Context: an optimization exercise on an open-source flow, tuned for small area, a short achievable clock period and few clock cycles per item. The choices shown serve that exercise and are no tape-out recipe.
Where RTL was checked, it was by simulation tests only, not by an equivalence proof against the original.
The series may have gaps, and a smaller design here may also do less where the tests do not look.
Only the layout flow was run in runs 4 to 9; the RTL was not checked for function there.
Power is estimated from default activity; no workload was simulated.

[flow/design.v]
module switch
#(
    parameter ROUTER_WIDTH = 2,
    parameter AURORA_WIDTH = 256
)(
    input clk,
    input rst_n,
    input [ROUTER_WIDTH - 1:0] src_router,
    input empty_input_port_0,
    input [AURORA_WIDTH - 1:0] data_in_port_0,
    output reg rd_input_port_0,
    input empty_ack_fifo,
    input [AURORA_WIDTH - 1:0] ack_data,
    output reg rd_ack_fifo,
    input empty_input_port_1,
    input [AURORA_WIDTH - 1:0] data_in_port_1,
    output reg rd_input_port_1,
    input empty_input_port_2,
    input [AURORA_WIDTH - 1:0] data_in_port_2,
    output reg rd_input_port_2,
    output reg we_output_port_0,
    output reg [AURORA_WIDTH - 1:0] data_out_port_0,
    output reg we_output_port_1,
    output reg [AURORA_WIDTH - 1:0] data_out_port_1,
    output reg we_output_port_2,
    output reg [AURORA_WIDTH - 1:0] data_out_port_2,
    input [ROUTER_WIDTH - 1:0] next_router,
    output reg [ROUTER_WIDTH - 1:0] pkt_dst_router
);
reg [3:0] current_state;
reg [3:0] next_state;
localparam IDLE = 4'b0000;
localparam READ_ACK_FIFO = 4'b0001;
localparam READ_ACK_FIFO_DELAY = 4'b0010;
localparam READ_FIFO_IN0 = 4'b0011;
localparam READ_FIFO_IN0_DELAY = 4'b0100;
localparam READ_FIFO_IN1 = 4'b0101;
localparam READ_FIFO_IN1_DELAY = 4'b0110;
localparam READ_FIFO_IN2 = 4'b0111;
localparam READ_FIFO_IN2_DELAY = 4'b1000;
localparam PROCESS = 4'b1001;
localparam ROUTER0 = 2'b00;
localparam ROUTER1 = 2'b01;
localparam ROUTER2 = 2'b10;
localparam ROUTER3 = 2'b11;
always @(posedge clk or negedge rst_n) begin
    if(!rst_n) begin
        current_state <= IDLE;
    end
    else begin
        current_state <= next_state;
    end
end
always @(*) begin
    case(current_state)
        IDLE: begin
            if(!empty_input_port_2) begin
                next_state = READ_FIFO_IN2;
            end
            else if(!empty_input_port_1) begin
                next_state = READ_FIFO_IN1;
            end
            else if(!empty_ack_fifo) begin
                next_state = READ_ACK_FIFO;
            end
            else if(!empty_input_port_0) begin
                next_state = READ_FIFO_IN0;
            end
            else begin
                next_state = IDLE;
            end
        end
        READ_FIFO_IN2: begin
            next_state = READ_FIFO_IN2_DELAY;
        end
        READ_FIFO_IN2_DELAY: begin
            next_state = PROCESS;
        end
        READ_FIFO_IN1: begin
            next_state = READ_FIFO_IN1_DELAY;
        end
        READ_FIFO_IN1_DELAY: begin
            next_state = PROCESS;
        end
        READ_ACK_FIFO: begin
            next_state = READ_ACK_FIFO_DELAY;
        end
        READ_ACK_FIFO_DELAY: begin
            next_state = PROCESS;
        end
        READ_FIFO_IN0: begin
            next_state = READ_FIFO_IN0_DELAY;
        end
        READ_FIFO_IN0_DELAY: begin
            next_state = PROCESS;
        end
        PROCESS: begin
            next_state = IDLE;
        end
        default: next_state = IDLE;
    endcase
end
always @(posedge clk or negedge rst_n) begin
    if(!rst_n) begin
        rd_ack_fifo <= 0;
        rd_input_port_0 <= 0;
        rd_input_port_1 <= 0;
        rd_input_port_2 <= 0;
    end
    else begin
        case (current_state)
            IDLE: begin
                if(!empty_input_port_2) begin
                    rd_ack_fifo <= 0;
                    rd_input_port_0 <= 0;
                    rd_input_port_1 <= 0;
                    rd_input_port_2 <= 1;
                end
                else if(!empty_input_port_1) begin
                    rd_ack_fifo <= 0;
                    rd_input_port_0 <= 0;
                    rd_input_port_1 <= 1;
                    rd_input_port_2 <= 0;
                end
                else if(!empty_ack_fifo) begin
                    rd_ack_fifo <= 1;
                    rd_input_port_0 <= 0;
                    rd_input_port_1 <= 0;
                    rd_input_port_2 <= 0;
                end
                else if(!empty_input_port_0) begin
                    rd_ack_fifo <= 0;
                    rd_input_port_0 <= 1;
                    rd_input_port_1 <= 0;
                    rd_input_port_2 <= 0;
                end
                else begin
                    rd_ack_fifo <= 0;
                    rd_input_port_0 <= 0;
                    rd_input_port_1 <= 0;
                    rd_input_port_2 <= 0;
                end
            end
            default: begin
                rd_ack_fifo <= 0;
                rd_input_port_0 <= 0;
                rd_input_port_1 <= 0;
                rd_input_port_2 <= 0;
            end
        endcase
    end
end
reg [AURORA_WIDTH - 1:0] fifo_data_reg;
always @(posedge clk or negedge rst_n) begin
    if (!rst_n) begin
        fifo_data_reg <= 0;
    end
    else begin
        case(current_state)
            READ_FIFO_IN2_DELAY: begin
                fifo_data_reg <= data_in_port_2;
            end
            READ_FIFO_IN1_DELAY: begin
                fifo_data_reg <= data_in_port_1;
            end
            READ_ACK_FIFO_DELAY: begin
                fifo_data_reg <= ack_data;
            end
            READ_FIFO_IN0_DELAY: begin
                fifo_data_reg <= data_in_port_0;
            end
            default: fifo_data_reg <= 0;
        endcase
    end
end
always @(*) begin
    pkt_dst_router = fifo_data_reg[3:2];
end
always @(posedge clk or negedge rst_n) begin
    if(!rst_n) begin
        we_output_port_0 <= 0;
        data_out_port_0 <= 0;
        we_output_port_1 <= 0;
        data_out_port_1 <= 0;
        we_output_port_2 <= 0;
        data_out_port_2 <= 0;
    end
    else begin
        case (current_state)
            PROCESS: begin
                if(next_router == src_router + 2'd1) begin
                    we_output_port_0 <= 0;
                    data_out_port_0 <= 0;
                    we_output_port_1 <= 0;
                    data_out_port_1 <= 0;
                    we_output_port_2 <= 1;
                    data_out_port_2 <= fifo_data_reg;
                end
                else if(next_router == src_router - 2'd1) begin
                    we_output_port_0 <= 0;
                    data_out_port_0 <= 0;
                    we_output_port_1 <= 1;
                    data_out_port_1 <= fifo_data_reg;
                    we_output_port_2 <= 0;
                    data_out_port_2 <= 0;
                end
                else if(next_router == src_router) begin
                    we_output_port_0 <= 1;
                    data_out_port_0 <= fifo_data_reg;
                    we_output_port_1 <= 0;
                    data_out_port_1 <= 0;
                    we_output_port_2 <= 0;
                    data_out_port_2 <= 0;
                end
                else begin
                    we_output_port_0 <= 0;
                    data_out_port_0 <= 0;
                    we_output_port_1 <= 0;
                    data_out_port_1 <= 0;
                    we_output_port_2 <= 0;
                    data_out_port_2 <= 0;
                end
            end
            default: begin
                we_output_port_0 <= 0;
                data_out_port_0 <= 0;
                we_output_port_1 <= 0;
                data_out_port_1 <= 0;
                we_output_port_2 <= 0;
                data_out_port_2 <= 0;
            end
        endcase
    end
end
endmodule
module routing_table
#(
    parameter ROUTER_WIDTH = 2
)(
    input [ROUTER_WIDTH - 1:0] src_router,
    input [ROUTER_WIDTH - 1:0] pkt_dst_router,
    output reg [ROUTER_WIDTH - 1:0] next_router
);
localparam ROUTER0 = 2'b00;
localparam ROUTER1 = 2'b01;
localparam ROUTER2 = 2'b10;
localparam ROUTER3 = 2'b11;
always @(*) begin
    case (src_router)
        ROUTER0: begin
            if (pkt_dst_router == ROUTER1) begin
                next_router = ROUTER1; 
            end
            else if (pkt_dst_router == ROUTER2) begin
                next_router = ROUTER1; 
            end
            else if (pkt_dst_router == ROUTER3) begin
                next_router = ROUTER3; 
            end
            else begin
                next_router = ROUTER0; 
            end
        end
        ROUTER1: begin
            if (pkt_dst_router == ROUTER0) begin
                next_router = ROUTER0; 
            end
            else if (pkt_dst_router == ROUTER2) begin
                next_router = ROUTER2;
            end
            else if (pkt_dst_router == ROUTER3) begin
                next_router = ROUTER2;
            end
            else begin
                next_router = ROUTER1;
            end
        end
        ROUTER2: begin
            if (pkt_dst_router == ROUTER0) begin
                next_router = ROUTER3;
            end
            else if (pkt_dst_router == ROUTER1) begin
                next_router = ROUTER1;
            end
            else if (pkt_dst_router == ROUTER3) begin
                next_router = ROUTER3;
            end
            else begin
                next_router = ROUTER2;
            end
        end
        ROUTER3: begin
            if (pkt_dst_router == ROUTER0) begin
                next_router = ROUTER0;
            end
            else if (pkt_dst_router == ROUTER1) begin
                next_router = ROUTER0;
            end
            else if (pkt_dst_router == ROUTER2) begin
                next_router = ROUTER2;
            end
            else begin
                next_router = ROUTER3;
            end
        end
        default: begin
            next_router = src_router;  
        end
    endcase
end
endmodule
module router_switch
#(
    parameter ROUTER_WIDTH = 2,
    parameter AURORA_WIDTH = 256
)(
    input clk,
    input rst_n,
    input [ROUTER_WIDTH - 1:0] src_router,
    input empty_input_port_0,
    input [AURORA_WIDTH - 1:0] data_in_port_0,
    output rd_input_port_0,
    input empty_ack_fifo,
    input [AURORA_WIDTH - 1:0] ack_data,
    output rd_ack_fifo,
    input empty_input_port_1,
    input [AURORA_WIDTH - 1:0] data_in_port_1,
    output rd_input_port_1,
    input empty_input_port_2,
    input [AURORA_WIDTH - 1:0] data_in_port_2,
    output rd_input_port_2,
    output we_output_port_0,
    output [AURORA_WIDTH - 1:0] data_out_port_0,
    output we_output_port_1,
    output [AURORA_WIDTH - 1:0] data_out_port_1,
    output we_output_port_2,
    output [AURORA_WIDTH - 1:0] data_out_port_2
);
wire [ROUTER_WIDTH - 1:0] pkt_dst_router;
wire [ROUTER_WIDTH - 1:0] next_router;
switch #(
    .ROUTER_WIDTH(ROUTER_WIDTH),
    .AURORA_WIDTH(AURORA_WIDTH)
) switch_i (
    .clk(clk),
    .rst_n(rst_n),
    .src_router(src_router),
    .empty_input_port_0(empty_input_port_0),
    .data_in_port_0(data_in_port_0),
    .rd_input_port_0(rd_input_port_0),
    .empty_ack_fifo(empty_ack_fifo),
    .ack_data(ack_data),
    .rd_ack_fifo(rd_ack_fifo),
    .empty_input_port_1(empty_input_port_1),
    .data_in_port_1(data_in_port_1),
    .rd_input_port_1(rd_input_port_1),
    .empty_input_port_2(empty_input_port_2),
    .data_in_port_2(data_in_port_2),
    .rd_input_port_2(rd_input_port_2),
    .we_output_port_0(we_output_port_0),
    .data_out_port_0(data_out_port_0),
    .we_output_port_1(we_output_port_1),
    .data_out_port_1(data_out_port_1),
    .we_output_port_2(we_output_port_2),
    .data_out_port_2(data_out_port_2),
    .next_router(next_router),
    .pkt_dst_router(pkt_dst_router)
);
routing_table #(
    .ROUTER_WIDTH(ROUTER_WIDTH)
) routing_table_i (
    .src_router(src_router),
    .pkt_dst_router(pkt_dst_router),
    .next_router(next_router)
);
endmodule
[flow/run.sh]
#!/bin/bash
# synth_recipe.tcl (not shown) runs the flow's synth.tcl, then flattens the netlist and writes it again
# the make line also repeats each setting of config.mk as NAME=value (left out here)
make -C /OpenROAD-flow-scripts/flow DESIGN_CONFIG=/design/flow/config.mk WORK_HOME=/design/flow/orfs CLKGATE_MAP_FILE= SYNTH_SCRIPT=/design/flow/synth_recipe.tcl finish
[flow/config.mk]
export PLATFORM = sky130hd
export DESIGN_NAME = router_switch
export DESIGN_NICKNAME = router_switch
export VERILOG_FILES = /design/flow/design.v
export SDC_FILE = /design/flow/constraint.sdc
export NUM_CORES = 8
export LEC_CHECK = 0
export CAP_MARGIN = 20
export CORE_AREA = 5 5 645 645
export DIE_AREA = 0 0 650 650
export SLEW_MARGIN = 20
[flow/constraint.sdc]
create_clock -name core_clock -period 5.0 [get_ports {clk}]
set_input_delay 1.0000 -clock core_clock [delete_from_list [all_inputs] [get_ports {clk}]]
set_output_delay 1.0000 -clock core_clock [all_outputs]
set_load 0.01 [all_outputs]
==> summary.txt, run 1 <==
* Largest class: registers
* Synth Net Count at 4,324
* WL/cell at 31.2 um
* Critical Path Start: src_router[0]
* Site row count at 235
* GR peak layer: met2
* Synth unique cells at 42
* Post-detail-place hpwl at 270 mm
* Crit path buf inv count at 4
* Delay-heaviest family, CP: buffers and inverters
* Vias at 37,600
* H-tree depth at 4
* Sw Ratio at 38.6%
* Synth area leader: dfrtp_1
* Worst reg-to-reg path cell count at 5
* Total gr overflow at 0
* Vias in the first global route at 38,200
* Hold Path Class: input pin to async pin
* M1 wire length at 133 mm
* Arr. time, crit path at 4.67 ns
* Worst EP required at 5.64 ns
* Initial Util at 10.5%
* R2r setup slk at 1.46 ns
* Storage cell area at 25,900 sq um
* Status: no timing/DRC/antenna violations
* Sequential power at 0.0103 W
* CP Launch Type: input pin
* DR pass1 iterations at 7
* Clock buf/inv share at 6.24%
* Fmax at 248 MHz
* Crit. path cell count at 9
* Worst slack, placed at 0.209 ns
* Seq_cells at 1,035
* Total power at 0.0305 W
* Simple-Gate Fraction of Synth Area at 11.3%
* CTS buffer count at 139
* Final Instance Count excl. Fillers at 10,600
* CTS max path bufs at 4
* Final ANT Viol Nets at 0
* Dpl cell area at 68,000 sq um
* Clock skew at 0.0766 ns
* Top_reg_cell synth: dfrtp_1
* Setup TNS at 0 ns
* Placed cells at 10,300
* RSZ-0062 raised after global routing: false
* XOR/XNOR share of the synthesized area at 0.0205%
* Final setup vio count at 0
* Critical Path Slowest Stage Cell: clkdlybuf4s50_1
* Synth area leaders: dfrtp_1 (61%), o211a_1 (9.6%), a221o_1 (6.0%)
* CP Max Fanout at 47
* Worst-margin pin slew at 1.20 ns
* Yosys top cell area share at 60.5%
* Drc violations at 0
* Worst-case hold slack at 0.177 ns
* Die Footprint at 423,000 sq um
* Leakage at 34.2 nW
* M1 GR Usage at 18.1%
* TritonCTS clock tree: yes
* Most numerous cell in the Yosys netlist: dfrtp_1
* Min Tclk post-route at 4.03 ns
* Hold Buf Count CTS at 0
* Core outline area at 409,000 sq um
* Compound-Gate Fraction of Synth Area at 17.9%
* PwrDens at 420 nW/um^2
* Layout fillers at 44,900
* Post-cts sizing count at 0
* Post CTS Setup Buffer Count at 0
* Met2 WL at 160 mm
* Mux cell area share after synthesis at 5.99%
* Number of port buffers at 1,806
* Flop pwr share at 33.9%
* Total Wirelength at 331 mm
* Final GP Congestion at 0.921
* CP Cell Sequence: clkdlybuf4s50_1 > inv_1 > ha_1 > or4_1 > o211ai_1 > xnor2_4 > buf_12 > buf_12 > nor4b_1
* Power Clock at 0.0102 W
* Drt via density at 3.55
* Syn avg cell area at 13.0 sq um
* Final-report hold violation count at 0
* Synth warnings at 2
* Clock buf count at 178
* Most used cell, CP: buf_12
* Asr flop ratio synth at 100%
* Worst path max stage delay at 0.95 ns
* Initial antenna violation count at 121
* CP endpoint kind: flop
* Max-slew headroom at 17.7%
* Fin worst setup slack at 0.965 ns
* Area grow syn2layout at 69.7%
* CTS root buffer: clkbuf_16
* Net switching power at 0.0118 W
* Area occupied by multi-input gates at 15,200 sq um
* M3 GR Usage at 3.92%
Testbench counts for the RTL of run 1, summed over its fixed seeds: cycles 7,680, items 1,920.
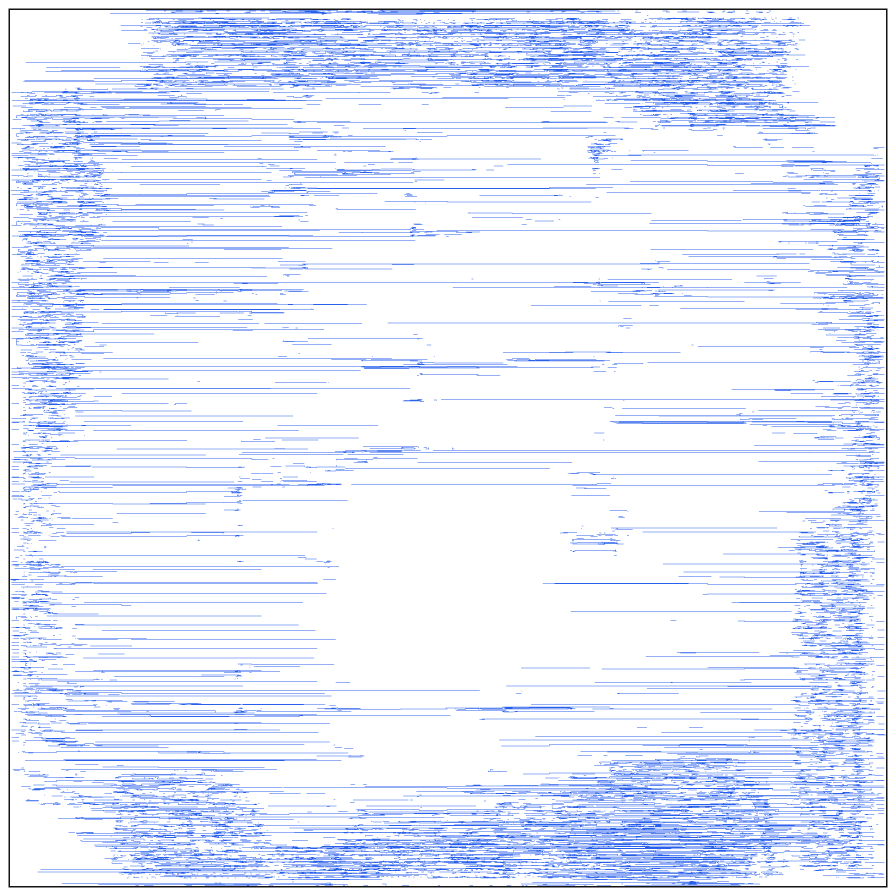
run_1/met1.png
longest straight run: 402 um
main direction: horizontal

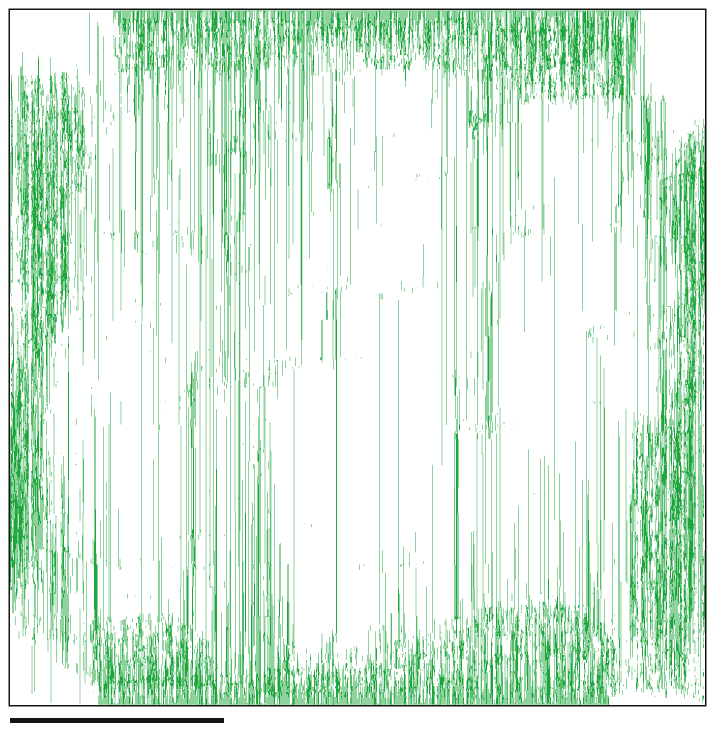
run_1/met2.png
Scale bar: 200 um.
nets with wire on the layer: 5,289
wire length on this layer: 160 mm

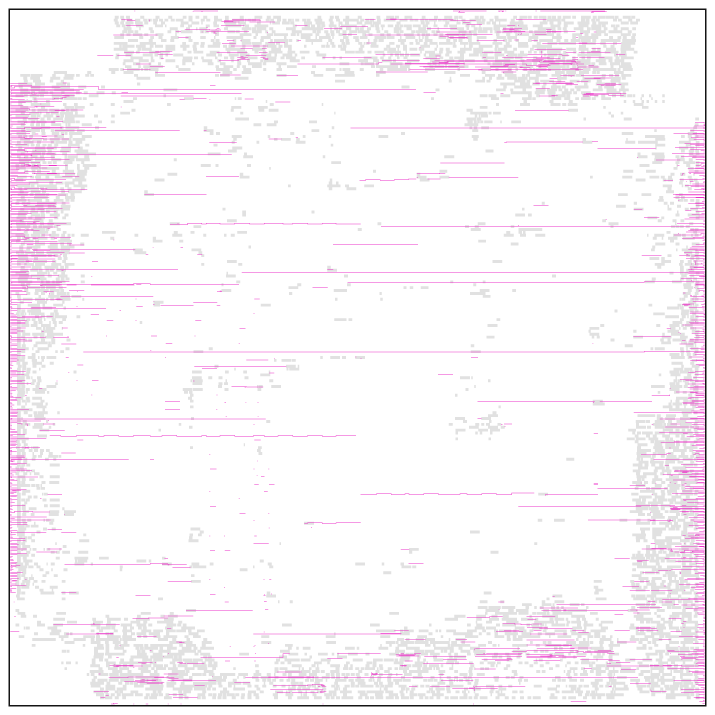
run_1/met3.png
share of all routed wire: 7.3%
main direction: horizontal
longest straight run: 525 um

## Run 2: files that changed since run 1, shown whole
==> flow/design.v <==
module switch
#(
    parameter ROUTER_WIDTH = 2,
    parameter AURORA_WIDTH = 256
)(
    input clk,
    input rst_n,
    input [ROUTER_WIDTH - 1:0] src_router,
    input empty_input_port_0,
    input [AURORA_WIDTH - 1:0] data_in_port_0,
    output rd_input_port_0,
    input empty_ack_fifo,
    input [AURORA_WIDTH - 1:0] ack_data,
    output rd_ack_fifo,
    input empty_input_port_1,
    input [AURORA_WIDTH - 1:0] data_in_port_1,
    output rd_input_port_1,
    input empty_input_port_2,
    input [AURORA_WIDTH - 1:0] data_in_port_2,
    output rd_input_port_2,
    output we_output_port_0,
    output [AURORA_WIDTH - 1:0] data_out_port_0,
    output we_output_port_1,
    output [AURORA_WIDTH - 1:0] data_out_port_1,
    output we_output_port_2,
    output [AURORA_WIDTH - 1:0] data_out_port_2
);
wire [AURORA_WIDTH - 1:0] din [0:3];
assign din[0] = data_in_port_0;
assign din[1] = ack_data;
assign din[2] = data_in_port_1;
assign din[3] = data_in_port_2;
wire [3:0] empty = {empty_input_port_2, empty_input_port_1, empty_ack_fifo, empty_input_port_0};
reg [3:0] held;    
reg [3:0] sel_a;   
reg [3:0] sel_b;   
reg [1:0] ptr;     
wire [3:0] is0, is1, is2;
genvar g;
generate
    for (g = 0; g < 4; g = g + 1) begin : g_route
        wire [1:0] rel = din[g][3:2] - src_router;
        assign is0[g] = (rel == 2'd0);
        assign is1[g] = (rel == 2'd3);
        assign is2[g] = rel[1] ^ rel[0];
    end
endgenerate
wire [3:0] wa  = sel_a & held & is2;
wire [3:0] wb0 = sel_b & held & is0;
wire [3:0] wb1 = sel_b & held & is1;
wire [3:0] wr  = wa | wb0 | wb1;
wire [3:0] rd  = ~held | wr;
assign rd_input_port_0 = rd[0];
assign rd_ack_fifo     = rd[1];
assign rd_input_port_1 = rd[2];
assign rd_input_port_2 = rd[3];
assign we_output_port_2 = |wa;
assign we_output_port_0 = |wb0;
assign we_output_port_1 = |wb1;
reg [AURORA_WIDTH - 1:0] out_a, out_b;
integer k;
always @(*) begin
    out_a = {AURORA_WIDTH{1'b0}};
    out_b = {AURORA_WIDTH{1'b0}};
    for (k = 0; k < 4; k = k + 1) begin
        out_a = out_a | (din[k] & {AURORA_WIDTH{sel_a[k]}});
        out_b = out_b | (din[k] & {AURORA_WIDTH{sel_b[k]}});
    end
end
assign data_out_port_2 = out_a;
assign data_out_port_0 = out_b;
assign data_out_port_1 = out_b;
wire [3:0] pop  = rd & ~empty;
wire [3:0] kept = held & ~wr;
wire [3:0] cand_a = kept & is2;
wire [3:0] cand_b = kept & ~is2;
function [3:0] pick_first(input [3:0] req, input [1:0] p);
    reg [7:0] d;
    reg [3:0] r, o;
    begin
        d = {req, req} >> p;
        r = d[3:0];
        o = r & ~(r - 4'd1);
        d = {o, o} << p;
        pick_first = d[7:4];
    end
endfunction
function [3:0] pick_last(input [3:0] req, input [1:0] p);
    reg [7:0] d;
    reg [3:0] r, o;
    begin
        d = {req, req} >> p;
        r = d[3:0];
        o = r[3] ? 4'b1000 : r[2] ? 4'b0100 : r[1] ? 4'b0010 : r[0] ? 4'b0001 : 4'b0000;
        d = {o, o} << p;
        pick_last = d[7:4];
    end
endfunction
wire [3:0] next_a = pick_first((|cand_a) ? cand_a : pop, ptr);
wire [3:0] next_b = (|cand_b) ? pick_first(cand_b, ptr) : pick_last(pop, ptr);
always @(posedge clk or negedge rst_n) begin
    if (!rst_n) begin
        held  <= 4'd0;
        sel_a <= 4'd0;
        sel_b <= 4'd0;
        ptr   <= 2'd0;
    end else begin
        held  <= pop | kept;
        sel_a <= next_a;
        sel_b <= next_b;
        ptr   <= ptr + 2'd1;
    end
end
endmodule
module routing_table
#(
    parameter ROUTER_WIDTH = 2
)(
    input [ROUTER_WIDTH - 1:0] src_router,
    input [ROUTER_WIDTH - 1:0] pkt_dst_router,
    output reg [ROUTER_WIDTH - 1:0] next_router
);
localparam ROUTER0 = 2'b00;
localparam ROUTER1 = 2'b01;
localparam ROUTER2 = 2'b10;
localparam ROUTER3 = 2'b11;
always @(*) begin
    case (src_router)
        ROUTER0: begin
            if (pkt_dst_router == ROUTER1) begin
                next_router = ROUTER1; 
            end
            else if (pkt_dst_router == ROUTER2) begin
                next_router = ROUTER1; 
            end
            else if (pkt_dst_router == ROUTER3) begin
                next_router = ROUTER3; 
            end
            else begin
                next_router = ROUTER0; 
            end
        end
        ROUTER1: begin
            if (pkt_dst_router == ROUTER0) begin
                next_router = ROUTER0; 
            end
            else if (pkt_dst_router == ROUTER2) begin
                next_router = ROUTER2;
            end
            else if (pkt_dst_router == ROUTER3) begin
                next_router = ROUTER2;
            end
            else begin
                next_router = ROUTER1;
            end
        end
        ROUTER2: begin
            if (pkt_dst_router == ROUTER0) begin
                next_router = ROUTER3;
            end
            else if (pkt_dst_router == ROUTER1) begin
                next_router = ROUTER1;
            end
            else if (pkt_dst_router == ROUTER3) begin
                next_router = ROUTER3;
            end
            else begin
                next_router = ROUTER2;
            end
        end
        ROUTER3: begin
            if (pkt_dst_router == ROUTER0) begin
                next_router = ROUTER0;
            end
            else if (pkt_dst_router == ROUTER1) begin
                next_router = ROUTER0;
            end
            else if (pkt_dst_router == ROUTER2) begin
                next_router = ROUTER2;
            end
            else begin
                next_router = ROUTER3;
            end
        end
        default: begin
            next_router = src_router;  
        end
    endcase
end
endmodule
module router_switch
#(
    parameter ROUTER_WIDTH = 2,
    parameter AURORA_WIDTH = 256
)(
    input clk,
    input rst_n,
    input [ROUTER_WIDTH - 1:0] src_router,
    input empty_input_port_0,
    input [AURORA_WIDTH - 1:0] data_in_port_0,
    output rd_input_port_0,
    input empty_ack_fifo,
    input [AURORA_WIDTH - 1:0] ack_data,
    output rd_ack_fifo,
    input empty_input_port_1,
    input [AURORA_WIDTH - 1:0] data_in_port_1,
    output rd_input_port_1,
    input empty_input_port_2,
    input [AURORA_WIDTH - 1:0] data_in_port_2,
    output rd_input_port_2,
    output we_output_port_0,
    output [AURORA_WIDTH - 1:0] data_out_port_0,
    output we_output_port_1,
    output [AURORA_WIDTH - 1:0] data_out_port_1,
    output we_output_port_2,
    output [AURORA_WIDTH - 1:0] data_out_port_2
);
switch #(
    .ROUTER_WIDTH(ROUTER_WIDTH),
    .AURORA_WIDTH(AURORA_WIDTH)
) switch_i (
    .clk(clk),
    .rst_n(rst_n),
    .src_router(src_router),
    .empty_input_port_0(empty_input_port_0),
    .data_in_port_0(data_in_port_0),
    .rd_input_port_0(rd_input_port_0),
    .empty_ack_fifo(empty_ack_fifo),
    .ack_data(ack_data),
    .rd_ack_fifo(rd_ack_fifo),
    .empty_input_port_1(empty_input_port_1),
    .data_in_port_1(data_in_port_1),
    .rd_input_port_1(rd_input_port_1),
    .empty_input_port_2(empty_input_port_2),
    .data_in_port_2(data_in_port_2),
    .rd_input_port_2(rd_input_port_2),
    .we_output_port_0(we_output_port_0),
    .data_out_port_0(data_out_port_0),
    .we_output_port_1(we_output_port_1),
    .data_out_port_1(data_out_port_1),
    .we_output_port_2(we_output_port_2),
    .data_out_port_2(data_out_port_2)
);
endmodule
==> flow/config.mk <==
export PLATFORM = sky130hd
export DESIGN_NAME = router_switch
export DESIGN_NICKNAME = router_switch
export VERILOG_FILES = /design/flow/design.v
export SDC_FILE = /design/flow/constraint.sdc
export NUM_CORES = 8
export LEC_CHECK = 0
export CAP_MARGIN = 20
export CORE_AREA = 5 5 295 295
export DIE_AREA = 0 0 300 300
export SLEW_MARGIN = 20
==> run 2 against run 1 <==
  * The run now fails in 3_2_place_iop
  * Synthesized area down 67%
  * Synthesized cell count down 33%
==> summary.txt, run 2 <==
* Status: aborted with a tool error (was no timing/DRC/antenna violations)
* Halt point of the flow: 3_2_place_iop
* Err: [ERROR PPL-0024] Number of IO pins (1807) exceeds maximum number of available positions (1082). Increase the die perimeter from 1200.00um to 2457.52um.
* Die Y at 300 um (was 650 um)
* Site row count at 106 (was 235)
* Die X at 300 um (was 650 um)
* Syn avg cell area at 6.31 sq um (was 13.0 sq um)
* Post-Synthesis Cell Area at 14,000 sq um (was 42,800 sq um)
* Synth area leader: a22oi_1 (was dfrtp_1)
* Asr flop ratio synth at 100% (unchanged)
* Largest family of logic cells by synthesized area: compound AO/OA/AOI/OAI gates (unchanged)
* Synth warnings at 1 (was 2)
* Post-synthesis adder-cell area fraction at 1.07% (was 0.117%)
* Post-synth EDFFs at 0 (unchanged)
* Most numerous cell in the Yosys netlist: a22oi_1 (was dfrtp_1)
* Top_reg_cell synth: dfrtp_1 (unchanged)
* Initial Util at 16.7% (was 10.5%)
* Simple-Gate Fraction of Synth Area at 16.8% (was 11.3%)
* Yosys top cell area share at 55.0% (was 60.5%)
* Number of synthesized register bits at 14 (was 1,035)
* Syn Inst Count at 2,217 (was 3,288)
* Sequential fraction of the synthesis area at 2.51% (was 60.5%)
* Post-synth top cells: a22oi_1 (1,025), nand2_1 (526), buf_4 (261) (was dfrtp_1 (1,035), o211a_1 (412), nor2_1 (263))
* Compound-Gate Fraction of Synth Area at 58.4% (was 17.9%)
* Synth unique cells at 53 (was 42)
* Synth area leaders: a22oi_1 (55%), nand2_1 (14%), buf_4 (14%) (was dfrtp_1 (61%), o211a_1 (9.6%), a221o_1 (6.0%))
* Mux cell area share after synthesis at 0% (was 5.99%)
* XOR/XNOR share of the synthesized area at 0.501% (was 0.0205%)
* Synth Net Count at 3,261 (was 4,324)
Testbench counts for the RTL of run 2, summed over its fixed seeds: cycles 1,175, items 1,920.
==> run 3: changes to the inputs <==
--- a/flow/config.mk
+++ b/flow/config.mk
@@ -7,5 +7,5 @@
 export LEC_CHECK = 0
 export CAP_MARGIN = 20
-export CORE_AREA = 5 5 295 295
-export DIE_AREA = 0 0 300 300
+export CORE_AREA = 5 5 645 645
+export DIE_AREA = 0 0 650 650
 export SLEW_MARGIN = 20
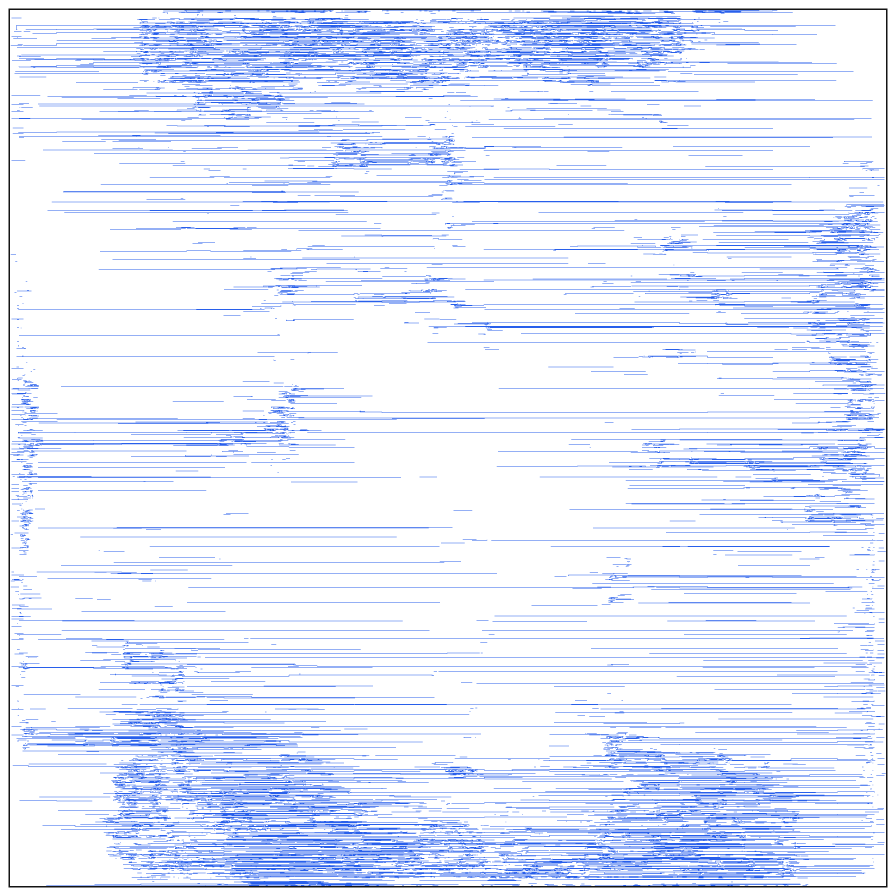
run_3/met1.png
Vias: 28,900
M1 GR Usage: 18.8%
Total Wirelength: 424 mm

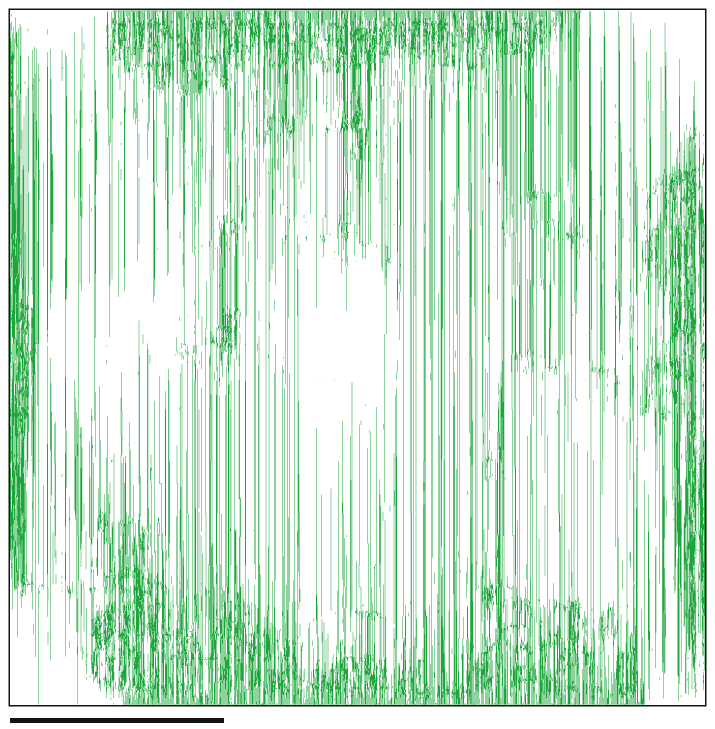
run_3/met2.png
Scale bar: 200 um.
main direction: vertical
longest straight run: 613 um
wire length on this layer: 208 mm

==> run 3 against run 2 <==
  * The run now finishes clean
  * Synthesized cell count unchanged
  * Synthesized area stayed put
==> summary.txt, run 3 <==
* Mux cell area share after synthesis at 0% (unchanged)
* CTS root buffer: clkbuf_16
* RR Endpoint: switch_i.sel_b[0]$_DFF_PN0_
* Commonest non-fill, non-tap cell in the layout: clkdlybuf4s50_1
* Finished Cell Area at 37,800 sq um
* Cell-internal power at 0.00996 W
* Synth warnings at 1 (unchanged)
* Post-cts sizing count at 0
* Max-slew headroom at 23.7%
* Leakage at 12.8 nW
* Comb_multi_in at 1,694
* Post-Synthesis Cell Area at 14,000 sq um (unchanged)
* Worst EP required at 4.00 ns
* Worst slack, placed at 0.374 ns
* Drc violations at 0
* Seq_cells at 14
* Power Clock at 0.000179 W
* Comb pwr share at 97.2%
* Sequential fraction of the synthesis area at 2.51% (unchanged)
* H-tree depth at 1
* Synth Net Count at 3,261 (unchanged)
* Die X at 650 um (was 300 um)
* Clock buf/inv share at 0.235%
* Min Tclk post-route at 4.55 ns
* Drt via density at 3.13
* Hold EP: switch_i.held[0]$_DFF_PN0_
* Synth area leader: a22oi_1 (unchanged)
* GR peak layer: met2
* Core outline area at 409,000 sq um
* Arr. time, crit path at 3.55 ns
* WL met3 at 61.3 mm
* TritonCTS clock tree: yes
* Status: no timing/DRC/antenna violations (was aborted with a tool error)
* Synth area leaders: a22oi_1 (55%), nand2_1 (14%), buf_4 (14%) (unchanged)
* Number of port buffers at 1,806
* Crit. path cell count at 4
* Flop pwr share at 2.2%
* Critical R2R Launch: switch_i.sel_a[3]$_DFF_PN0_
* GRT Overall Usage at 19.0%
* Fin worst setup slack at 0.454 ns
* Met2 WL at 208 mm
* Worst skew pair latency at 0.25 ns
* Storage cell area at 380 sq um
* Sw Ratio at 67.3%
* Area occupied by multi-input gates at 10,700 sq um
* CP Launch Type: input pin
* CTS clk-pin slew, worst paths at 0.06 ns
* Largest regs: switch_i.held: 4 flops, switch_i.sel_a: 4 flops, switch_i.sel_b: 4 flops
* CTS buffer count at 3
* CTS max path bufs at 2
* Die Y at 650 um (was 300 um)
* Critical Path Slowest Stage Cell: a22oi_1
* DR pass1 iterations at 6
* Net switching power at 0.0205 W
* Top power group: combinational logic
* Clock buf count at 4
* Hold Path Class: flop to flop
* Layout fillers at 47,800
* Simple-Gate Fraction of Synth Area at 16.8% (unchanged)
* Sinks on Clock Net at 14
* Worst reg-to-reg path cell count at 8
* Final nets at 4,757
* First-pass GRT wire length at 484 mm
* Most used cell, CP: clkdlybuf4s50_1
* Largest family of logic cells by synthesized area: compound AO/OA/AOI/OAI gates (unchanged)
* Total gr overflow at 0
* Pin count of the biggest net entering global routing at 81
* Initial antenna violation count at 290
* Multi-input gate share of total cell area at 28.4%
* Commonest non-fill, non-tap cells in the layout: clkdlybuf4s50_1 (1,713), a22oi_1 (1,025), nand2_1 (526), buf_4 (242), buf_12 (29)
* Fin util at 9.25%
* Total power at 0.0305 W
* PwrDens at 806 nW/um^2
* Worst vdd ir at 0.465 mV
* Synth unique cells at 53 (unchanged)
* Final GP Congestion at 1.04
* R2r setup slk at 2.15 ns
* Sequential share of cell area at 1.01%
* Clock skew at 0.00731 ns
* Slew Limit Fails at 0
* Worst-case hold slack at 0.714 ns
* Worst-margin pin slew at 1.14 ns
* Site row count at 235 (was 106)
* Most numerous cell in the Yosys netlist: a22oi_1 (unchanged)
* Number of synthesized register bits at 14 (unchanged)
* Combinational Power at 0.0297 W
* M1 wire length at 141 mm
* Hold Buf Count CTS at 0
* Worst path max stage delay at 0.85 ns
* Syn Inst Count at 2,217 (unchanged)
* # diodes at 81
* Dpl cell area at 37,600 sq um
* Delay-heaviest family, CP: buffers and inverters
* Critical setup path kind: input pin to output port
* M3 GR Usage at 11.6%
* Compound-Gate Fraction of Synth Area at 58.4% (unchanged)
* Sequential power at 0.000661 W
* Final Instance Count excl. Fillers at 9,244
* Signal buffers share of area at 51.7%
* Final ANT Viol Nets at 0
* Clock power share at 0.6%
* Crit path buf inv count at 2
* Critical Path Start: data_in_port_1[247]
* Area grow syn2layout at 171%
* Min-Delay Path Depth at 2
* Yosys top cell area share at 55.0% (unchanged)
* Die Footprint at 423,000 sq um
* Post-synth top cells: a22oi_1 (1,025), nand2_1 (526), buf_4 (261) (unchanged)
* I/O pins at 1,807
* Fmax at 220 MHz
* Post-detail-place hpwl at 395 mm
* Post CTS Setup Buffer Count at 0
* Crit share post-route at 90.9%
* RSZ-0062 raised after global routing: false
* Asr flop ratio synth at 100% (unchanged)
* Initial Util at 3.42% (was 16.7%)
* Top Layer Used: met5
* CP Cell Sequence: clkdlybuf4s50_1 > a22oi_1 > nand2_1 > clkdlybuf4s50_1
* Buffers excl. clock at 1,986
* Max_cap viols at 0
* Syn avg cell area at 6.31 sq um (unchanged)
* Placed cells at 9,159
* XOR/XNOR share of the synthesized area at 0.501% (unchanged)
* Post-synth EDFFs at 0 (unchanged)
* Top_reg_cell synth: dfrtp_1 (unchanged)
* Vias in the first global route at 26,800
* Hold Crit Start: switch_i.held[0]$_DFF_PN0_
* Final-report hold violation count at 0
* Largest class: buffers
* Tap cells at 5,451
* Met2 Use GR at 33.7%
* Final setup vio count at 0
* Drt initial violations at 3,648
* Invs w/o clock at 14
* Layout cells sized above 1 at 8.32%
* WL/cell at 45.8 um
* CP Max Fanout at 2
* Critical Path End: data_out_port_1[247]
* Setup TNS at 0 ns
* CP endpoint kind: output port
* Post-synthesis adder-cell area fraction at 1.07% (unchanged)
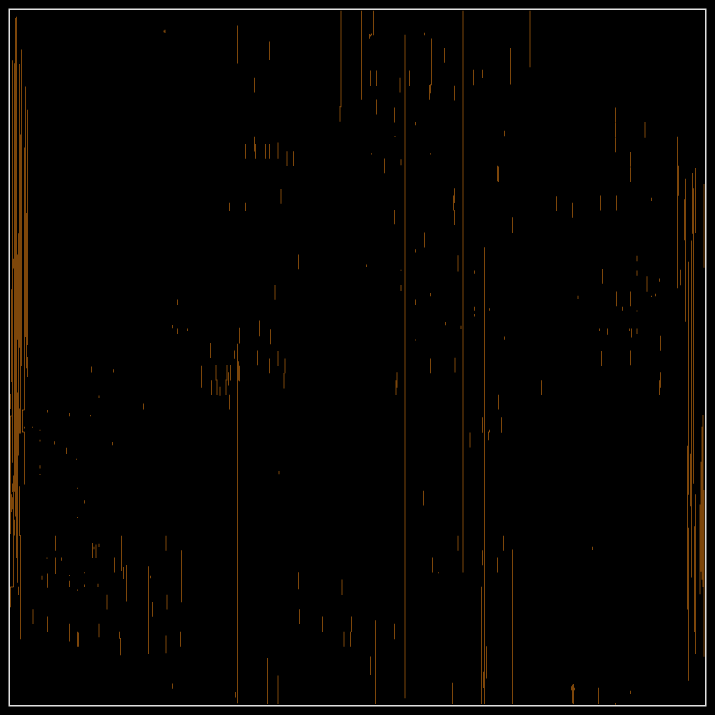
run_3/met4.png
main direction: vertical
wire length on this layer: 12,100 um
longest straight run: 620 um

run_3/met3.png
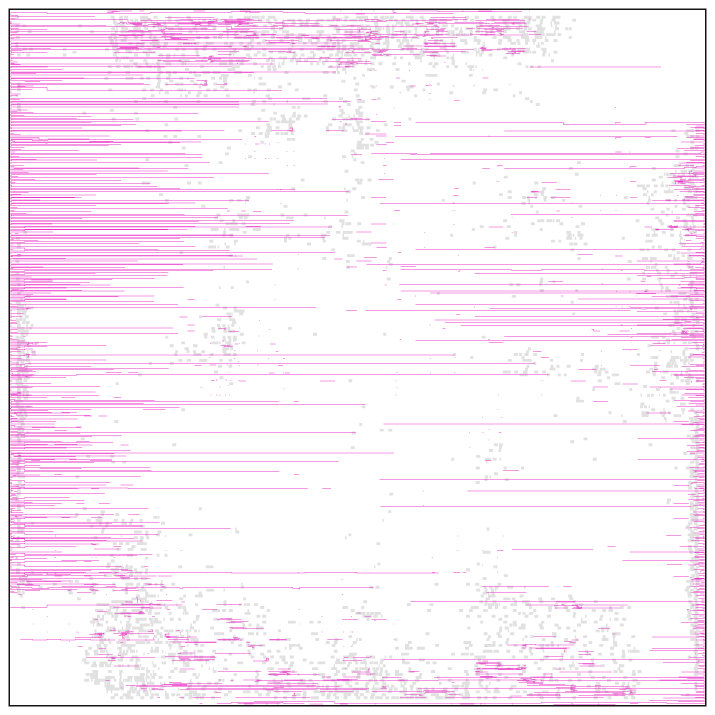

==> run 4: changes to the inputs <==
--- a/flow/design.v
+++ b/flow/design.v
@@ -36,17 +36,24 @@
 reg [3:0] sel_b;   
 reg [1:0] ptr;     
-wire [3:0] is0, is1, is2;
+reg [3:0] to2, to1;   
+always @(*) begin
+    case (src_router)
+        2'd0: begin to2 = 4'b0110; to1 = 4'b1000; end
+        2'd1: begin to2 = 4'b1100; to1 = 4'b0001; end
+        2'd2: begin to2 = 4'b1001; to1 = 4'b0010; end
+        default: begin to2 = 4'b0011; to1 = 4'b0100; end
+    endcase
+end
+wire [3:0] is1, is2;
 genvar g;
 generate
     for (g = 0; g < 4; g = g + 1) begin : g_route
-        wire [1:0] rel = din[g][3:2] - src_router;
-        assign is0[g] = (rel == 2'd0);
-        assign is1[g] = (rel == 2'd3);
-        assign is2[g] = rel[1] ^ rel[0];
+        assign is2[g] = to2[din[g][3:2]];
+        assign is1[g] = to1[din[g][3:2]];
     end
 endgenerate
-wire [3:0] wa  = sel_a & held & is2;
-wire [3:0] wb0 = sel_b & held & is0;
-wire [3:0] wb1 = sel_b & held & is1;
+wire [3:0] wa  = sel_a & is2;
+wire [3:0] wb1 = sel_b & is1;
+wire [3:0] wb0 = sel_b & ~is2 & ~is1;
 wire [3:0] wr  = wa | wb0 | wb1;
 wire [3:0] rd  = ~held | wr;
==> flow/flow/run.sh (new file) <==
#!/bin/bash
# Own layout flow: the standard ORFS flow with
#  - minimum-size port buffers (every port still gets its own buffer),
#  - pins grouped per data bit: bit j of the four inputs and three outputs
#    sit next to each other, so each bit's mux stays local.
set -euo pipefail
here=$(pwd)
export BUFFER_PORTS_ARGS="-buffer_cell sky130_fd_sc_hd__buf_1"
export PRE_IO_PLACEMENT_TCL="$here/flow/pins.tcl"
bash standard.sh > "$here/standard.log" 2>&1
==> flow/flow/pins.tcl (new file) <==
# Group the pins of each data bit so its mux can be placed next to them.
for {set j 0} {$j < 256} {incr j} {
  set names {}
  foreach p {data_in_port_0 ack_data data_in_port_1 data_in_port_2 data_out_port_2 data_out_port_0 data_out_port_1} {
    lappend names "$p\[$j\]"
  }
  set_io_pin_constraint -group -order -pin_names $names
}
==> flow/standard.sh (new file) <==
#!/bin/bash
# synth_recipe.tcl (not shown) runs the flow's synth.tcl, then flattens the netlist and writes it again
# the make line also repeats each setting of config.mk as NAME=value (left out here)
make -C /OpenROAD-flow-scripts/flow DESIGN_CONFIG=/design/flow/config.mk WORK_HOME=/design/flow/orfs CLKGATE_MAP_FILE= SYNTH_SCRIPT=/design/flow/synth_recipe.tcl "${@:-finish}"
--- a/flow/config.mk
+++ b/flow/config.mk
@@ -9,3 +9,4 @@
 export CORE_AREA = 5 5 645 645
 export DIE_AREA = 0 0 650 650
+export SETUP_SLACK_MARGIN = 2.4
 export SLEW_MARGIN = 20
removed: flow/run.sh
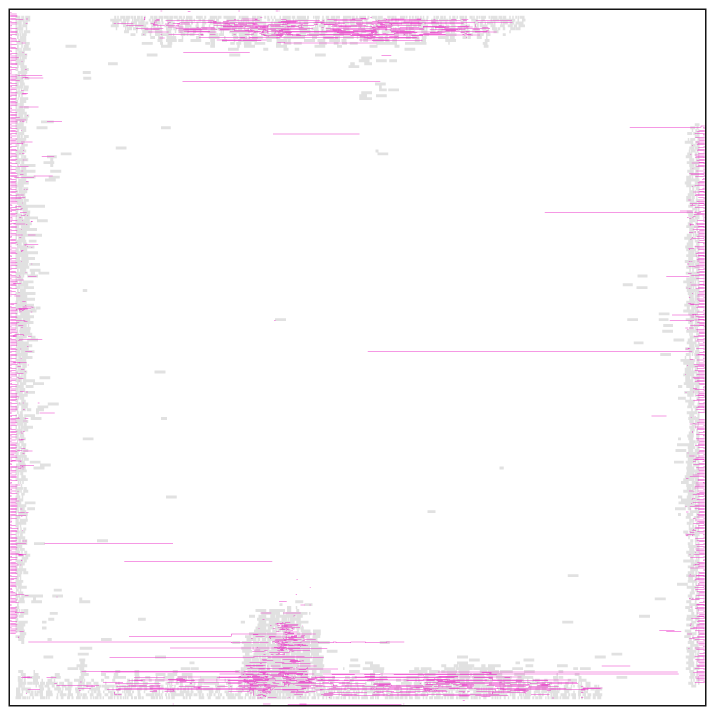
run_4/met3.png
main direction: horizontal
nets with wire on the layer: 1,263
longest straight run: 303 um
wire length on this layer: 17,600 um
share of all routed wire: 11%

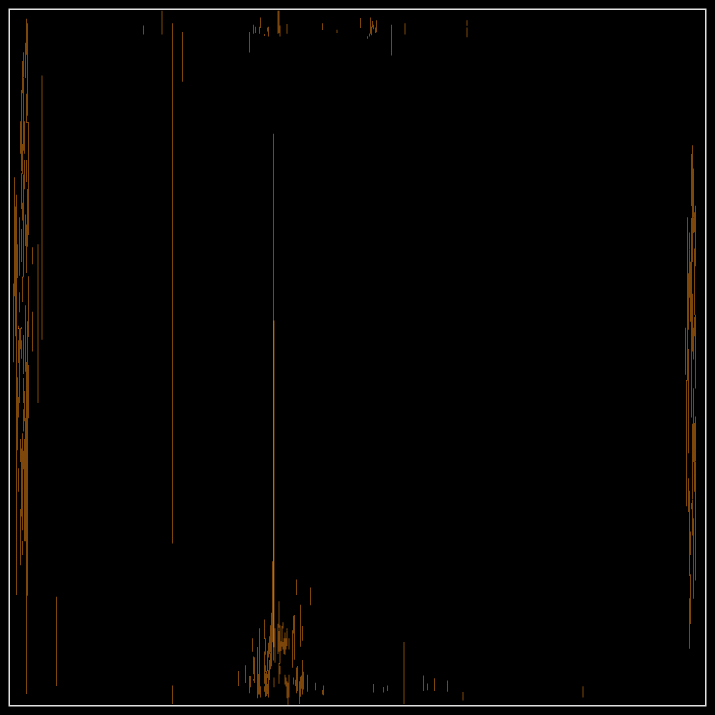
run_4/met4.png
Total Wirelength: 166 mm
Vias: 28,400

==> run 4 against run 3 <==
  * Die area is the same
  * Sequential cell count unchanged
  * Cell area rose by 5.0%
  * Largest power group unchanged
  * Worst setup slack improved by 0.47 ns
  * Routed wire length down 61%
  * Still clean on timing, DRC and antenna
  * Non-clock buffer count up 253
  * First-iteration DRC count decreased by 31%
==> summary.txt, run 4 <==
* Layout cells sized above 1 at 50.3% (was 8.32%)
* Top Layer Used: met4 (was met5)
* Final setup vio count at 0 (unchanged)
* Final-report hold violation count at 0 (unchanged)
* Post-synthesis adder-cell area fraction at 0.443% (was 1.07%)
* Total power at 0.0259 W (was 0.0305 W)
* RSZ-0062 raised after global routing: true (was false)
* Clock buf/inv share at 0.198% (was 0.235%)
* Post-detail-place hpwl at 62.5 mm (was 395 mm)
* Simple-Gate Fraction of Synth Area at 16.9% (was 16.8%)
* Post-Synthesis Cell Area at 14,100 sq um (was 14,000 sq um)
* Commonest non-fill, non-tap cells in the layout: buf_1 (1,119), a22oi_2 (779), nand2_1 (519), buf_2 (454), a22oi_1 (245) (was clkdlybuf4s50_1 (1,713), a22oi_1 (1,025), nand2_1 (526), buf_4 (242), buf_12 (29))
* Largest family of logic cells by synthesized area: compound AO/OA/AOI/OAI gates (unchanged)
* Arr. time, crit path at 3.08 ns (was 3.55 ns)
* Multi-input gate share of total cell area at 38.4% (was 28.4%)
* Commonest non-fill, non-tap cell in the layout: buf_1 (was clkdlybuf4s50_1)
* Hold Buf Count CTS at 0 (unchanged)
* Min Tclk post-route at 4.08 ns (was 4.55 ns)
* Die Footprint at 423,000 sq um (unchanged)
* Worst-case hold slack at 0.707 ns (was 0.714 ns)
* PwrDens at 652 nW/um^2 (was 806 nW/um^2)
* Area grow syn2layout at 181% (was 171%)
* Crit share post-route at 81.5% (was 90.9%)
* Crit. path cell count at 9 (was 4)
* WL/cell at 17.6 um (was 45.8 um)
* Sequential share of cell area at 0.957% (was 1.01%)
* Asr flop ratio synth at 100% (unchanged)
* RR Endpoint: switch_i.sel_b[2]$_DFF_PN0_ (was switch_i.sel_b[0]$_DFF_PN0_)
* DR pass1 iterations at 6 (unchanged)
* Setup TNS at 0 ns (unchanged)
* Compound-Gate Fraction of Synth Area at 58.7% (was 58.4%)
* Largest regs: switch_i.held: 4 flops, switch_i.sel_a: 4 flops, switch_i.sel_b: 4 flops (unchanged)
* Hold Crit Start: switch_i.held[3]$_DFF_PN0_ (was switch_i.held[0]$_DFF_PN0_)
* Synth warnings at 1 (unchanged)
* Layout fillers at 47,100 (was 47,800)
* Slew Limit Fails at 0 (unchanged)
* Synth unique cells at 73 (was 53)
* Buffers excl. clock at 2,239 (was 1,986)
* Storage cell area at 380 sq um (unchanged)
* R2r setup slk at 2.22 ns (was 2.15 ns)
* Invs w/o clock at 11 (was 14)
* Final Instance Count excl. Fillers at 9,426 (was 9,244)
* Post CTS Setup Buffer Count at 141 (was 0)
* Syn Inst Count at 2,231 (was 2,217)
* Drt initial violations at 2,502 (was 3,648)
* Post-synth top cells: a22oi_1 (1,024), nand2_1 (530), buf_4 (256) (was a22oi_1 (1,025), nand2_1 (526), buf_4 (261))
* Comb_multi_in at 1,707 (was 1,694)
* Final nets at 5,013 (was 4,757)
* CP Cell Sequence: buf_12 > inv_12 > buf_4 > ha_1 > o21bai_4 > a211oi_4 > or4b_4 > nand4_1 > buf_12 (was clkdlybuf4s50_1 > a22oi_1 > nand2_1 > clkdlybuf4s50_1)
* CTS max path bufs at 2 (unchanged)
* WL met3 at 17.6 mm (was 61.3 mm)
* Signal buffers share of area at 43.2% (was 51.7%)
* Worst slack, placed at 0.244 ns (was 0.374 ns)
* Post-cts sizing count at 1,225 (was 0)
* Final ANT Viol Nets at 0 (unchanged)
* CP Max Fanout at 4 (was 2)
* Sinks on Clock Net at 14 (unchanged)
* Fmax at 245 MHz (was 220 MHz)
* M3 GR Usage at 1.68% (was 11.6%)
* Delay-heaviest family, CP: simple AND/OR/NAND/NOR gates (was buffers and inverters)
* Sequential power at 0.000258 W
* Sequential fraction of the synthesis area at 2.48% (was 2.51%)
* Comb pwr share at 98.4% (was 97.2%)
* Most numerous cell in the Yosys netlist: a22oi_1 (unchanged)
* Flop pwr share at 1.0% (was 2.2%)
* Placed cells at 9,020 (was 9,159)
* Number of synthesized register bits at 14 (unchanged)
* H-tree depth at 1 (unchanged)
* Dpl cell area at 25,500 sq um (was 37,600 sq um)
* Final GP Congestion at 0.715 (was 1.04)
* Hold EP: switch_i.held[3]$_DFF_PN0_ (was switch_i.held[0]$_DFF_PN0_)
* Critical R2R Launch: switch_i.sel_b[0]$_DFF_PN0_ (was switch_i.sel_a[3]$_DFF_PN0_)
* Crit path buf inv count at 4 (was 2)
* M1 GR Usage at 7.37% (was 18.8%)
* Total gr overflow at 0 (unchanged)
* XOR/XNOR share of the synthesized area at 0.186% (was 0.501%)
* Top_reg_cell synth: dfrtp_1 (unchanged)
* Largest class: buffers (unchanged)
* First-pass GRT wire length at 199 mm (was 484 mm)
* Drt via density at 3.02 (was 3.13)
* Net switching power at 0.0141 W (was 0.0205 W)
* Hold Path Class: flop to flop (unchanged)
* Critical Path Slowest Stage Cell: or4b_4 (was a22oi_1)
* Worst reg-to-reg path cell count at 10 (was 8)
* Met2 WL at 81.6 mm (was 208 mm)
* Critical Path Start: src_router[0] (was data_in_port_1[247])
* Cell-internal power at 0.0119 W (was 0.00996 W)
* Critical setup path kind: input pin to output port (unchanged)
* Synth Net Count at 3,268 (was 3,261)
* Core outline area at 409,000 sq um (unchanged)
* Worst path max stage delay at 0.58 ns (was 0.85 ns)
* CP Launch Type: input pin (unchanged)
* Fin worst setup slack at 0.924 ns (was 0.454 ns)
* Fin util at 9.71% (was 9.25%)
* Max_cap viols at 0 (unchanged)
* Synth area leader: a22oi_1 (unchanged)
* Met2 Use GR at 11.8% (was 33.7%)
* CTS root buffer: clkbuf_16 (unchanged)
* I/O pins at 1,807 (unchanged)
* Sw Ratio at 54.2% (was 67.3%)
* Tap cells at 5,451 (unchanged)
* Number of port buffers at 1,806 (unchanged)
* CTS clk-pin slew, worst paths at 0.05 ns (was 0.06 ns)
* Die Y at 650 um (unchanged)
* Combinational Power at 0.0255 W (was 0.0297 W)
* Site row count at 235 (unchanged)
* Power Clock at 0.000159 W
* GRT Overall Usage at 6.57% (was 19.0%)
* Finished Cell Area at 39,700 sq um (was 37,800 sq um)
* Syn avg cell area at 6.33 sq um (was 6.31 sq um)
* Pin count of the biggest net entering global routing at 53 (was 81)
* Min-Delay Path Depth at 2 (unchanged)
* Initial antenna violation count at 8 (was 290)
* Max-slew headroom at 32.0% (was 23.7%)
* GR peak layer: met2 (unchanged)
* Die X at 650 um (unchanged)
* Drc violations at 0 (unchanged)
* Status: no timing/DRC/antenna violations (unchanged)
* Top power group: combinational logic (unchanged)
* Worst EP required at 4.00 ns (about the same)
* Worst-margin pin slew at 1.02 ns (was 1.14 ns)
* Clock power share at 0.6% (about the same)
* Area occupied by multi-input gates at 15,200 sq um (was 10,700 sq um)
* Vias in the first global route at 27,200 (was 26,800)
* Mux cell area share after synthesis at 0.869% (was 0%)
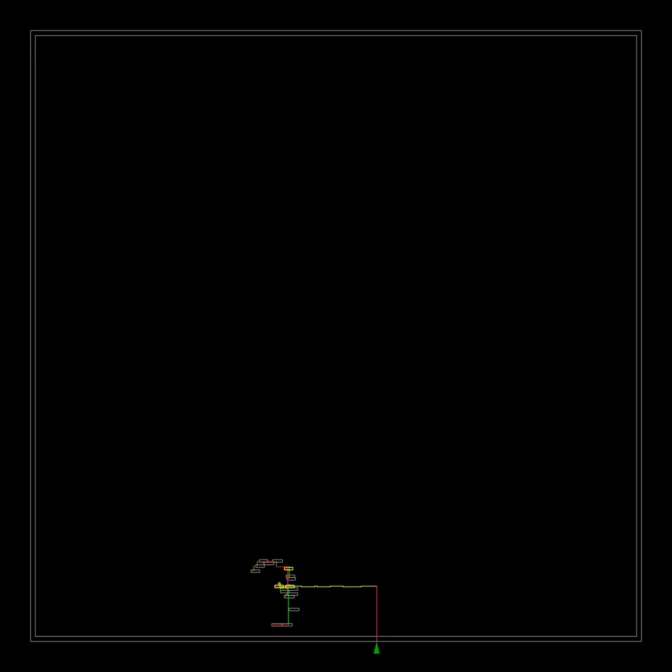
run_4/final_clocks.png
clock buf count: 4
CTS buffer count: 3
worst skew pair latency: 0.25 ns
seq_cells: 14
clock skew: 0.00293 ns

==> run 5: changes to the inputs <==
--- a/flow/flow/run.sh
+++ b/flow/flow/run.sh
@@ -7,4 +7,5 @@
 here=$(pwd)
 export BUFFER_PORTS_ARGS="-buffer_cell sky130_fd_sc_hd__buf_1"
+export PLACE_PINS_ARGS="-min_distance 1 -min_distance_in_tracks"
 export PRE_IO_PLACEMENT_TCL="$here/flow/pins.tcl"
 bash standard.sh > "$here/standard.log" 2>&1
--- a/flow/config.mk
+++ b/flow/config.mk
@@ -7,6 +7,5 @@
 export LEC_CHECK = 0
 export CAP_MARGIN = 20
-export CORE_AREA = 5 5 645 645
-export DIE_AREA = 0 0 650 650
-export SETUP_SLACK_MARGIN = 2.4
+export CORE_AREA = 5 5 355 355
+export DIE_AREA = 0 0 360 360
 export SLEW_MARGIN = 20
==> run 5 against run 4 <==
  * The flow now stops in 5_1_grt
  * Synthesized area unchanged
  * Synthesized cell count unchanged
==> summary.txt, run 5 <==
* Status: aborted with a tool error (was no timing/DRC/antenna violations)
* Halt point of the flow: 5_1_grt
* Err: [ERROR GRT-0116] Global routing finished with congestion. Check the congestion regions in the DRC Viewer.
* Syn Inst Count at 2,231 (unchanged)
* Post-synthesis adder-cell area fraction at 0.443% (unchanged)
* Sinks on Clock Net at 14 (unchanged)
* Post-synth top cells: a22oi_1 (1,024), nand2_1 (530), buf_4 (256) (unchanged)
* Mux cell area share after synthesis at 0.869% (unchanged)
* Number of synthesized register bits at 14 (unchanged)
* Site row count at 128 (was 235)
* Syn avg cell area at 6.33 sq um (unchanged)
* First-pass GRT wire length at 136 mm
* Most numerous cell in the Yosys netlist: a22oi_1 (unchanged)
* Post-cts sizing count at 0 (was 1,225)
* I/O pins at 1,807 (unchanged)
* XOR/XNOR share of the synthesized area at 0.186% (unchanged)
* Die Y at 360 um (was 650 um)
* Final GP Congestion at 0.923 (was 0.715)
* Initial Util at 11.6% (was 3.45%)
* Compound-Gate Fraction of Synth Area at 58.7% (unchanged)
* CTS buffer count at 3 (unchanged)
* Synth warnings at 1 (unchanged)
* H-tree depth at 1 (unchanged)
* Vias in the first global route at 26,200
* M1 GR Usage at 14.2%
* GR peak layer: met2
* Number of port buffers at 1,806 (unchanged)
* Top_reg_cell synth: dfrtp_1 (unchanged)
* Placed cells at 5,206 (was 9,020)
* Simple-Gate Fraction of Synth Area at 16.9% (unchanged)
* Worst slack, placed at 0.853 ns (was 0.244 ns)
* Synth Net Count at 3,268 (unchanged)
* Sequential fraction of the synthesis area at 2.48% (unchanged)
* Yosys top cell area share at 54.5% (unchanged)
* Synth area leader: a22oi_1 (unchanged)
* Total gr overflow at 2
* Pin count of the biggest net entering global routing at 133
* M3 GR Usage at 5.91%
* Met2 Use GR at 18.2%
* Post-Synthesis Cell Area at 14,100 sq um (unchanged)
* Synth unique cells at 73 (unchanged)
* Post-detail-place hpwl at 64.1 mm (was 62.5 mm)
* GRT Overall Usage at 12.6%
* Dpl cell area at 20,600 sq um (was 25,500 sq um)
* CTS root buffer: clkbuf_16 (unchanged)
* Post-synth EDFFs at 0 (unchanged)
* Asr flop ratio synth at 100% (unchanged)
* Hold Buf Count CTS at 0 (unchanged)
* Synth area leaders: a22oi_1 (54%), nand2_1 (14%), buf_4 (14%) (unchanged)
* CTS max path bufs at 2 (unchanged)
* Post CTS Setup Buffer Count at 0 (was 141)
* Largest family of logic cells by synthesized area: compound AO/OA/AOI/OAI gates (unchanged)
* Die X at 360 um (was 650 um)
==> run 6: changes to the inputs <==
--- a/flow/design.v
+++ b/flow/design.v
@@ -57,5 +57,6 @@
 wire [3:0] wb0 = sel_b & ~is2 & ~is1;
 wire [3:0] wr  = wa | wb0 | wb1;
-wire [3:0] rd  = ~held | wr;
+reg  [3:0] rd_a, rd_b;
+wire [3:0] rd  = (is2 & rd_a) | (~is2 & rd_b);
 assign rd_input_port_0 = rd[0];
 assign rd_ack_fifo     = rd[1];
@@ -112,4 +113,6 @@
         sel_b <= 4'd0;
         ptr   <= 2'd0;
+        rd_a  <= 4'b1111;
+        rd_b  <= 4'b1111;
     end else begin
         held  <= pop | kept;
@@ -117,4 +120,6 @@
         sel_b <= next_b;
         ptr   <= ptr + 2'd1;
+        rd_a  <= ~(pop | kept) | next_a;
+        rd_b  <= ~(pop | kept) | next_b;
     end
 end
--- a/flow/flow/run.sh
+++ b/flow/flow/run.sh
@@ -7,5 +7,4 @@
 here=$(pwd)
 export BUFFER_PORTS_ARGS="-buffer_cell sky130_fd_sc_hd__buf_1"
-export PLACE_PINS_ARGS="-min_distance 1 -min_distance_in_tracks"
 export PRE_IO_PLACEMENT_TCL="$here/flow/pins.tcl"
 bash standard.sh > "$here/standard.log" 2>&1
--- a/flow/config.mk
+++ b/flow/config.mk
@@ -7,5 +7,6 @@
 export LEC_CHECK = 0
 export CAP_MARGIN = 20
-export CORE_AREA = 5 5 355 355
-export DIE_AREA = 0 0 360 360
+export CORE_AREA = 5 5 645 645
+export DIE_AREA = 0 0 650 650
+export SETUP_SLACK_MARGIN = 2.0
 export SLEW_MARGIN = 20
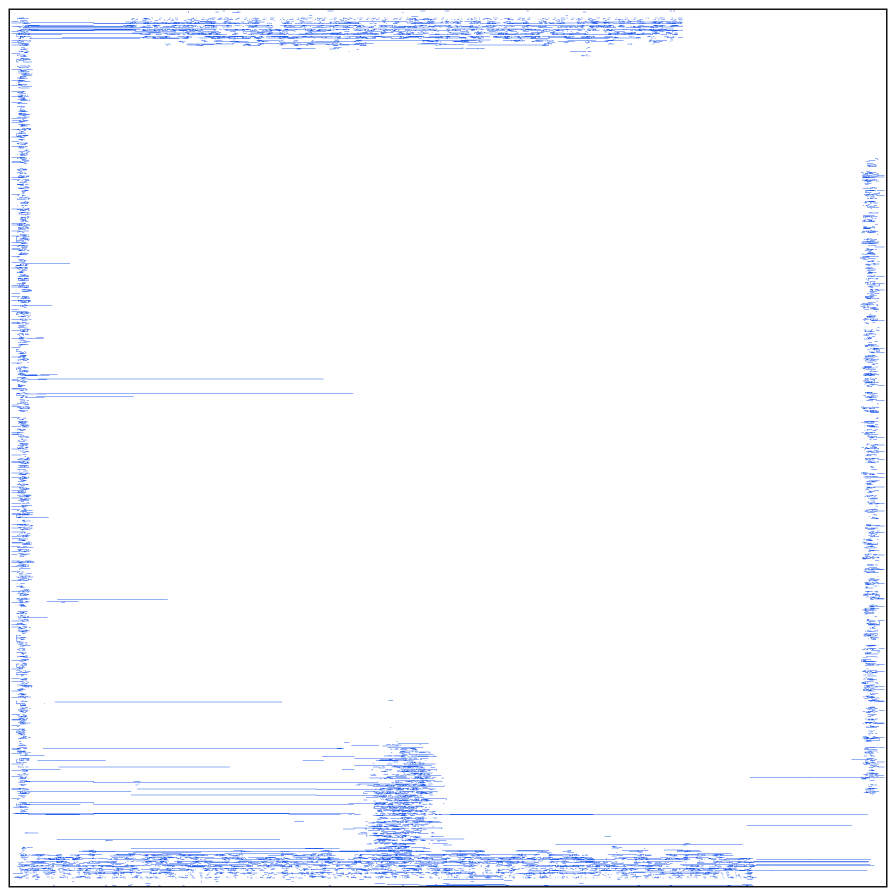
run_6/met1.png
main direction: horizontal
share of all routed wire: 35%
longest straight run: 310 um
wire length on this layer: 31.8 mm

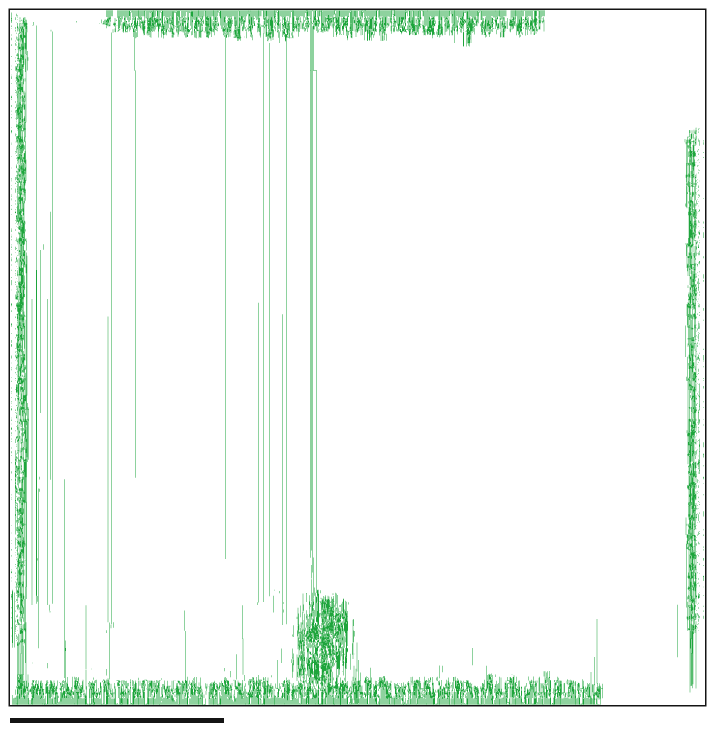
run_6/met2.png
Scale bar: 200 um.
share of all routed wire: 55%
nets with wire on the layer: 4,116

==> run 6 against run 5 <==
  * The run now finishes clean
  * Synthesized area increased by 2.8%
  * Synthesized cell count increased by 1.7%
==> summary.txt, run 6 <==
* Most used cell, CP: buf_12
* CTS root buffer: clkbuf_16 (unchanged)
* Top Layer Used: met5
* Max-slew headroom at 41.1%
* Final GP Congestion at 0.750 (was 0.923)
* Fin worst setup slack at 1.40 ns
* # diodes at 0
* Final setup vio count at 0
* Layout fillers at 48,300
* Post CTS Setup Buffer Count at 37 (was 0)
* Hold EP: switch_i.held[0]$_DFF_PN0_
* Commonest non-fill, non-tap cell in the layout: buf_1
* CTS buffer count at 3 (unchanged)
* Final Instance Count excl. Fillers at 9,151
* Status: no timing/DRC/antenna violations (was aborted with a tool error)
* Largest family of logic cells by synthesized area: compound AO/OA/AOI/OAI gates (unchanged)
* Signal buffers share of area at 30.4%
* Number of port buffers at 1,806 (unchanged)
* Tap cells at 5,451
* Vias at 24,300
* GR peak layer: met2
* Critical Path Slowest Stage Cell: or3_4
* Fin util at 6.76%
* WL/cell at 9.83 um
* M1 wire length at 31.8 mm
* XOR/XNOR share of the synthesized area at 0% (was 0.186%)
* Mux cell area share after synthesis at 1.58% (was 0.869%)
* M3 GR Usage at 0.420%
* Syn Inst Count at 2,269 (was 2,231)
* Net switching power at 0.00913 W
* M1 GR Usage at 3.62%
* Delay-heaviest family, CP: simple AND/OR/NAND/NOR gates
* Clock buf/inv share at 0.380%
* Core outline area at 409,000 sq um
* Synth area leaders: a22oi_1 (53%), nand2_1 (14%), buf_4 (13%) (was a22oi_1 (54%), nand2_1 (14%), buf_4 (14%))
* Leakage at 8.02 nW
* RR Endpoint: switch_i.sel_b[2]$_DFF_PN0_
* Initial antenna violation count at 6
* Worst EP required at 4.00 ns
* Die X at 650 um (was 360 um)
* Total gr overflow at 0
* Hold Buf Count CTS at 0 (unchanged)
* First-pass GRT wire length at 116 mm
* Number of synthesized register bits at 22 (was 14)
* Critical Path Start: src_router[0]
* Min Tclk post-route at 3.60 ns
* Final ANT Viol Nets at 0
* Largest class: multi-input gates
* Comb_multi_in at 1,743
* Synth area leader: a22oi_1 (unchanged)
* Sequential share of cell area at 2.14%
* Worst-case hold slack at 0.579 ns
* Post-synth top cells: a22oi_1 (1,027), nand2_1 (543), buf_4 (257) (was a22oi_1 (1,024), nand2_1 (530), buf_4 (256))
* Critical Path End: rd_ack_fifo
* I/O pins at 1,807 (unchanged)
* CTS clk-pin slew, worst paths at 0.06 ns
* Fmax at 278 MHz
* Storage cell area at 591 sq um
* Hold Crit Start: switch_i.held[0]$_DFF_PN0_
* Post-synth EDFFs at 0 (unchanged)
* Post-Synthesis Cell Area at 14,500 sq um (was 14,100 sq um)
* Clock power share at 1.6%
* CP Max Fanout at 8
* Critical setup path kind: input pin to output port
* Crit path buf inv count at 4
* Final-report hold violation count at 0
* Asr flop ratio synth at 100% (unchanged)
* Worst reg-to-reg path cell count at 6
* Multi-input gate share of total cell area at 42.2%
* Layout cells sized above 1 at 7.03%
* Sequential power at 0.000486 W
* Combinational Power at 0.0137 W
* Most numerous cell in the Yosys netlist: a22oi_1 (unchanged)
* Worst skew pair latency at 0.26 ns
* Area occupied by multi-input gates at 11,700 sq um
* PwrDens at 521 nW/um^2
* Comb pwr share at 95.1%
* Die Footprint at 423,000 sq um
* Pin count of the biggest net entering global routing at 122
* Sw Ratio at 63.3%
* Synth warnings at 1 (unchanged)
* Top_reg_cell synth: dfrtp_1 (unchanged)
* Sequential fraction of the synthesis area at 3.86% (was 2.48%)
* TritonCTS clock tree: yes
* RSZ-0062 raised after global routing: true
* Power Clock at 0.000224 W
* Setup TNS at 0 ns
* Post-detail-place hpwl at 62.9 mm (was 64.1 mm)
* Crit. path cell count at 9
* Flop pwr share at 3.4%
* Commonest non-fill, non-tap cells in the layout: buf_1 (1,793), a22oi_1 (998), nand2_1 (536), buf_4 (69), a22oi_2 (29)
* Finished Cell Area at 27,700 sq um
* Yosys top cell area share at 53.1% (was 54.5%)
* CP Cell Sequence: buf_12 > inv_8 > ha_4 > or3_4 > a21oi_4 > nor2_4 > buf_12 > mux2_4 > buf_12
* Slew Limit Fails at 0
* Critical R2R Launch: switch_i.ptr[1]$_DFF_PN0_
* Max_cap viols at 0
* Drt via density at 2.66
* Synth unique cells at 60 (was 73)
* Syn avg cell area at 6.39 sq um (was 6.33 sq um)
* CP endpoint kind: output port
* Drc violations at 0
* Arr. time, crit path at 2.60 ns
* Invs w/o clock at 8
* GRT Overall Usage at 3.21%
* Clock skew at 0.00612 ns
* Worst slack, placed at 0.546 ns (was 0.853 ns)
* Site row count at 235 (was 128)
* Post-cts sizing count at 76 (was 0)
* CP Launch Type: input pin
* H-tree depth at 1 (unchanged)
* Hold Path Class: flop to flop
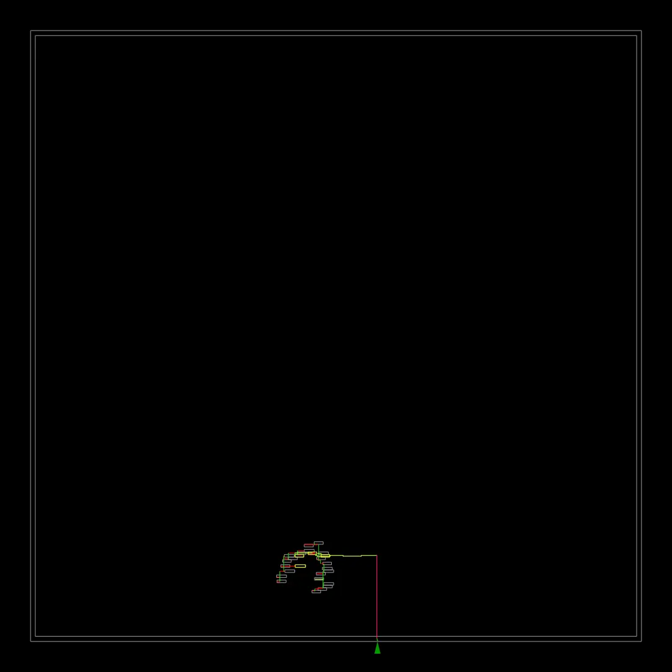
run_6/final_clocks.png
seq_cells: 22
Sinks on Clock Net: 22
clock buf count: 3

run_6/met3.png
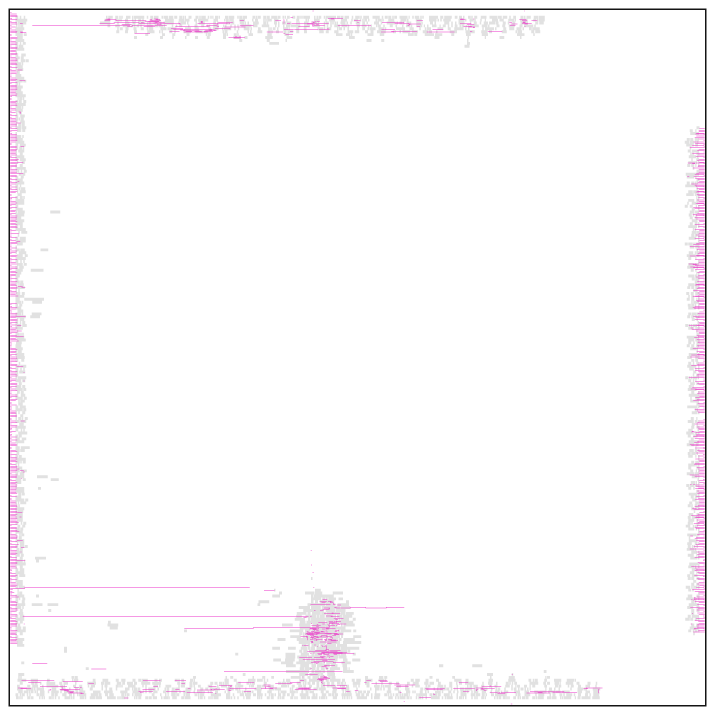

==> run 7: changes to the inputs <==
--- a/flow/config.mk
+++ b/flow/config.mk
@@ -9,4 +9,4 @@
 export CORE_AREA = 5 5 645 645
 export DIE_AREA = 0 0 650 650
-export SETUP_SLACK_MARGIN = 2.0
+export SETUP_SLACK_MARGIN = 2.3
 export SLEW_MARGIN = 20
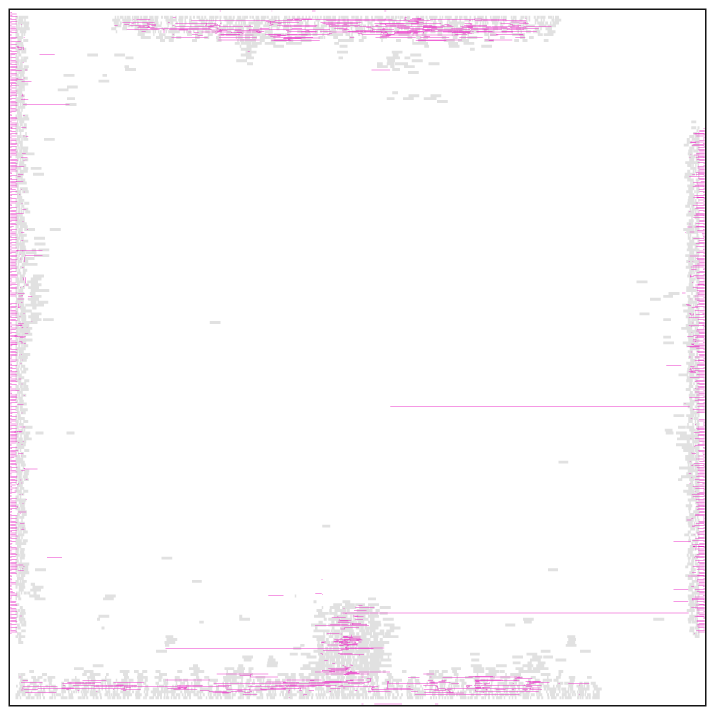
run_7/met3.png
nets with wire on the layer: 1,112
main direction: horizontal

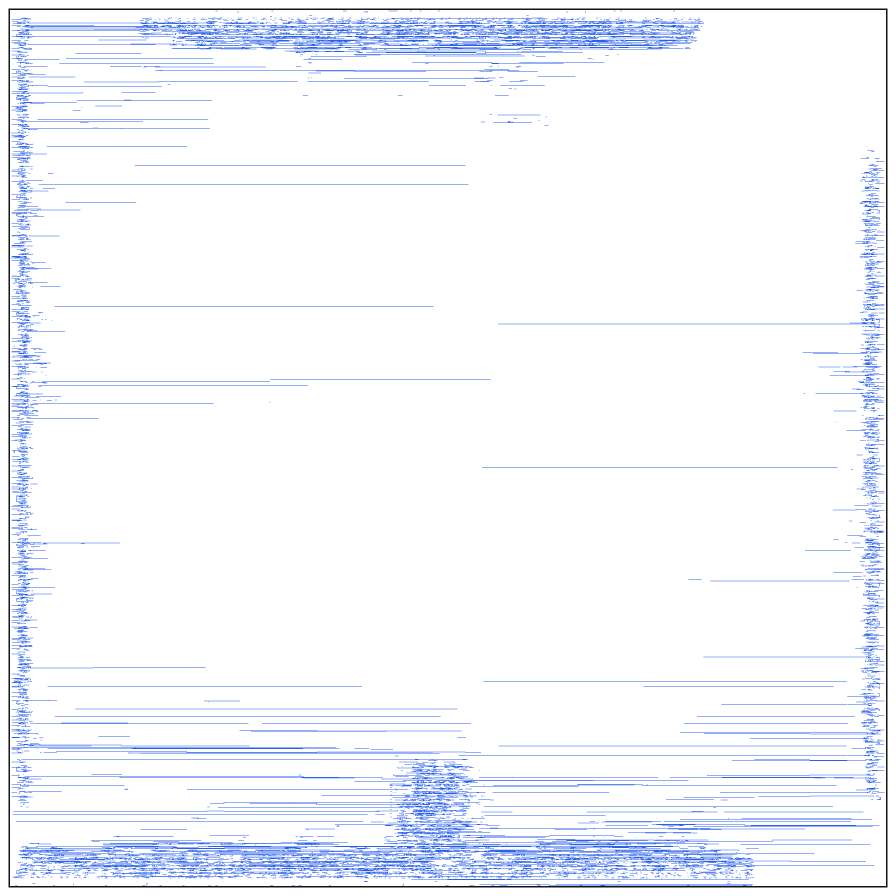
run_7/met1.png
longest straight run: 330 um
wire length on this layer: 56.3 mm
main direction: horizontal
share of all routed wire: 37%

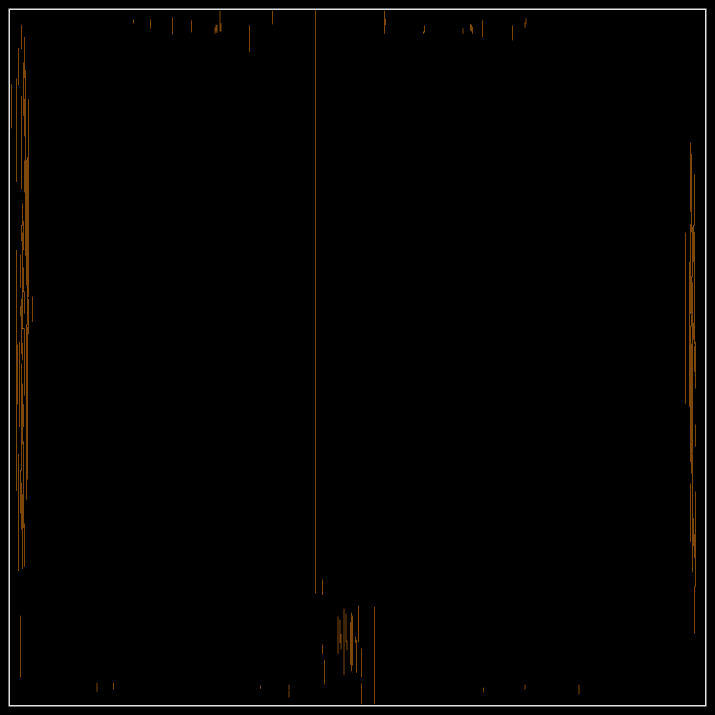
run_7/met4.png
main direction: vertical
share of all routed wire: 3.8%

==> run 7 against run 6 <==
  * Worst setup slack lost 0.053 ns
  * Routed wire length rose by 70%
  * Count of clock-buffer cells in the layout did not move
  * Global-route usage grew 2.7 points
  * Sequential power shrank 21%
  * Die area did not move
  * Total power grew 65%
  * Sequential share of layout area decreased by 0.59 points
  * Register-to-register slack lost 0.10 ns
  * Largest cell class is now buffers
==> summary.txt, run 7 <==
* Final Instance Count excl. Fillers at 9,411 (was 9,151)
* Comb pwr share at 97.4% (was 95.1%)
* Final-report hold violation count at 0 (unchanged)
* Most numerous cell in the Yosys netlist: a22oi_1 (unchanged)
* Met2 Use GR at 11.1% (was 6.34%)
* RSZ-0062 raised after global routing: true (unchanged)
* Syn avg cell area at 6.39 sq um (unchanged)
* Combinational Power at 0.0231 W (was 0.0137 W)
* Sw Ratio at 54.9% (was 63.3%)
* WL met3 at 11.7 mm (was 7.80 mm)
* I/O pins at 1,807 (unchanged)
* Number of synthesized register bits at 22 (unchanged)
* Fin util at 9.31% (was 6.76%)
* Critical R2R Launch: switch_i.sel_b[0]$_DFF_PN0_ (was switch_i.ptr[1]$_DFF_PN0_)
* Worst slack, placed at 0.630 ns (was 0.546 ns)
* Top power group: combinational logic (unchanged)
* Critical Path End: we_output_port_0 (was rd_ack_fifo)
* Die X at 650 um (unchanged)
* Worst vdd ir at 0.422 mV (was 0.522 mV)
* Status: no timing/DRC/antenna violations (unchanged)
* Synth area leader: a22oi_1 (unchanged)
* H-tree depth at 1 (unchanged)
* Clock power share at 1.0% (was 1.6%)
* Post-synthesis adder-cell area fraction at 0.517% (unchanged)
* CP Max Fanout at 8 (unchanged)
* Hold Path Class: flop to flop (unchanged)
* Site row count at 235 (unchanged)
* Largest class: buffers (was multi-input gates)
* Placed cells at 9,058 (was 9,060)
* Storage cell area at 591 sq um (unchanged)
* Critical Path Slowest Stage Cell: mux4_2 (was or3_4)
* TritonCTS clock tree: yes (unchanged)
* R2r setup slk at 2.21 ns (was 2.31 ns)
* Final GP Congestion at 0.743 (was 0.750)
* XOR/XNOR share of the synthesized area at 0% (unchanged)
* Final ANT Viol Nets at 0 (unchanged)
* Synth area leaders: a22oi_1 (53%), nand2_1 (14%), buf_4 (13%) (unchanged)
* Pin count of the biggest net entering global routing at 60 (was 122)
* Synth Net Count at 3,307 (unchanged)
* Initial Util at 3.55% (unchanged)
* Clock skew at 0.00228 ns (was 0.00612 ns)
* Hold Buf Count CTS at 0 (unchanged)
* Finished Cell Area at 38,100 sq um (was 27,700 sq um)
* M1 GR Usage at 6.73% (was 3.62%)
* DR pass1 iterations at 6 (unchanged)
* CP Cell Sequence: buf_12 > ha_4 > buf_4 > mux4_2 > nor2_1 > a22oi_1 > nand2_2 > buf_6 (was buf_12 > inv_8 > ha_4 > or3_4 > a21oi_4 > nor2_4 > buf_12 > mux2_4 > buf_12)
* First-pass GRT wire length at 183 mm (was 116 mm)
* GR peak layer: met2 (unchanged)
* Cell-internal power at 0.0107 W (was 0.00529 W)
* Fmax at 274 MHz (was 278 MHz)
* Signal buffers share of area at 40.6% (was 30.4%)
* Post-cts sizing count at 1,128 (was 76)
* Drt via density at 2.93 (was 2.66)
* CTS max path bufs at 2 (unchanged)
* Flop pwr share at 1.6% (was 3.4%)
* Comb_multi_in at 1,743 (unchanged)
* Initial antenna violation count at 12 (was 6)
* Arr. time, crit path at 2.65 ns (was 2.60 ns)
* Invs w/o clock at 8 (unchanged)
* Asr flop ratio synth at 100% (unchanged)
* Min Tclk post-route at 3.65 ns (was 3.60 ns)
* Crit. path cell count at 8 (was 9)
* Total gr overflow at 0 (unchanged)
* Critical setup path kind: input pin to output port (unchanged)
* RR Endpoint: switch_i.sel_b[1]$_DFF_PN0_ (was switch_i.sel_b[2]$_DFF_PN0_)
* Fin worst setup slack at 1.35 ns (was 1.40 ns)
* Post-synth top cells: a22oi_1 (1,027), nand2_1 (543), buf_4 (257) (unchanged)
* Post-detail-place hpwl at 63.7 mm (was 62.9 mm)
* Worst-margin pin slew at 0.867 ns (was 0.884 ns)
* PwrDens at 623 nW/um^2 (was 521 nW/um^2)
* Largest family of logic cells by synthesized area: compound AO/OA/AOI/OAI gates (unchanged)
* Dpl cell area at 25,900 sq um (about the same)
* Post-Synthesis Cell Area at 14,500 sq um (unchanged)
* Vias in the first global route at 26,500 (was 23,100)
* CP Launch Type: input pin (unchanged)
* Area grow syn2layout at 163% (was 90.6%)
* GRT Overall Usage at 5.91% (was 3.21%)
* Crit path buf inv count at 3 (was 4)
* Number of port buffers at 1,806 (unchanged)
* Worst skew pair latency at 0.26 ns (about the same)
* Setup TNS at 0 ns (unchanged)
* Leakage at 13.1 nW (was 8.02 nW)
* Area occupied by multi-input gates at 15,000 sq um (was 11,700 sq um)
* Multi-input gate share of total cell area at 39.5% (was 42.2%)
* Sequential share of cell area at 1.55% (was 2.14%)
* Worst reg-to-reg path cell count at 11 (was 6)
* Met2 WL at 78.8 mm (was 49.3 mm)
* Post CTS Setup Buffer Count at 135 (was 37)
* Final nets at 4,984 (was 4,739)
* Delay-heaviest family, CP: multiplexers (was simple AND/OR/NAND/NOR gates)
* Net switching power at 0.0130 W (was 0.00913 W)
* # diodes at 15 (was 0)
* M1 wire length at 56.3 mm (was 31.8 mm)
* Seq_cells at 22 (unchanged)
* Post-synth EDFFs at 0 (unchanged)
* Mux cell area share after synthesis at 1.58% (unchanged)
* CTS clk-pin slew, worst paths at 0.06 ns (about the same)
* Layout cells sized above 1 at 47.0% (was 7.03%)
* Core outline area at 409,000 sq um (unchanged)
* Sequential power at 0.000386 W (was 0.000486 W)
* Die Footprint at 423,000 sq um (unchanged)
* Top_reg_cell synth: dfrtp_1 (unchanged)
* Clock buf/inv share at 0.276% (was 0.380%)
* Total power at 0.0237 W (was 0.0144 W)
* M3 GR Usage at 0.661% (was 0.420%)
* Layout fillers at 47,400 (was 48,300)
* Die Y at 650 um (unchanged)
* Top Layer Used: met4 (was met5)
* Commonest non-fill, non-tap cell in the layout: buf_1 (unchanged)
* Vias at 27,600 (was 24,300)
* Min-Delay Path Depth at 2 (was 1)
* Slew Limit Fails at 0 (unchanged)
* Worst EP required at 4.00 ns (about the same)
* CTS buffer count at 3 (unchanged)
* Syn Inst Count at 2,269 (unchanged)
* CTS root buffer: clkbuf_16 (unchanged)
* Sequential fraction of the synthesis area at 3.86% (unchanged)
* Worst-case hold slack at 0.614 ns (was 0.579 ns)
* Crit share post-route at 73.0% (was 71.9%)
* Drc violations at 0 (unchanged)
* Synth unique cells at 60 (unchanged)
* Max-slew headroom at 42.2% (was 41.1%)
* Total Wirelength at 153 mm (was 89.9 mm)
* Worst path max stage delay at 0.48 ns (was 0.40 ns)
* Hold EP: switch_i.held[3]$_DFF_PN0_ (was switch_i.held[0]$_DFF_PN0_)
* Drt initial violations at 2,133 (was 1,785)
* Hold Crit Start: switch_i.held[3]$_DFF_PN0_ (was switch_i.held[0]$_DFF_PN0_)
* Critical Path Start: src_router[1] (was src_router[0])
run_7/final_clocks.png
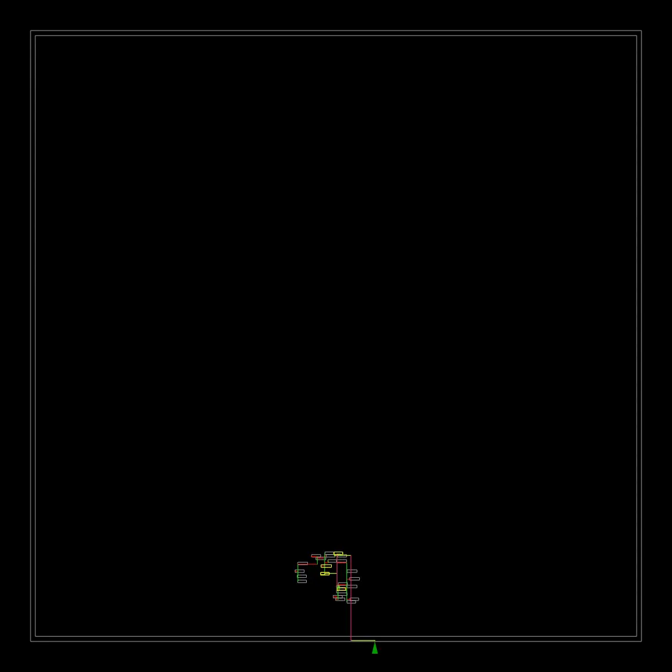

==> run 8: changes to the inputs <==
--- a/flow/design.v
+++ b/flow/design.v
@@ -37,10 +37,11 @@
 reg [1:0] ptr;     
 reg [3:0] to2, to1;   
+reg [3:0] to2_n, to1_n;
 always @(*) begin
     case (src_router)
-        2'd0: begin to2 = 4'b0110; to1 = 4'b1000; end
-        2'd1: begin to2 = 4'b1100; to1 = 4'b0001; end
-        2'd2: begin to2 = 4'b1001; to1 = 4'b0010; end
-        default: begin to2 = 4'b0011; to1 = 4'b0100; end
+        2'd0: begin to2_n = 4'b0110; to1_n = 4'b1000; end
+        2'd1: begin to2_n = 4'b1100; to1_n = 4'b0001; end
+        2'd2: begin to2_n = 4'b1001; to1_n = 4'b0010; end
+        default: begin to2_n = 4'b0011; to1_n = 4'b0100; end
     endcase
 end
@@ -115,4 +116,6 @@
         rd_a  <= 4'b1111;
         rd_b  <= 4'b1111;
+        to2   <= 4'd0;
+        to1   <= 4'd0;
     end else begin
         held  <= pop | kept;
@@ -122,4 +125,6 @@
         rd_a  <= ~(pop | kept) | next_a;
         rd_b  <= ~(pop | kept) | next_b;
+        to2   <= to2_n;
+        to1   <= to1_n;
     end
 end
--- a/flow/config.mk
+++ b/flow/config.mk
@@ -9,4 +9,3 @@
 export CORE_AREA = 5 5 645 645
 export DIE_AREA = 0 0 650 650
-export SETUP_SLACK_MARGIN = 2.3
 export SLEW_MARGIN = 20
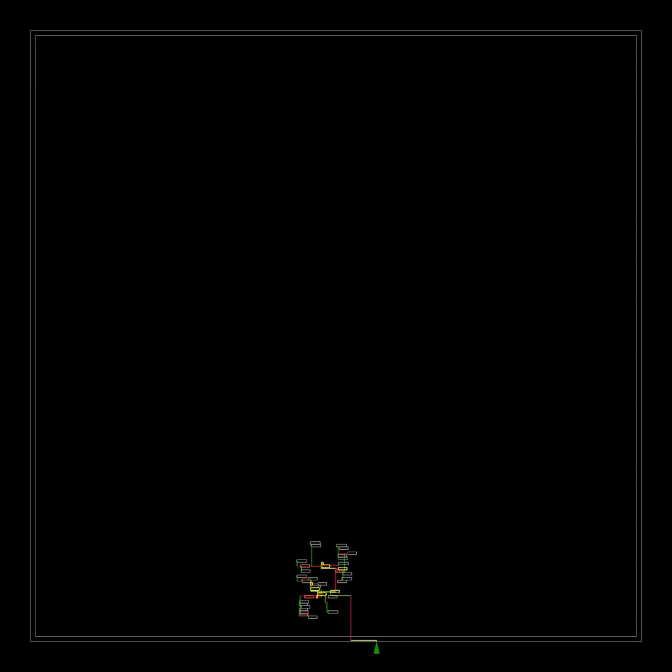
run_8/final_clocks.png
clock buf count: 6
seq_cells: 30
Sinks on Clock Net: 30

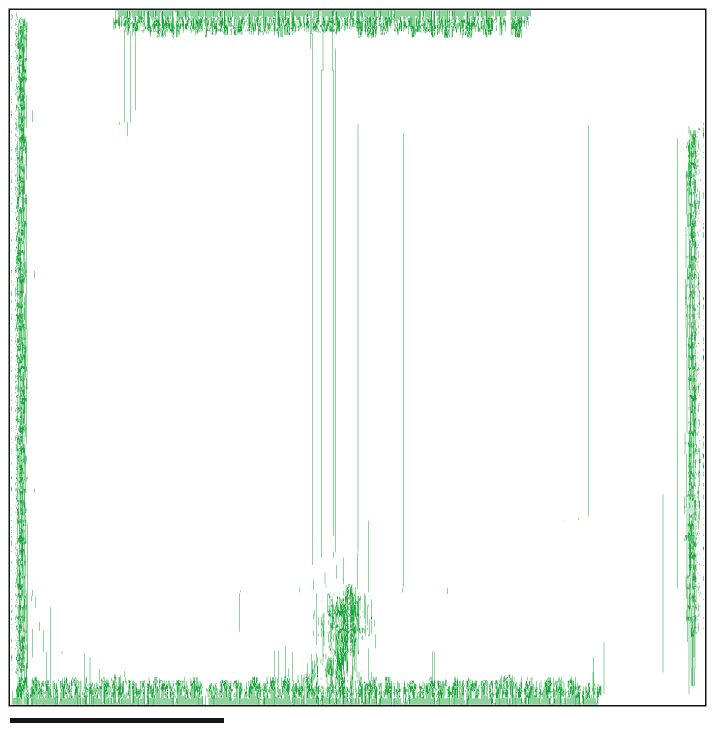
run_8/met2.png
Scale bar: 200 um.
wire length on this layer: 41.8 mm
nets with wire on the layer: 3,987

==> run 8 against run 7 <==
  * Fmax down 7.6%
  * Count of clock-buffer cells in the layout up 3
  * Die area unchanged
  * Non-clock buffer count down 325
  * Largest cell class is now multi-input gates
  * Highest routed layer unchanged
==> summary.txt, run 8 <==
* Status: no timing/DRC/antenna violations (unchanged)
* Synth area leader: a22oi_1 (unchanged)
* Asr flop ratio synth at 100% (unchanged)
* Number of synthesized register bits at 30 (was 22)
* Buffers excl. clock at 1,843 (was 2,168)
* Drc violations at 0 (unchanged)
* Setup TNS at 0 ns (unchanged)
* Leakage at 7.35 nW (was 13.1 nW)
* Sequential share of cell area at 3.05% (was 1.55%)
* Clock power share at 2.3% (was 1.0%)
* Final-report hold violation count at 0 (unchanged)
* Signal buffers share of area at 28.1% (was 40.6%)
* Most numerous cell in the Yosys netlist: a22oi_1 (unchanged)
* Die Footprint at 423,000 sq um (unchanged)
* Final setup vio count at 0 (unchanged)
* Worst skew pair latency at 0.28 ns (was 0.26 ns)
* Dpl cell area at 25,800 sq um (was 25,900 sq um)
* Net switching power at 0.00808 W (was 0.0130 W)
* Hold EP: switch_i.held[1]$_DFF_PN0_ (was switch_i.held[3]$_DFF_PN0_)
* CP Max Fanout at 6 (was 8)
* Die Y at 650 um (unchanged)
* Final nets at 4,640 (was 4,984)
* Total Wirelength at 76.9 mm (was 153 mm)
* RSZ-0062 raised after global routing: false (was true)
* Simple-Gate Fraction of Synth Area at 16.4% (was 16.9%)
* Post CTS Setup Buffer Count at 0 (was 135)
* CTS clk-pin slew, worst paths at 0.05 ns (was 0.06 ns)
* Drt initial violations at 1,488 (was 2,133)
* Invs w/o clock at 18 (was 8)
* DR pass1 iterations at 6 (unchanged)
* CTS buffer count at 5 (was 3)
* Core outline area at 409,000 sq um (unchanged)
* Top_reg_cell synth: dfrtp_1 (unchanged)
* GR peak layer: met2 (unchanged)
* Storage cell area at 791 sq um (was 591 sq um)
* WL met3 at 7.06 mm (was 11.7 mm)
* Hold Crit Start: switch_i.held[1]$_DFF_PN0_ (was switch_i.held[3]$_DFF_PN0_)
* Vias in the first global route at 22,500 (was 26,500)
* Worst path max stage delay at 0.63 ns (was 0.48 ns)
* Crit share post-route at 79.1% (was 73.0%)
* WL/cell at 8.49 um (was 16.2 um)
* Clock skew at 0.00608 ns (was 0.00228 ns)
* Comb_multi_in at 1,705 (was 1,743)
* Synth unique cells at 57 (was 60)
* Cell-internal power at 0.00448 W (was 0.0107 W)
* Hold Buf Count CTS at 0 (unchanged)
* CTS root buffer: clkbuf_16 (unchanged)
* Syn avg cell area at 6.43 sq um (was 6.39 sq um)
* Final Instance Count excl. Fillers at 9,056 (was 9,411)
* Post-synthesis adder-cell area fraction at 0.433% (was 0.517%)
* Comb pwr share at 91.9% (was 97.4%)
* Min-Delay Path Depth at 1 (was 2)
* Synth warnings at 1 (unchanged)
* Worst-margin pin slew at 1.09 ns (was 0.867 ns)
* Compound-Gate Fraction of Synth Area at 56.3% (was 57.3%)
* M1 GR Usage at 3.35% (was 6.73%)
* Critical Path Start: data_in_port_0[2] (was src_router[1])
* Worst EP required at 4.00 ns (about the same)
* CP endpoint kind: output port (unchanged)
* Top Layer Used: met4 (unchanged)
* Flop pwr share at 5.8% (was 1.6%)
* Finished Cell Area at 25,900 sq um (was 38,100 sq um)
* Sequential fraction of the synthesis area at 5.26% (was 3.86%)
* PwrDens at 484 nW/um^2 (was 623 nW/um^2)
* Pin count of the biggest net entering global routing at 119 (was 60)
* Top power group: combinational logic (unchanged)
* Vias at 23,400 (was 27,600)
* Post-synth EDFFs at 0 (unchanged)
* Total power at 0.0126 W (was 0.0237 W)
* Commonest non-fill, non-tap cell in the layout: buf_1 (unchanged)
* Final ANT Viol Nets at 0 (unchanged)
* Post-cts sizing count at 0 (was 1,128)
* Post-synth top cells: a22oi_1 (1,026), nand2_1 (533), buf_4 (257) (was a22oi_1 (1,027), nand2_1 (543), buf_4 (257))
* Critical Path End: rd_input_port_0 (was we_output_port_0)
* Commonest non-fill, non-tap cells in the layout: buf_1 (1,802), a22oi_1 (1,026), nand2_1 (533), nor2_1 (26), buf_4 (19) (was buf_1 (1,126), a22oi_2 (704), nand2_1 (525), buf_2 (454), a22oi_1 (323))
* Arr. time, crit path at 2.95 ns (was 2.65 ns)
* Final GP Congestion at 0.721 (was 0.743)
* Drt via density at 2.59 (was 2.93)
* H-tree depth at 2 (was 1)
* M1 wire length at 27.5 mm (was 56.3 mm)
* Crit. path cell count at 5 (was 8)
* Slew Limit Fails at 0 (unchanged)
* Tap cells at 5,451 (unchanged)
* Post-detail-place hpwl at 63.6 mm (was 63.7 mm)
* Area grow syn2layout at 79.2% (was 163%)
* TritonCTS clock tree: yes (unchanged)
* Initial antenna violation count at 6 (was 12)
* Clock buf/inv share at 0.536% (was 0.276%)
* Max_cap viols at 0 (unchanged)
* Critical R2R Launch: switch_i.to2[3]$_DFF_PN0_ (was switch_i.sel_b[0]$_DFF_PN0_)
* Power Clock at 0.000287 W
* Area occupied by multi-input gates at 10,800 sq um (was 15,000 sq um)
* Fmax at 253 MHz (was 274 MHz)
* Critical Path Slowest Stage Cell: mux4_2 (unchanged)
* XOR/XNOR share of the synthesized area at 0.0606% (was 0%)
* Combinational Power at 0.0115 W (was 0.0231 W)
* CTS max path bufs at 2 (unchanged)
* Synth Net Count at 3,286 (was 3,307)
* Sw Ratio at 64.3% (was 54.9%)
* Sequential power at 0.000731 W (was 0.000386 W)
* Hold Path Class: flop to flop (unchanged)
* Multi-input gate share of total cell area at 41.7% (was 39.5%)
* Synth area leaders: a22oi_1 (53%), nand2_1 (14%), buf_4 (13%) (unchanged)
* Worst-case hold slack at 0.568 ns (was 0.614 ns)
* Largest family of logic cells by synthesized area: compound AO/OA/AOI/OAI gates (unchanged)
* First-pass GRT wire length at 113 mm (was 183 mm)
* Fin worst setup slack at 1.05 ns (was 1.35 ns)
* Layout cells sized above 1 at 2.39% (was 47.0%)
* I/O pins at 1,807 (unchanged)
* Total gr overflow at 0 (unchanged)
* RR Endpoint: switch_i.rd_a[1]$_DFF_PN1_ (was switch_i.sel_b[1]$_DFF_PN0_)
* Mux cell area share after synthesis at 1.57% (was 1.58%)
* CP Cell Sequence: buf_1 > mux4_2 > mux2i_1 > inv_1 > clkbuf_2 (was buf_12 > ha_4 > buf_4 > mux4_2 > nor2_1 > a22oi_1 > nand2_2 > buf_6)
* Worst slack, placed at 0.929 ns (was 0.630 ns)
* Largest class: multi-input gates (was buffers)
* R2r setup slk at 2.29 ns (was 2.21 ns)
* M3 GR Usage at 0.469% (was 0.661%)
* Max-slew headroom at 27.6% (was 42.2%)
* Worst reg-to-reg path cell count at 7 (was 11)
* Layout fillers at 48,400 (was 47,400)
* Initial Util at 3.54% (was 3.55%)
* Met2 Use GR at 6.26% (was 11.1%)
* Min Tclk post-route at 3.95 ns (was 3.65 ns)
* Crit path buf inv count at 3 (unchanged)
* Die X at 650 um (unchanged)
* # diodes at 1 (was 15)
* Syn Inst Count at 2,249 (was 2,269)
* CP Launch Type: input pin (unchanged)
* Site row count at 235 (unchanged)
* Post-Synthesis Cell Area at 14,500 sq um (about the same)
* Worst vdd ir at 0.438 mV (was 0.422 mV)
* Fin util at 6.34% (was 9.31%)
* Placed cells at 9,046 (was 9,058)
* Delay-heaviest family, CP: multiplexers (unchanged)
* Yosys top cell area share at 53.3% (was 53.1%)
* GRT Overall Usage at 3.08% (was 5.91%)
* Critical setup path kind: input pin to output port (unchanged)
* Met2 WL at 41.8 mm (was 78.8 mm)
* Number of port buffers at 1,806 (unchanged)
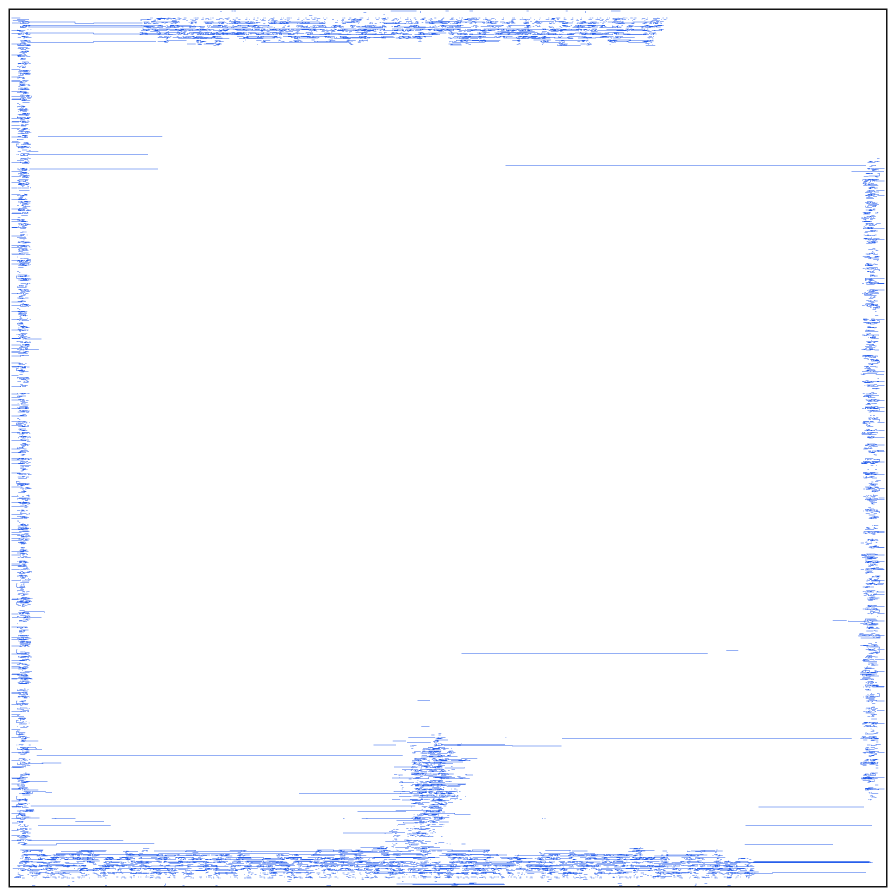
run_8/met1.png
longest straight run: 285 um
nets with wire on the layer: 3,652
main direction: horizontal
share of all routed wire: 36%

run_8/met3.png
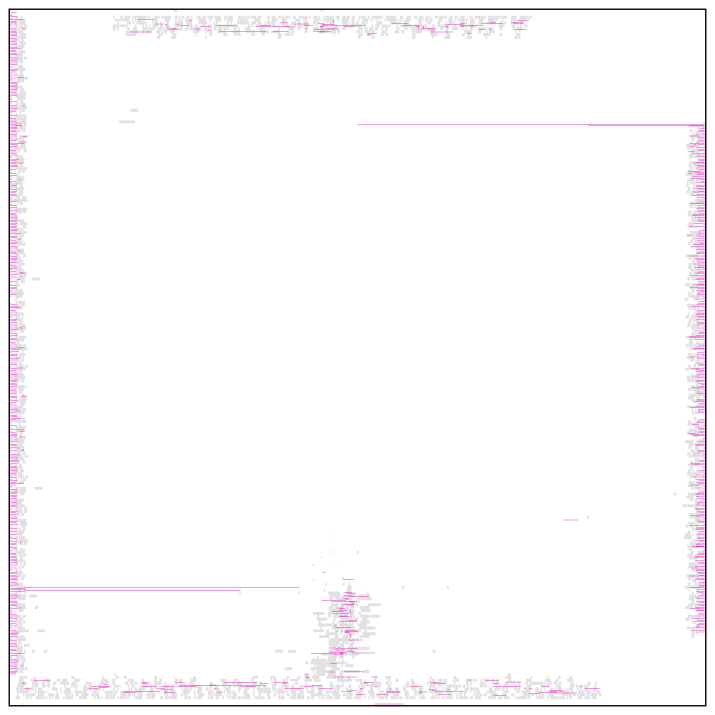

==> run 9: changes to the inputs <==
--- a/flow/config.mk
+++ b/flow/config.mk
@@ -9,3 +9,4 @@
 export CORE_AREA = 5 5 645 645
 export DIE_AREA = 0 0 650 650
+export SETUP_SLACK_MARGIN = 2.0
 export SLEW_MARGIN = 20
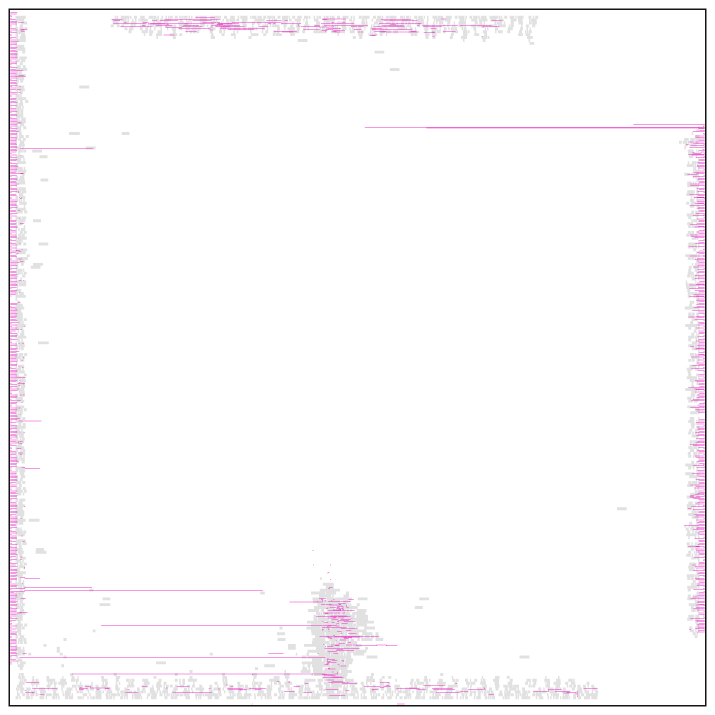
run_9/met3.png
nets with wire on the layer: 986
wire length on this layer: 8,880 um
main direction: horizontal
longest straight run: 317 um
share of all routed wire: 9.3%

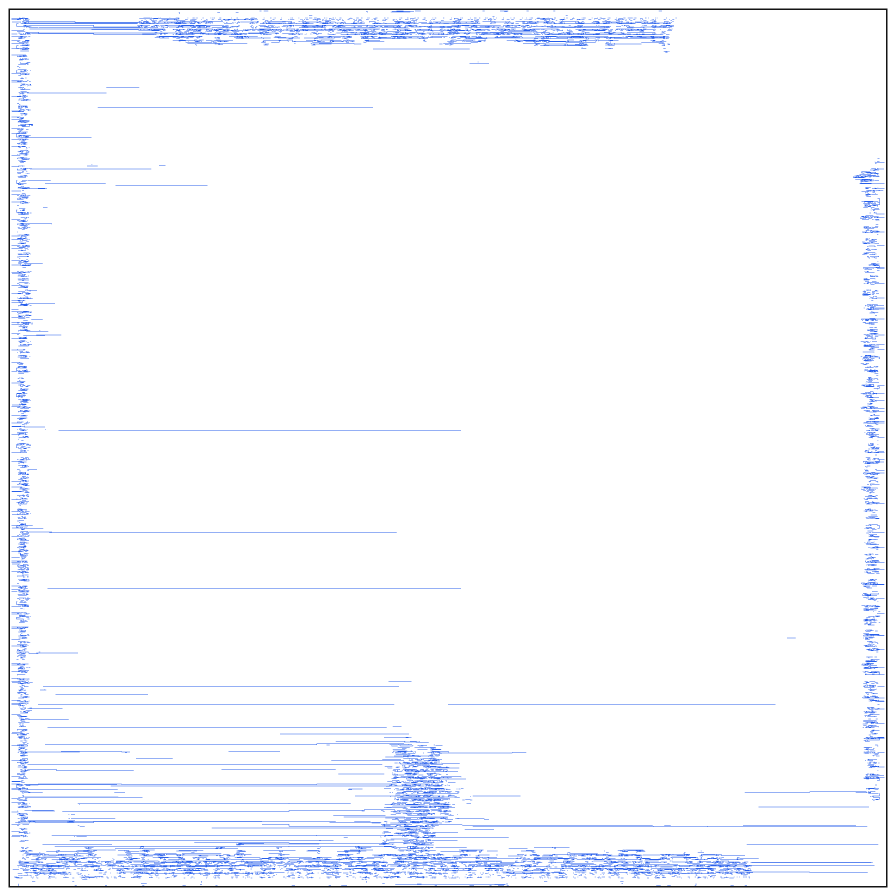
run_9/met1.png
longest straight run: 307 um
share of all routed wire: 36%
main direction: horizontal
wire length on this layer: 34.4 mm

==> run 9 against run 8 <==
  * Critical endpoint is now rd_input_port_1
  * Via count rose by 3.4%
  * First-iteration DRC count grew 19%
  * Global-route usage up 0.53 points
  * Utilization increased by 0.47 points
==> summary.txt, run 9 <==
* Status: no timing/DRC/antenna violations (unchanged)
* Sequential power at 0.000476 W (was 0.000731 W)
* Post-synth EDFFs at 0 (unchanged)
* Die Y at 650 um (unchanged)
* Worst reg-to-reg path cell count at 7 (unchanged)
* Worst-margin pin slew at 1.10 ns (was 1.09 ns)
* Fin worst setup slack at 1.51 ns (was 1.05 ns)
* Final-report hold violation count at 0 (unchanged)
* Worst-case hold slack at 0.617 ns (was 0.568 ns)
* Combinational Power at 0.0135 W (was 0.0115 W)
* Invs w/o clock at 18 (unchanged)
* CTS max path bufs at 2 (unchanged)
* Finished Cell Area at 27,900 sq um (was 25,900 sq um)
* RSZ-0062 raised after global routing: true (was false)
* Synth warnings at 1 (unchanged)
* Drt initial violations at 1,776 (was 1,488)
* Met2 WL at 50.7 mm (was 41.8 mm)
* Hold EP: switch_i.held[1]$_DFF_PN0_ (unchanged)
* Core outline area at 409,000 sq um (unchanged)
* Area grow syn2layout at 92.6% (was 79.2%)
* Critical Path Slowest Stage Cell: mux4_2 (unchanged)
* Min-Delay Path Depth at 1 (unchanged)
* Site row count at 235 (unchanged)
* Synth area leader: a22oi_1 (unchanged)
* TritonCTS clock tree: yes (unchanged)
* Delay-heaviest family, CP: multiplexers (unchanged)
* Net switching power at 0.00897 W (was 0.00808 W)
* Die Footprint at 423,000 sq um (unchanged)
* Sinks on Clock Net at 30 (unchanged)
* Buffers excl. clock at 1,941 (was 1,843)
* DR pass1 iterations at 6 (unchanged)
* Sw Ratio at 62.1% (was 64.3%)
* Syn Inst Count at 2,249 (unchanged)
* Clock power share at 2.8% (was 2.3%)
* Top_reg_cell synth: dfrtp_1 (unchanged)
* WL met3 at 8.88 mm (was 7.06 mm)
* Simple-Gate Fraction of Synth Area at 16.4% (unchanged)
* Initial antenna violation count at 8 (was 6)
* Slew Limit Fails at 0 (unchanged)
* Yosys top cell area share at 53.3% (unchanged)
* Total power at 0.0144 W (was 0.0126 W)
* Worst vdd ir at 0.378 mV (was 0.438 mV)
* Fin util at 6.81% (was 6.34%)
* Critical Path Start: data_in_port_1[2] (was data_in_port_0[2])
* Placed cells at 9,044 (was 9,046)
* Layout cells sized above 1 at 7.08% (was 2.39%)
* Die X at 650 um (unchanged)
* Post-synth top cells: a22oi_1 (1,026), nand2_1 (533), buf_4 (257) (unchanged)
* Syn avg cell area at 6.43 sq um (unchanged)
* Met2 Use GR at 7.11% (was 6.26%)
* Cell-internal power at 0.00547 W (was 0.00448 W)
* Final setup vio count at 0 (unchanged)
* Max_cap viols at 0 (unchanged)
* XOR/XNOR share of the synthesized area at 0.0606% (unchanged)
* Final nets at 4,738 (was 4,640)
* H-tree depth at 2 (unchanged)
* Critical Path End: rd_input_port_1 (was rd_input_port_0)
* Total Wirelength at 95.9 mm (was 76.9 mm)
* Pin count of the biggest net entering global routing at 113 (was 119)
* Signal buffers share of area at 31.5% (was 28.1%)
* Worst path max stage delay at 0.54 ns (was 0.63 ns)
* Commonest non-fill, non-tap cell in the layout: buf_1 (unchanged)
* Leakage at 8.18 nW (was 7.35 nW)
* CP endpoint kind: output port (unchanged)
* Clock buf count at 6 (unchanged)
* Worst slack, placed at 0.915 ns (was 0.929 ns)
* Final ANT Viol Nets at 0 (unchanged)
* CP Max Fanout at 4 (was 6)
* Critical setup path kind: input pin to output port (unchanged)
* Vias at 24,200 (was 23,400)
* Post-synthesis adder-cell area fraction at 0.433% (unchanged)
* Comb pwr share at 93.9% (was 91.9%)
* CTS buffer count at 5 (unchanged)
* Synth area leaders: a22oi_1 (53%), nand2_1 (14%), buf_4 (13%) (unchanged)
* PwrDens at 518 nW/um^2 (was 484 nW/um^2)
* M3 GR Usage at 0.621% (was 0.469%)
* Top power group: combinational logic (unchanged)
* CTS root buffer: clkbuf_16 (unchanged)
* Worst EP required at 4.00 ns (about the same)
* Worst skew pair latency at 0.28 ns (about the same)
* RR Endpoint: switch_i.rd_b[2]$_DFF_PN1_ (was switch_i.rd_a[1]$_DFF_PN1_)
* Largest class: multi-input gates (unchanged)
* Area occupied by multi-input gates at 11,200 sq um (was 10,800 sq um)
* Power Clock at 0.000410 W (was 0.000287 W)
* CP Launch Type: input pin (unchanged)
* Hold Crit Start: switch_i.held[1]$_DFF_PN0_ (unchanged)
* Storage cell area at 791 sq um (unchanged)
* Mux cell area share after synthesis at 1.57% (unchanged)
* Post-cts sizing count at 83 (was 0)
* Initial Util at 3.54% (unchanged)
* Setup TNS at 0 ns (unchanged)
* Seq_cells at 30 (unchanged)
* Top Layer Used: met4 (unchanged)
* First-pass GRT wire length at 126 mm (was 113 mm)
* Hold Path Class: flop to flop (unchanged)
* Tap cells at 5,451 (unchanged)
* Clock skew at 0.00860 ns (was 0.00608 ns)
* Arr. time, crit path at 2.49 ns (was 2.95 ns)
* Most numerous cell in the Yosys netlist: a22oi_1 (unchanged)
* Dpl cell area at 25,700 sq um (was 25,800 sq um)
* Compound-Gate Fraction of Synth Area at 56.3% (unchanged)
* Synth Net Count at 3,286 (unchanged)
* Final GP Congestion at 0.725 (was 0.721)
* Min Tclk post-route at 3.49 ns (was 3.95 ns)
* Post CTS Setup Buffer Count at 63 (was 0)
* Number of synthesized register bits at 30 (unchanged)
* Fmax at 286 MHz (was 253 MHz)
* R2r setup slk at 2.05 ns (was 2.29 ns)
* Final Instance Count excl. Fillers at 9,156 (was 9,056)
* Crit share post-route at 69.9% (was 79.1%)
* Comb_multi_in at 1,705 (unchanged)
* M1 GR Usage at 3.98% (was 3.35%)
* CTS clk-pin slew, worst paths at 0.05 ns (about the same)
* Hold Buf Count CTS at 0 (unchanged)
* CP Cell Sequence: buf_8 > mux4_2 > buf_6 > mux2i_4 > clkinvlp_4 > clkbuf_16 (was buf_1 > mux4_2 > mux2i_1 > inv_1 > clkbuf_2)
* Crit. path cell count at 6 (was 5)
* Critical R2R Launch: switch_i.ptr[1]$_DFF_PN0_ (was switch_i.to2[3]$_DFF_PN0_)
* # diodes at 3 (was 1)
* Multi-input gate share of total cell area at 40.1% (was 41.7%)
* Number of port buffers at 1,806 (unchanged)
* Flop pwr share at 3.3% (was 5.8%)
* Crit path buf inv count at 4 (was 3)
* GRT Overall Usage at 3.61% (was 3.08%)
* M1 wire length at 34.4 mm (was 27.5 mm)
* GR peak layer: met2 (unchanged)
* WL/cell at 10.5 um (was 8.49 um)
* Drt via density at 2.64 (was 2.59)
* I/O pins at 1,807 (unchanged)
* Vias in the first global route at 23,300 (was 22,500)
* Drc violations at 0 (unchanged)
* Post-detail-place hpwl at 64.0 mm (was 63.6 mm)
* Post-Synthesis Cell Area at 14,500 sq um (unchanged)
* Layout fillers at 48,200 (was 48,400)
* Asr flop ratio synth at 100% (unchanged)
* Sequential fraction of the synthesis area at 5.26% (unchanged)
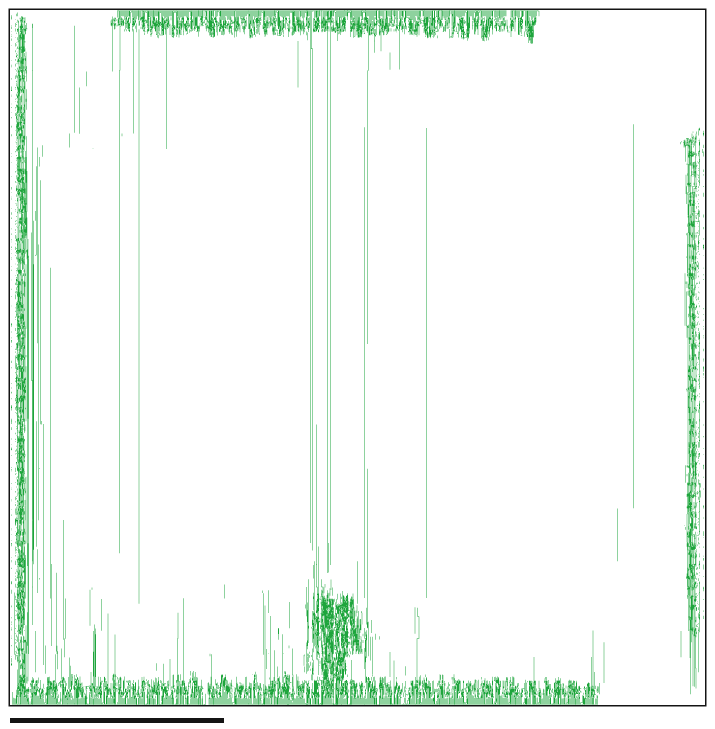
run_9/met2.png
Scale bar: 200 um.
wire length on this layer: 50.7 mm
share of all routed wire: 53%
longest straight run: 537 um
main direction: vertical
nets with wire on the layer: 4,136

run_9/final_clocks.png
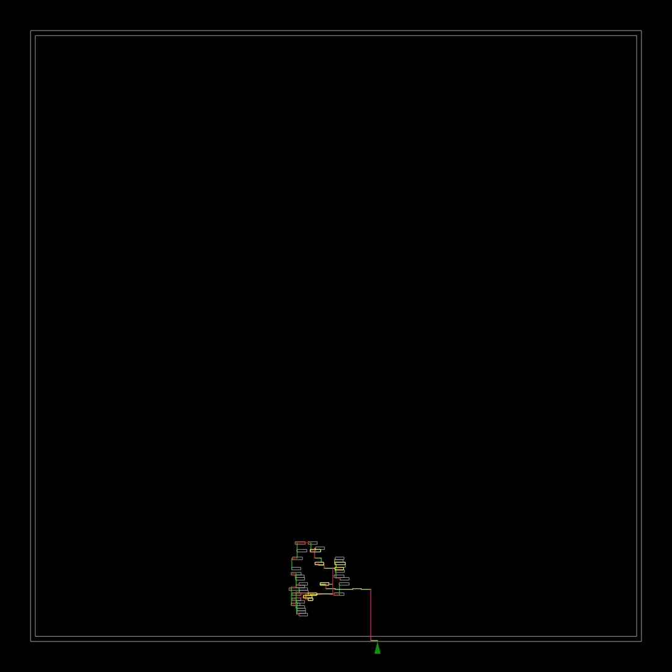

==> run 10: changes to the inputs <==
--- a/flow/design.v
+++ b/flow/design.v
@@ -36,28 +36,19 @@
 reg [3:0] sel_b;   
 reg [1:0] ptr;     
-reg [3:0] to2, to1;   
-reg [3:0] to2_n, to1_n;
-always @(*) begin
-    case (src_router)
-        2'd0: begin to2_n = 4'b0110; to1_n = 4'b1000; end
-        2'd1: begin to2_n = 4'b1100; to1_n = 4'b0001; end
-        2'd2: begin to2_n = 4'b1001; to1_n = 4'b0010; end
-        default: begin to2_n = 4'b0011; to1_n = 4'b0100; end
-    endcase
-end
-wire [3:0] is1, is2;
+wire [3:0] is0, is1, is2;
 genvar g;
 generate
     for (g = 0; g < 4; g = g + 1) begin : g_route
-        assign is2[g] = to2[din[g][3:2]];
-        assign is1[g] = to1[din[g][3:2]];
+        wire [1:0] rel = din[g][3:2] - src_router;
+        assign is0[g] = (rel == 2'd0);
+        assign is1[g] = (rel == 2'd3);
+        assign is2[g] = rel[1] ^ rel[0];
     end
 endgenerate
-wire [3:0] wa  = sel_a & is2;
-wire [3:0] wb1 = sel_b & is1;
-wire [3:0] wb0 = sel_b & ~is2 & ~is1;
+wire [3:0] wa  = sel_a & held & is2;
+wire [3:0] wb0 = sel_b & held & is0;
+wire [3:0] wb1 = sel_b & held & is1;
 wire [3:0] wr  = wa | wb0 | wb1;
-reg  [3:0] rd_a, rd_b;
-wire [3:0] rd  = (is2 & rd_a) | (~is2 & rd_b);
+wire [3:0] rd  = ~held | wr;
 assign rd_input_port_0 = rd[0];
 assign rd_ack_fifo     = rd[1];
@@ -114,8 +105,4 @@
         sel_b <= 4'd0;
         ptr   <= 2'd0;
-        rd_a  <= 4'b1111;
-        rd_b  <= 4'b1111;
-        to2   <= 4'd0;
-        to1   <= 4'd0;
     end else begin
         held  <= pop | kept;
@@ -123,8 +110,4 @@
         sel_b <= next_b;
         ptr   <= ptr + 2'd1;
-        rd_a  <= ~(pop | kept) | next_a;
-        rd_b  <= ~(pop | kept) | next_b;
-        to2   <= to2_n;
-        to1   <= to1_n;
     end
 end
--- a/flow/config.mk
+++ b/flow/config.mk
@@ -9,4 +9,3 @@
 export CORE_AREA = 5 5 645 645
 export DIE_AREA = 0 0 650 650
-export SETUP_SLACK_MARGIN = 2.0
 export SLEW_MARGIN = 20
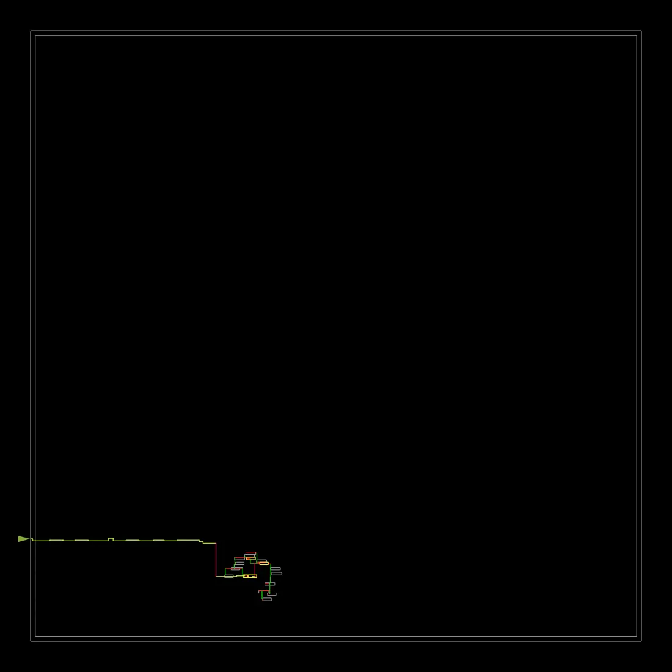
run_10/final_clocks.png
seq_cells: 14
Sinks on Clock Net: 14
Power Clock: 0.000170 W
clock skew: 0.00350 ns
clock buf count: 4

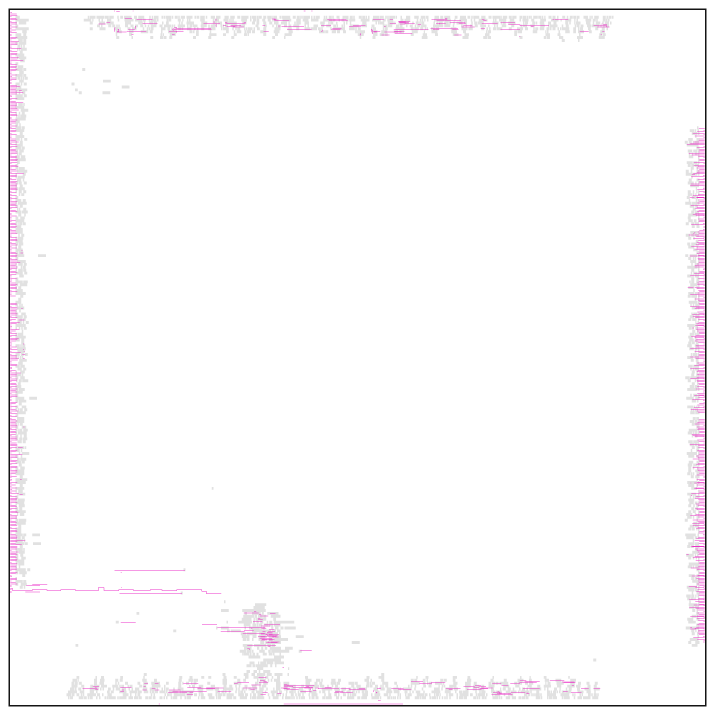
run_10/met3.png
M3 GR Usage: 0.429%
Vias: 23,200
Total Wirelength: 76.1 mm

==> run 10 against run 9 <==
  * Worst setup slack got worse by 0.39 ns
  * Register-to-register slack improved by 0.11 ns
  * Sequential power rose by 43%
  * Sequential cell count fell by 16
  * First-iteration DRC count fell by 4.9%
  * Still clean on timing, DRC and antenna
  * Largest power group unchanged
  * Critical path depth rose by 3
  * Critical endpoint unchanged
  * Global-route usage fell by 0.57 points
==> summary.txt, run 10 <==
* Status: no timing/DRC/antenna violations (unchanged)
* Worst reg-to-reg path cell count at 7 (unchanged)
* Combinational Power at 0.0117 W (was 0.0135 W)
* Worst path max stage delay at 0.55 ns (was 0.54 ns)
* Crit share post-route at 77.6% (was 69.9%)
* Critical Path Slowest Stage Cell: buf_1 (was mux4_2)
* Clock buf/inv share at 0.351% (was 0.714%)
* Compound-Gate Fraction of Synth Area at 58.4% (was 56.3%)
* Finished Cell Area at 25,300 sq um (was 27,900 sq um)
* Post-synth top cells: a22oi_1 (1,025), nand2_1 (526), buf_4 (261) (was a22oi_1 (1,026), nand2_1 (533), buf_4 (257))
* Final GP Congestion at 0.705 (was 0.725)
* RR Endpoint: switch_i.sel_b[0]$_DFF_PN0_ (was switch_i.rd_b[2]$_DFF_PN1_)
* TritonCTS clock tree: yes (unchanged)
* Storage cell area at 380 sq um (was 791 sq um)
* Final Instance Count excl. Fillers at 9,019 (was 9,156)
* Vias in the first global route at 22,200 (was 23,300)
* Crit path buf inv count at 3 (was 4)
* Number of synthesized register bits at 14 (was 30)
* Crit. path cell count at 9 (was 6)
* Top power group: combinational logic (unchanged)
* Commonest non-fill, non-tap cells in the layout: buf_1 (1,802), a22oi_1 (1,025), nand2_1 (526), buf_4 (21), nand3_1 (18) (was buf_1 (1,793), a22oi_1 (1,005), nand2_1 (526), buf_4 (67), buf_12 (30))
* Post-detail-place hpwl at 63.1 mm (was 64.0 mm)
* Drt via density at 2.57 (was 2.64)
* Worst EP required at 4.00 ns (about the same)
* CTS clk-pin slew, worst paths at 0.05 ns (about the same)
* M1 GR Usage at 3.44% (was 3.98%)
* DR pass1 iterations at 6 (unchanged)
* Final ANT Viol Nets at 0 (unchanged)
* Sequential share of cell area at 1.50% (was 2.84%)
* Fin util at 6.19% (was 6.81%)
* WL met3 at 6.47 mm (was 8.88 mm)
* I/O pins at 1,807 (unchanged)
* Net switching power at 0.00827 W (was 0.00897 W)
* M1 wire length at 28.1 mm (was 34.4 mm)
* Core outline area at 409,000 sq um (unchanged)
* Min-Delay Path Depth at 2 (was 1)
* Hold Crit Start: switch_i.held[2]$_DFF_PN0_ (was switch_i.held[1]$_DFF_PN0_)
* CTS buffer count at 3 (was 5)
* Synth warnings at 1 (unchanged)
* Placed cells at 9,014 (was 9,044)
* Total power at 0.0125 W (was 0.0144 W)
* PwrDens at 494 nW/um^2 (was 518 nW/um^2)
* Die Y at 650 um (unchanged)
* Synth area leaders: a22oi_1 (55%), nand2_1 (14%), buf_4 (14%) (was a22oi_1 (53%), nand2_1 (14%), buf_4 (13%))
* Initial antenna violation count at 6 (was 8)
* Worst slack, placed at 0.951 ns (was 0.915 ns)
* Slew Limit Fails at 0 (unchanged)
* Simple-Gate Fraction of Synth Area at 16.8% (was 16.4%)
* Setup TNS at 0 ns (unchanged)
* XOR/XNOR share of the synthesized area at 0.501% (was 0.0606%)
* Worst-margin pin slew at 1.15 ns (was 1.10 ns)
* Commonest non-fill, non-tap cell in the layout: buf_1 (unchanged)
* H-tree depth at 1 (was 2)
* Critical R2R Launch: switch_i.sel_a[1]$_DFF_PN0_ (was switch_i.ptr[1]$_DFF_PN0_)
* Met2 Use GR at 5.76% (was 7.11%)
* Pin count of the biggest net entering global routing at 126 (was 113)
* Hold EP: switch_i.held[2]$_DFF_PN0_ (was switch_i.held[1]$_DFF_PN0_)
* Die Footprint at 423,000 sq um (unchanged)
* CTS max path bufs at 2 (unchanged)
* Comb_multi_in at 1,694 (was 1,705)
* Syn avg cell area at 6.31 sq um (was 6.43 sq um)
* GRT Overall Usage at 3.04% (was 3.61%)
* Max-slew headroom at 23.2% (was 26.8%)
* Area occupied by multi-input gates at 10,700 sq um (was 11,200 sq um)
* WL/cell at 8.44 um (was 10.5 um)
* Leakage at 7.04 nW (was 8.18 nW)
* RSZ-0062 raised after global routing: false (was true)
* # diodes at 1 (was 3)
* Drt initial violations at 1,689 (was 1,776)
* CP Launch Type: input pin (unchanged)
* Sequential fraction of the synthesis area at 2.51% (was 5.26%)
* Comb pwr share at 93.2% (was 93.9%)
* Arr. time, crit path at 2.88 ns (was 2.49 ns)
* Sw Ratio at 66.1% (was 62.1%)
* Final-report hold violation count at 0 (unchanged)
* Dpl cell area at 25,200 sq um (was 25,700 sq um)
Testbench counts for the RTL of run 10, summed over its fixed seeds: cycles 1,175, items 1,920.
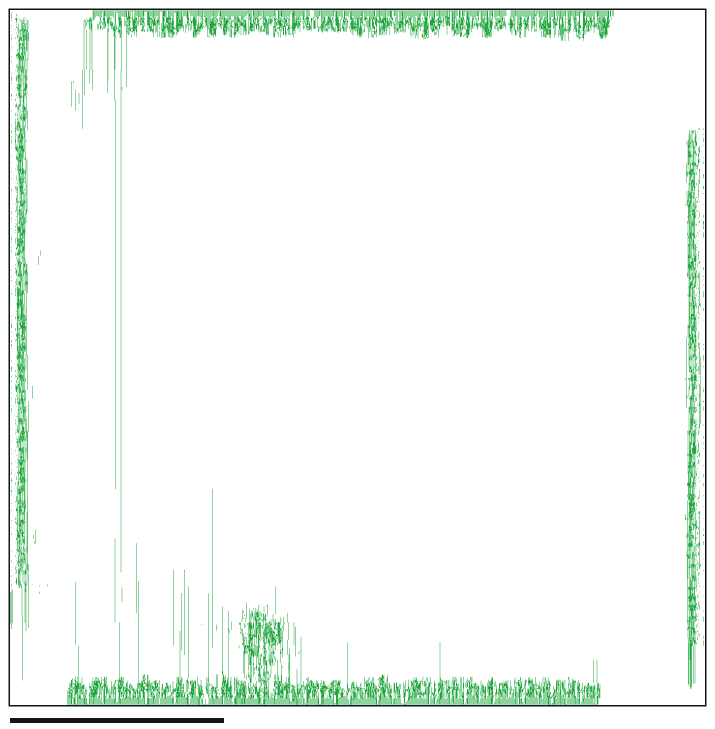
run_10/met2.png
Scale bar: 200 um.
main direction: vertical
share of all routed wire: 52%
longest straight run: 469 um

[what the ideal ports hide]
How much do the figures lean on ideal ports? The routed layouts below were timed once more, with nothing changed but the port constraints. Step 1 sets driving cells, clkbuf_16 on the clock port and buf_2 on the other inputs (assumed; they add their load-dependent delay and slew). Step 2 moves the port delays by t, midway between the first and last clock arrival at a register: inputs arrive t later, outputs are due t later. That takes back most of the time a late clock gives input paths. a / b / c = ideal / step 1 / step 2; a / b = the first two.
| run | t, ns | setup WS [ns] | worst setup path at the end | slew at the worst register clock pin (ns) | worst data-port slew with drivers (ns) |
|---|---|---|---|---|---|
| run 1 | 0.885 | 0.965 / 1.022 / 0.138 | input to register | 0.07 / 0.07 | 0.40 |
| run 3 | 0.314 | 0.454 / 0.373 / 0.373 | input to output | 0.06 / 0.06 | 0.50 |
| run 4 | 0.295 | 0.924 / 0.724 / 0.724 | input to output | 0.05 / 0.05 | 0.39 |
| run 6 | 0.299 | 1.403 / 1.096 / 1.001 | input to register | 0.06 / 0.06 | 0.35 |
| run 7 | 0.310 | 1.349 / 1.138 / 1.138 | input to output | 0.06 / 0.06 | 0.37 |
| run 8 | 0.312 | 1.047 / 1.023 / 1.023 | input to output | 0.05 / 0.05 | 0.29 |
| run 9 | 0.318 | 1.506 / 1.443 / 1.421 | input to register | 0.05 / 0.05 | 0.29 |
| run 10 | 0.305 | 1.118 / 1.084 / 1.084 | input to output | 0.05 / 0.05 | 0.38 |
After both steps every run listed still meets setup and hold. For run 1, which loses most, drivers alone change the setup slack by +0.057 ns; drivers and shift together by -0.827 ns.
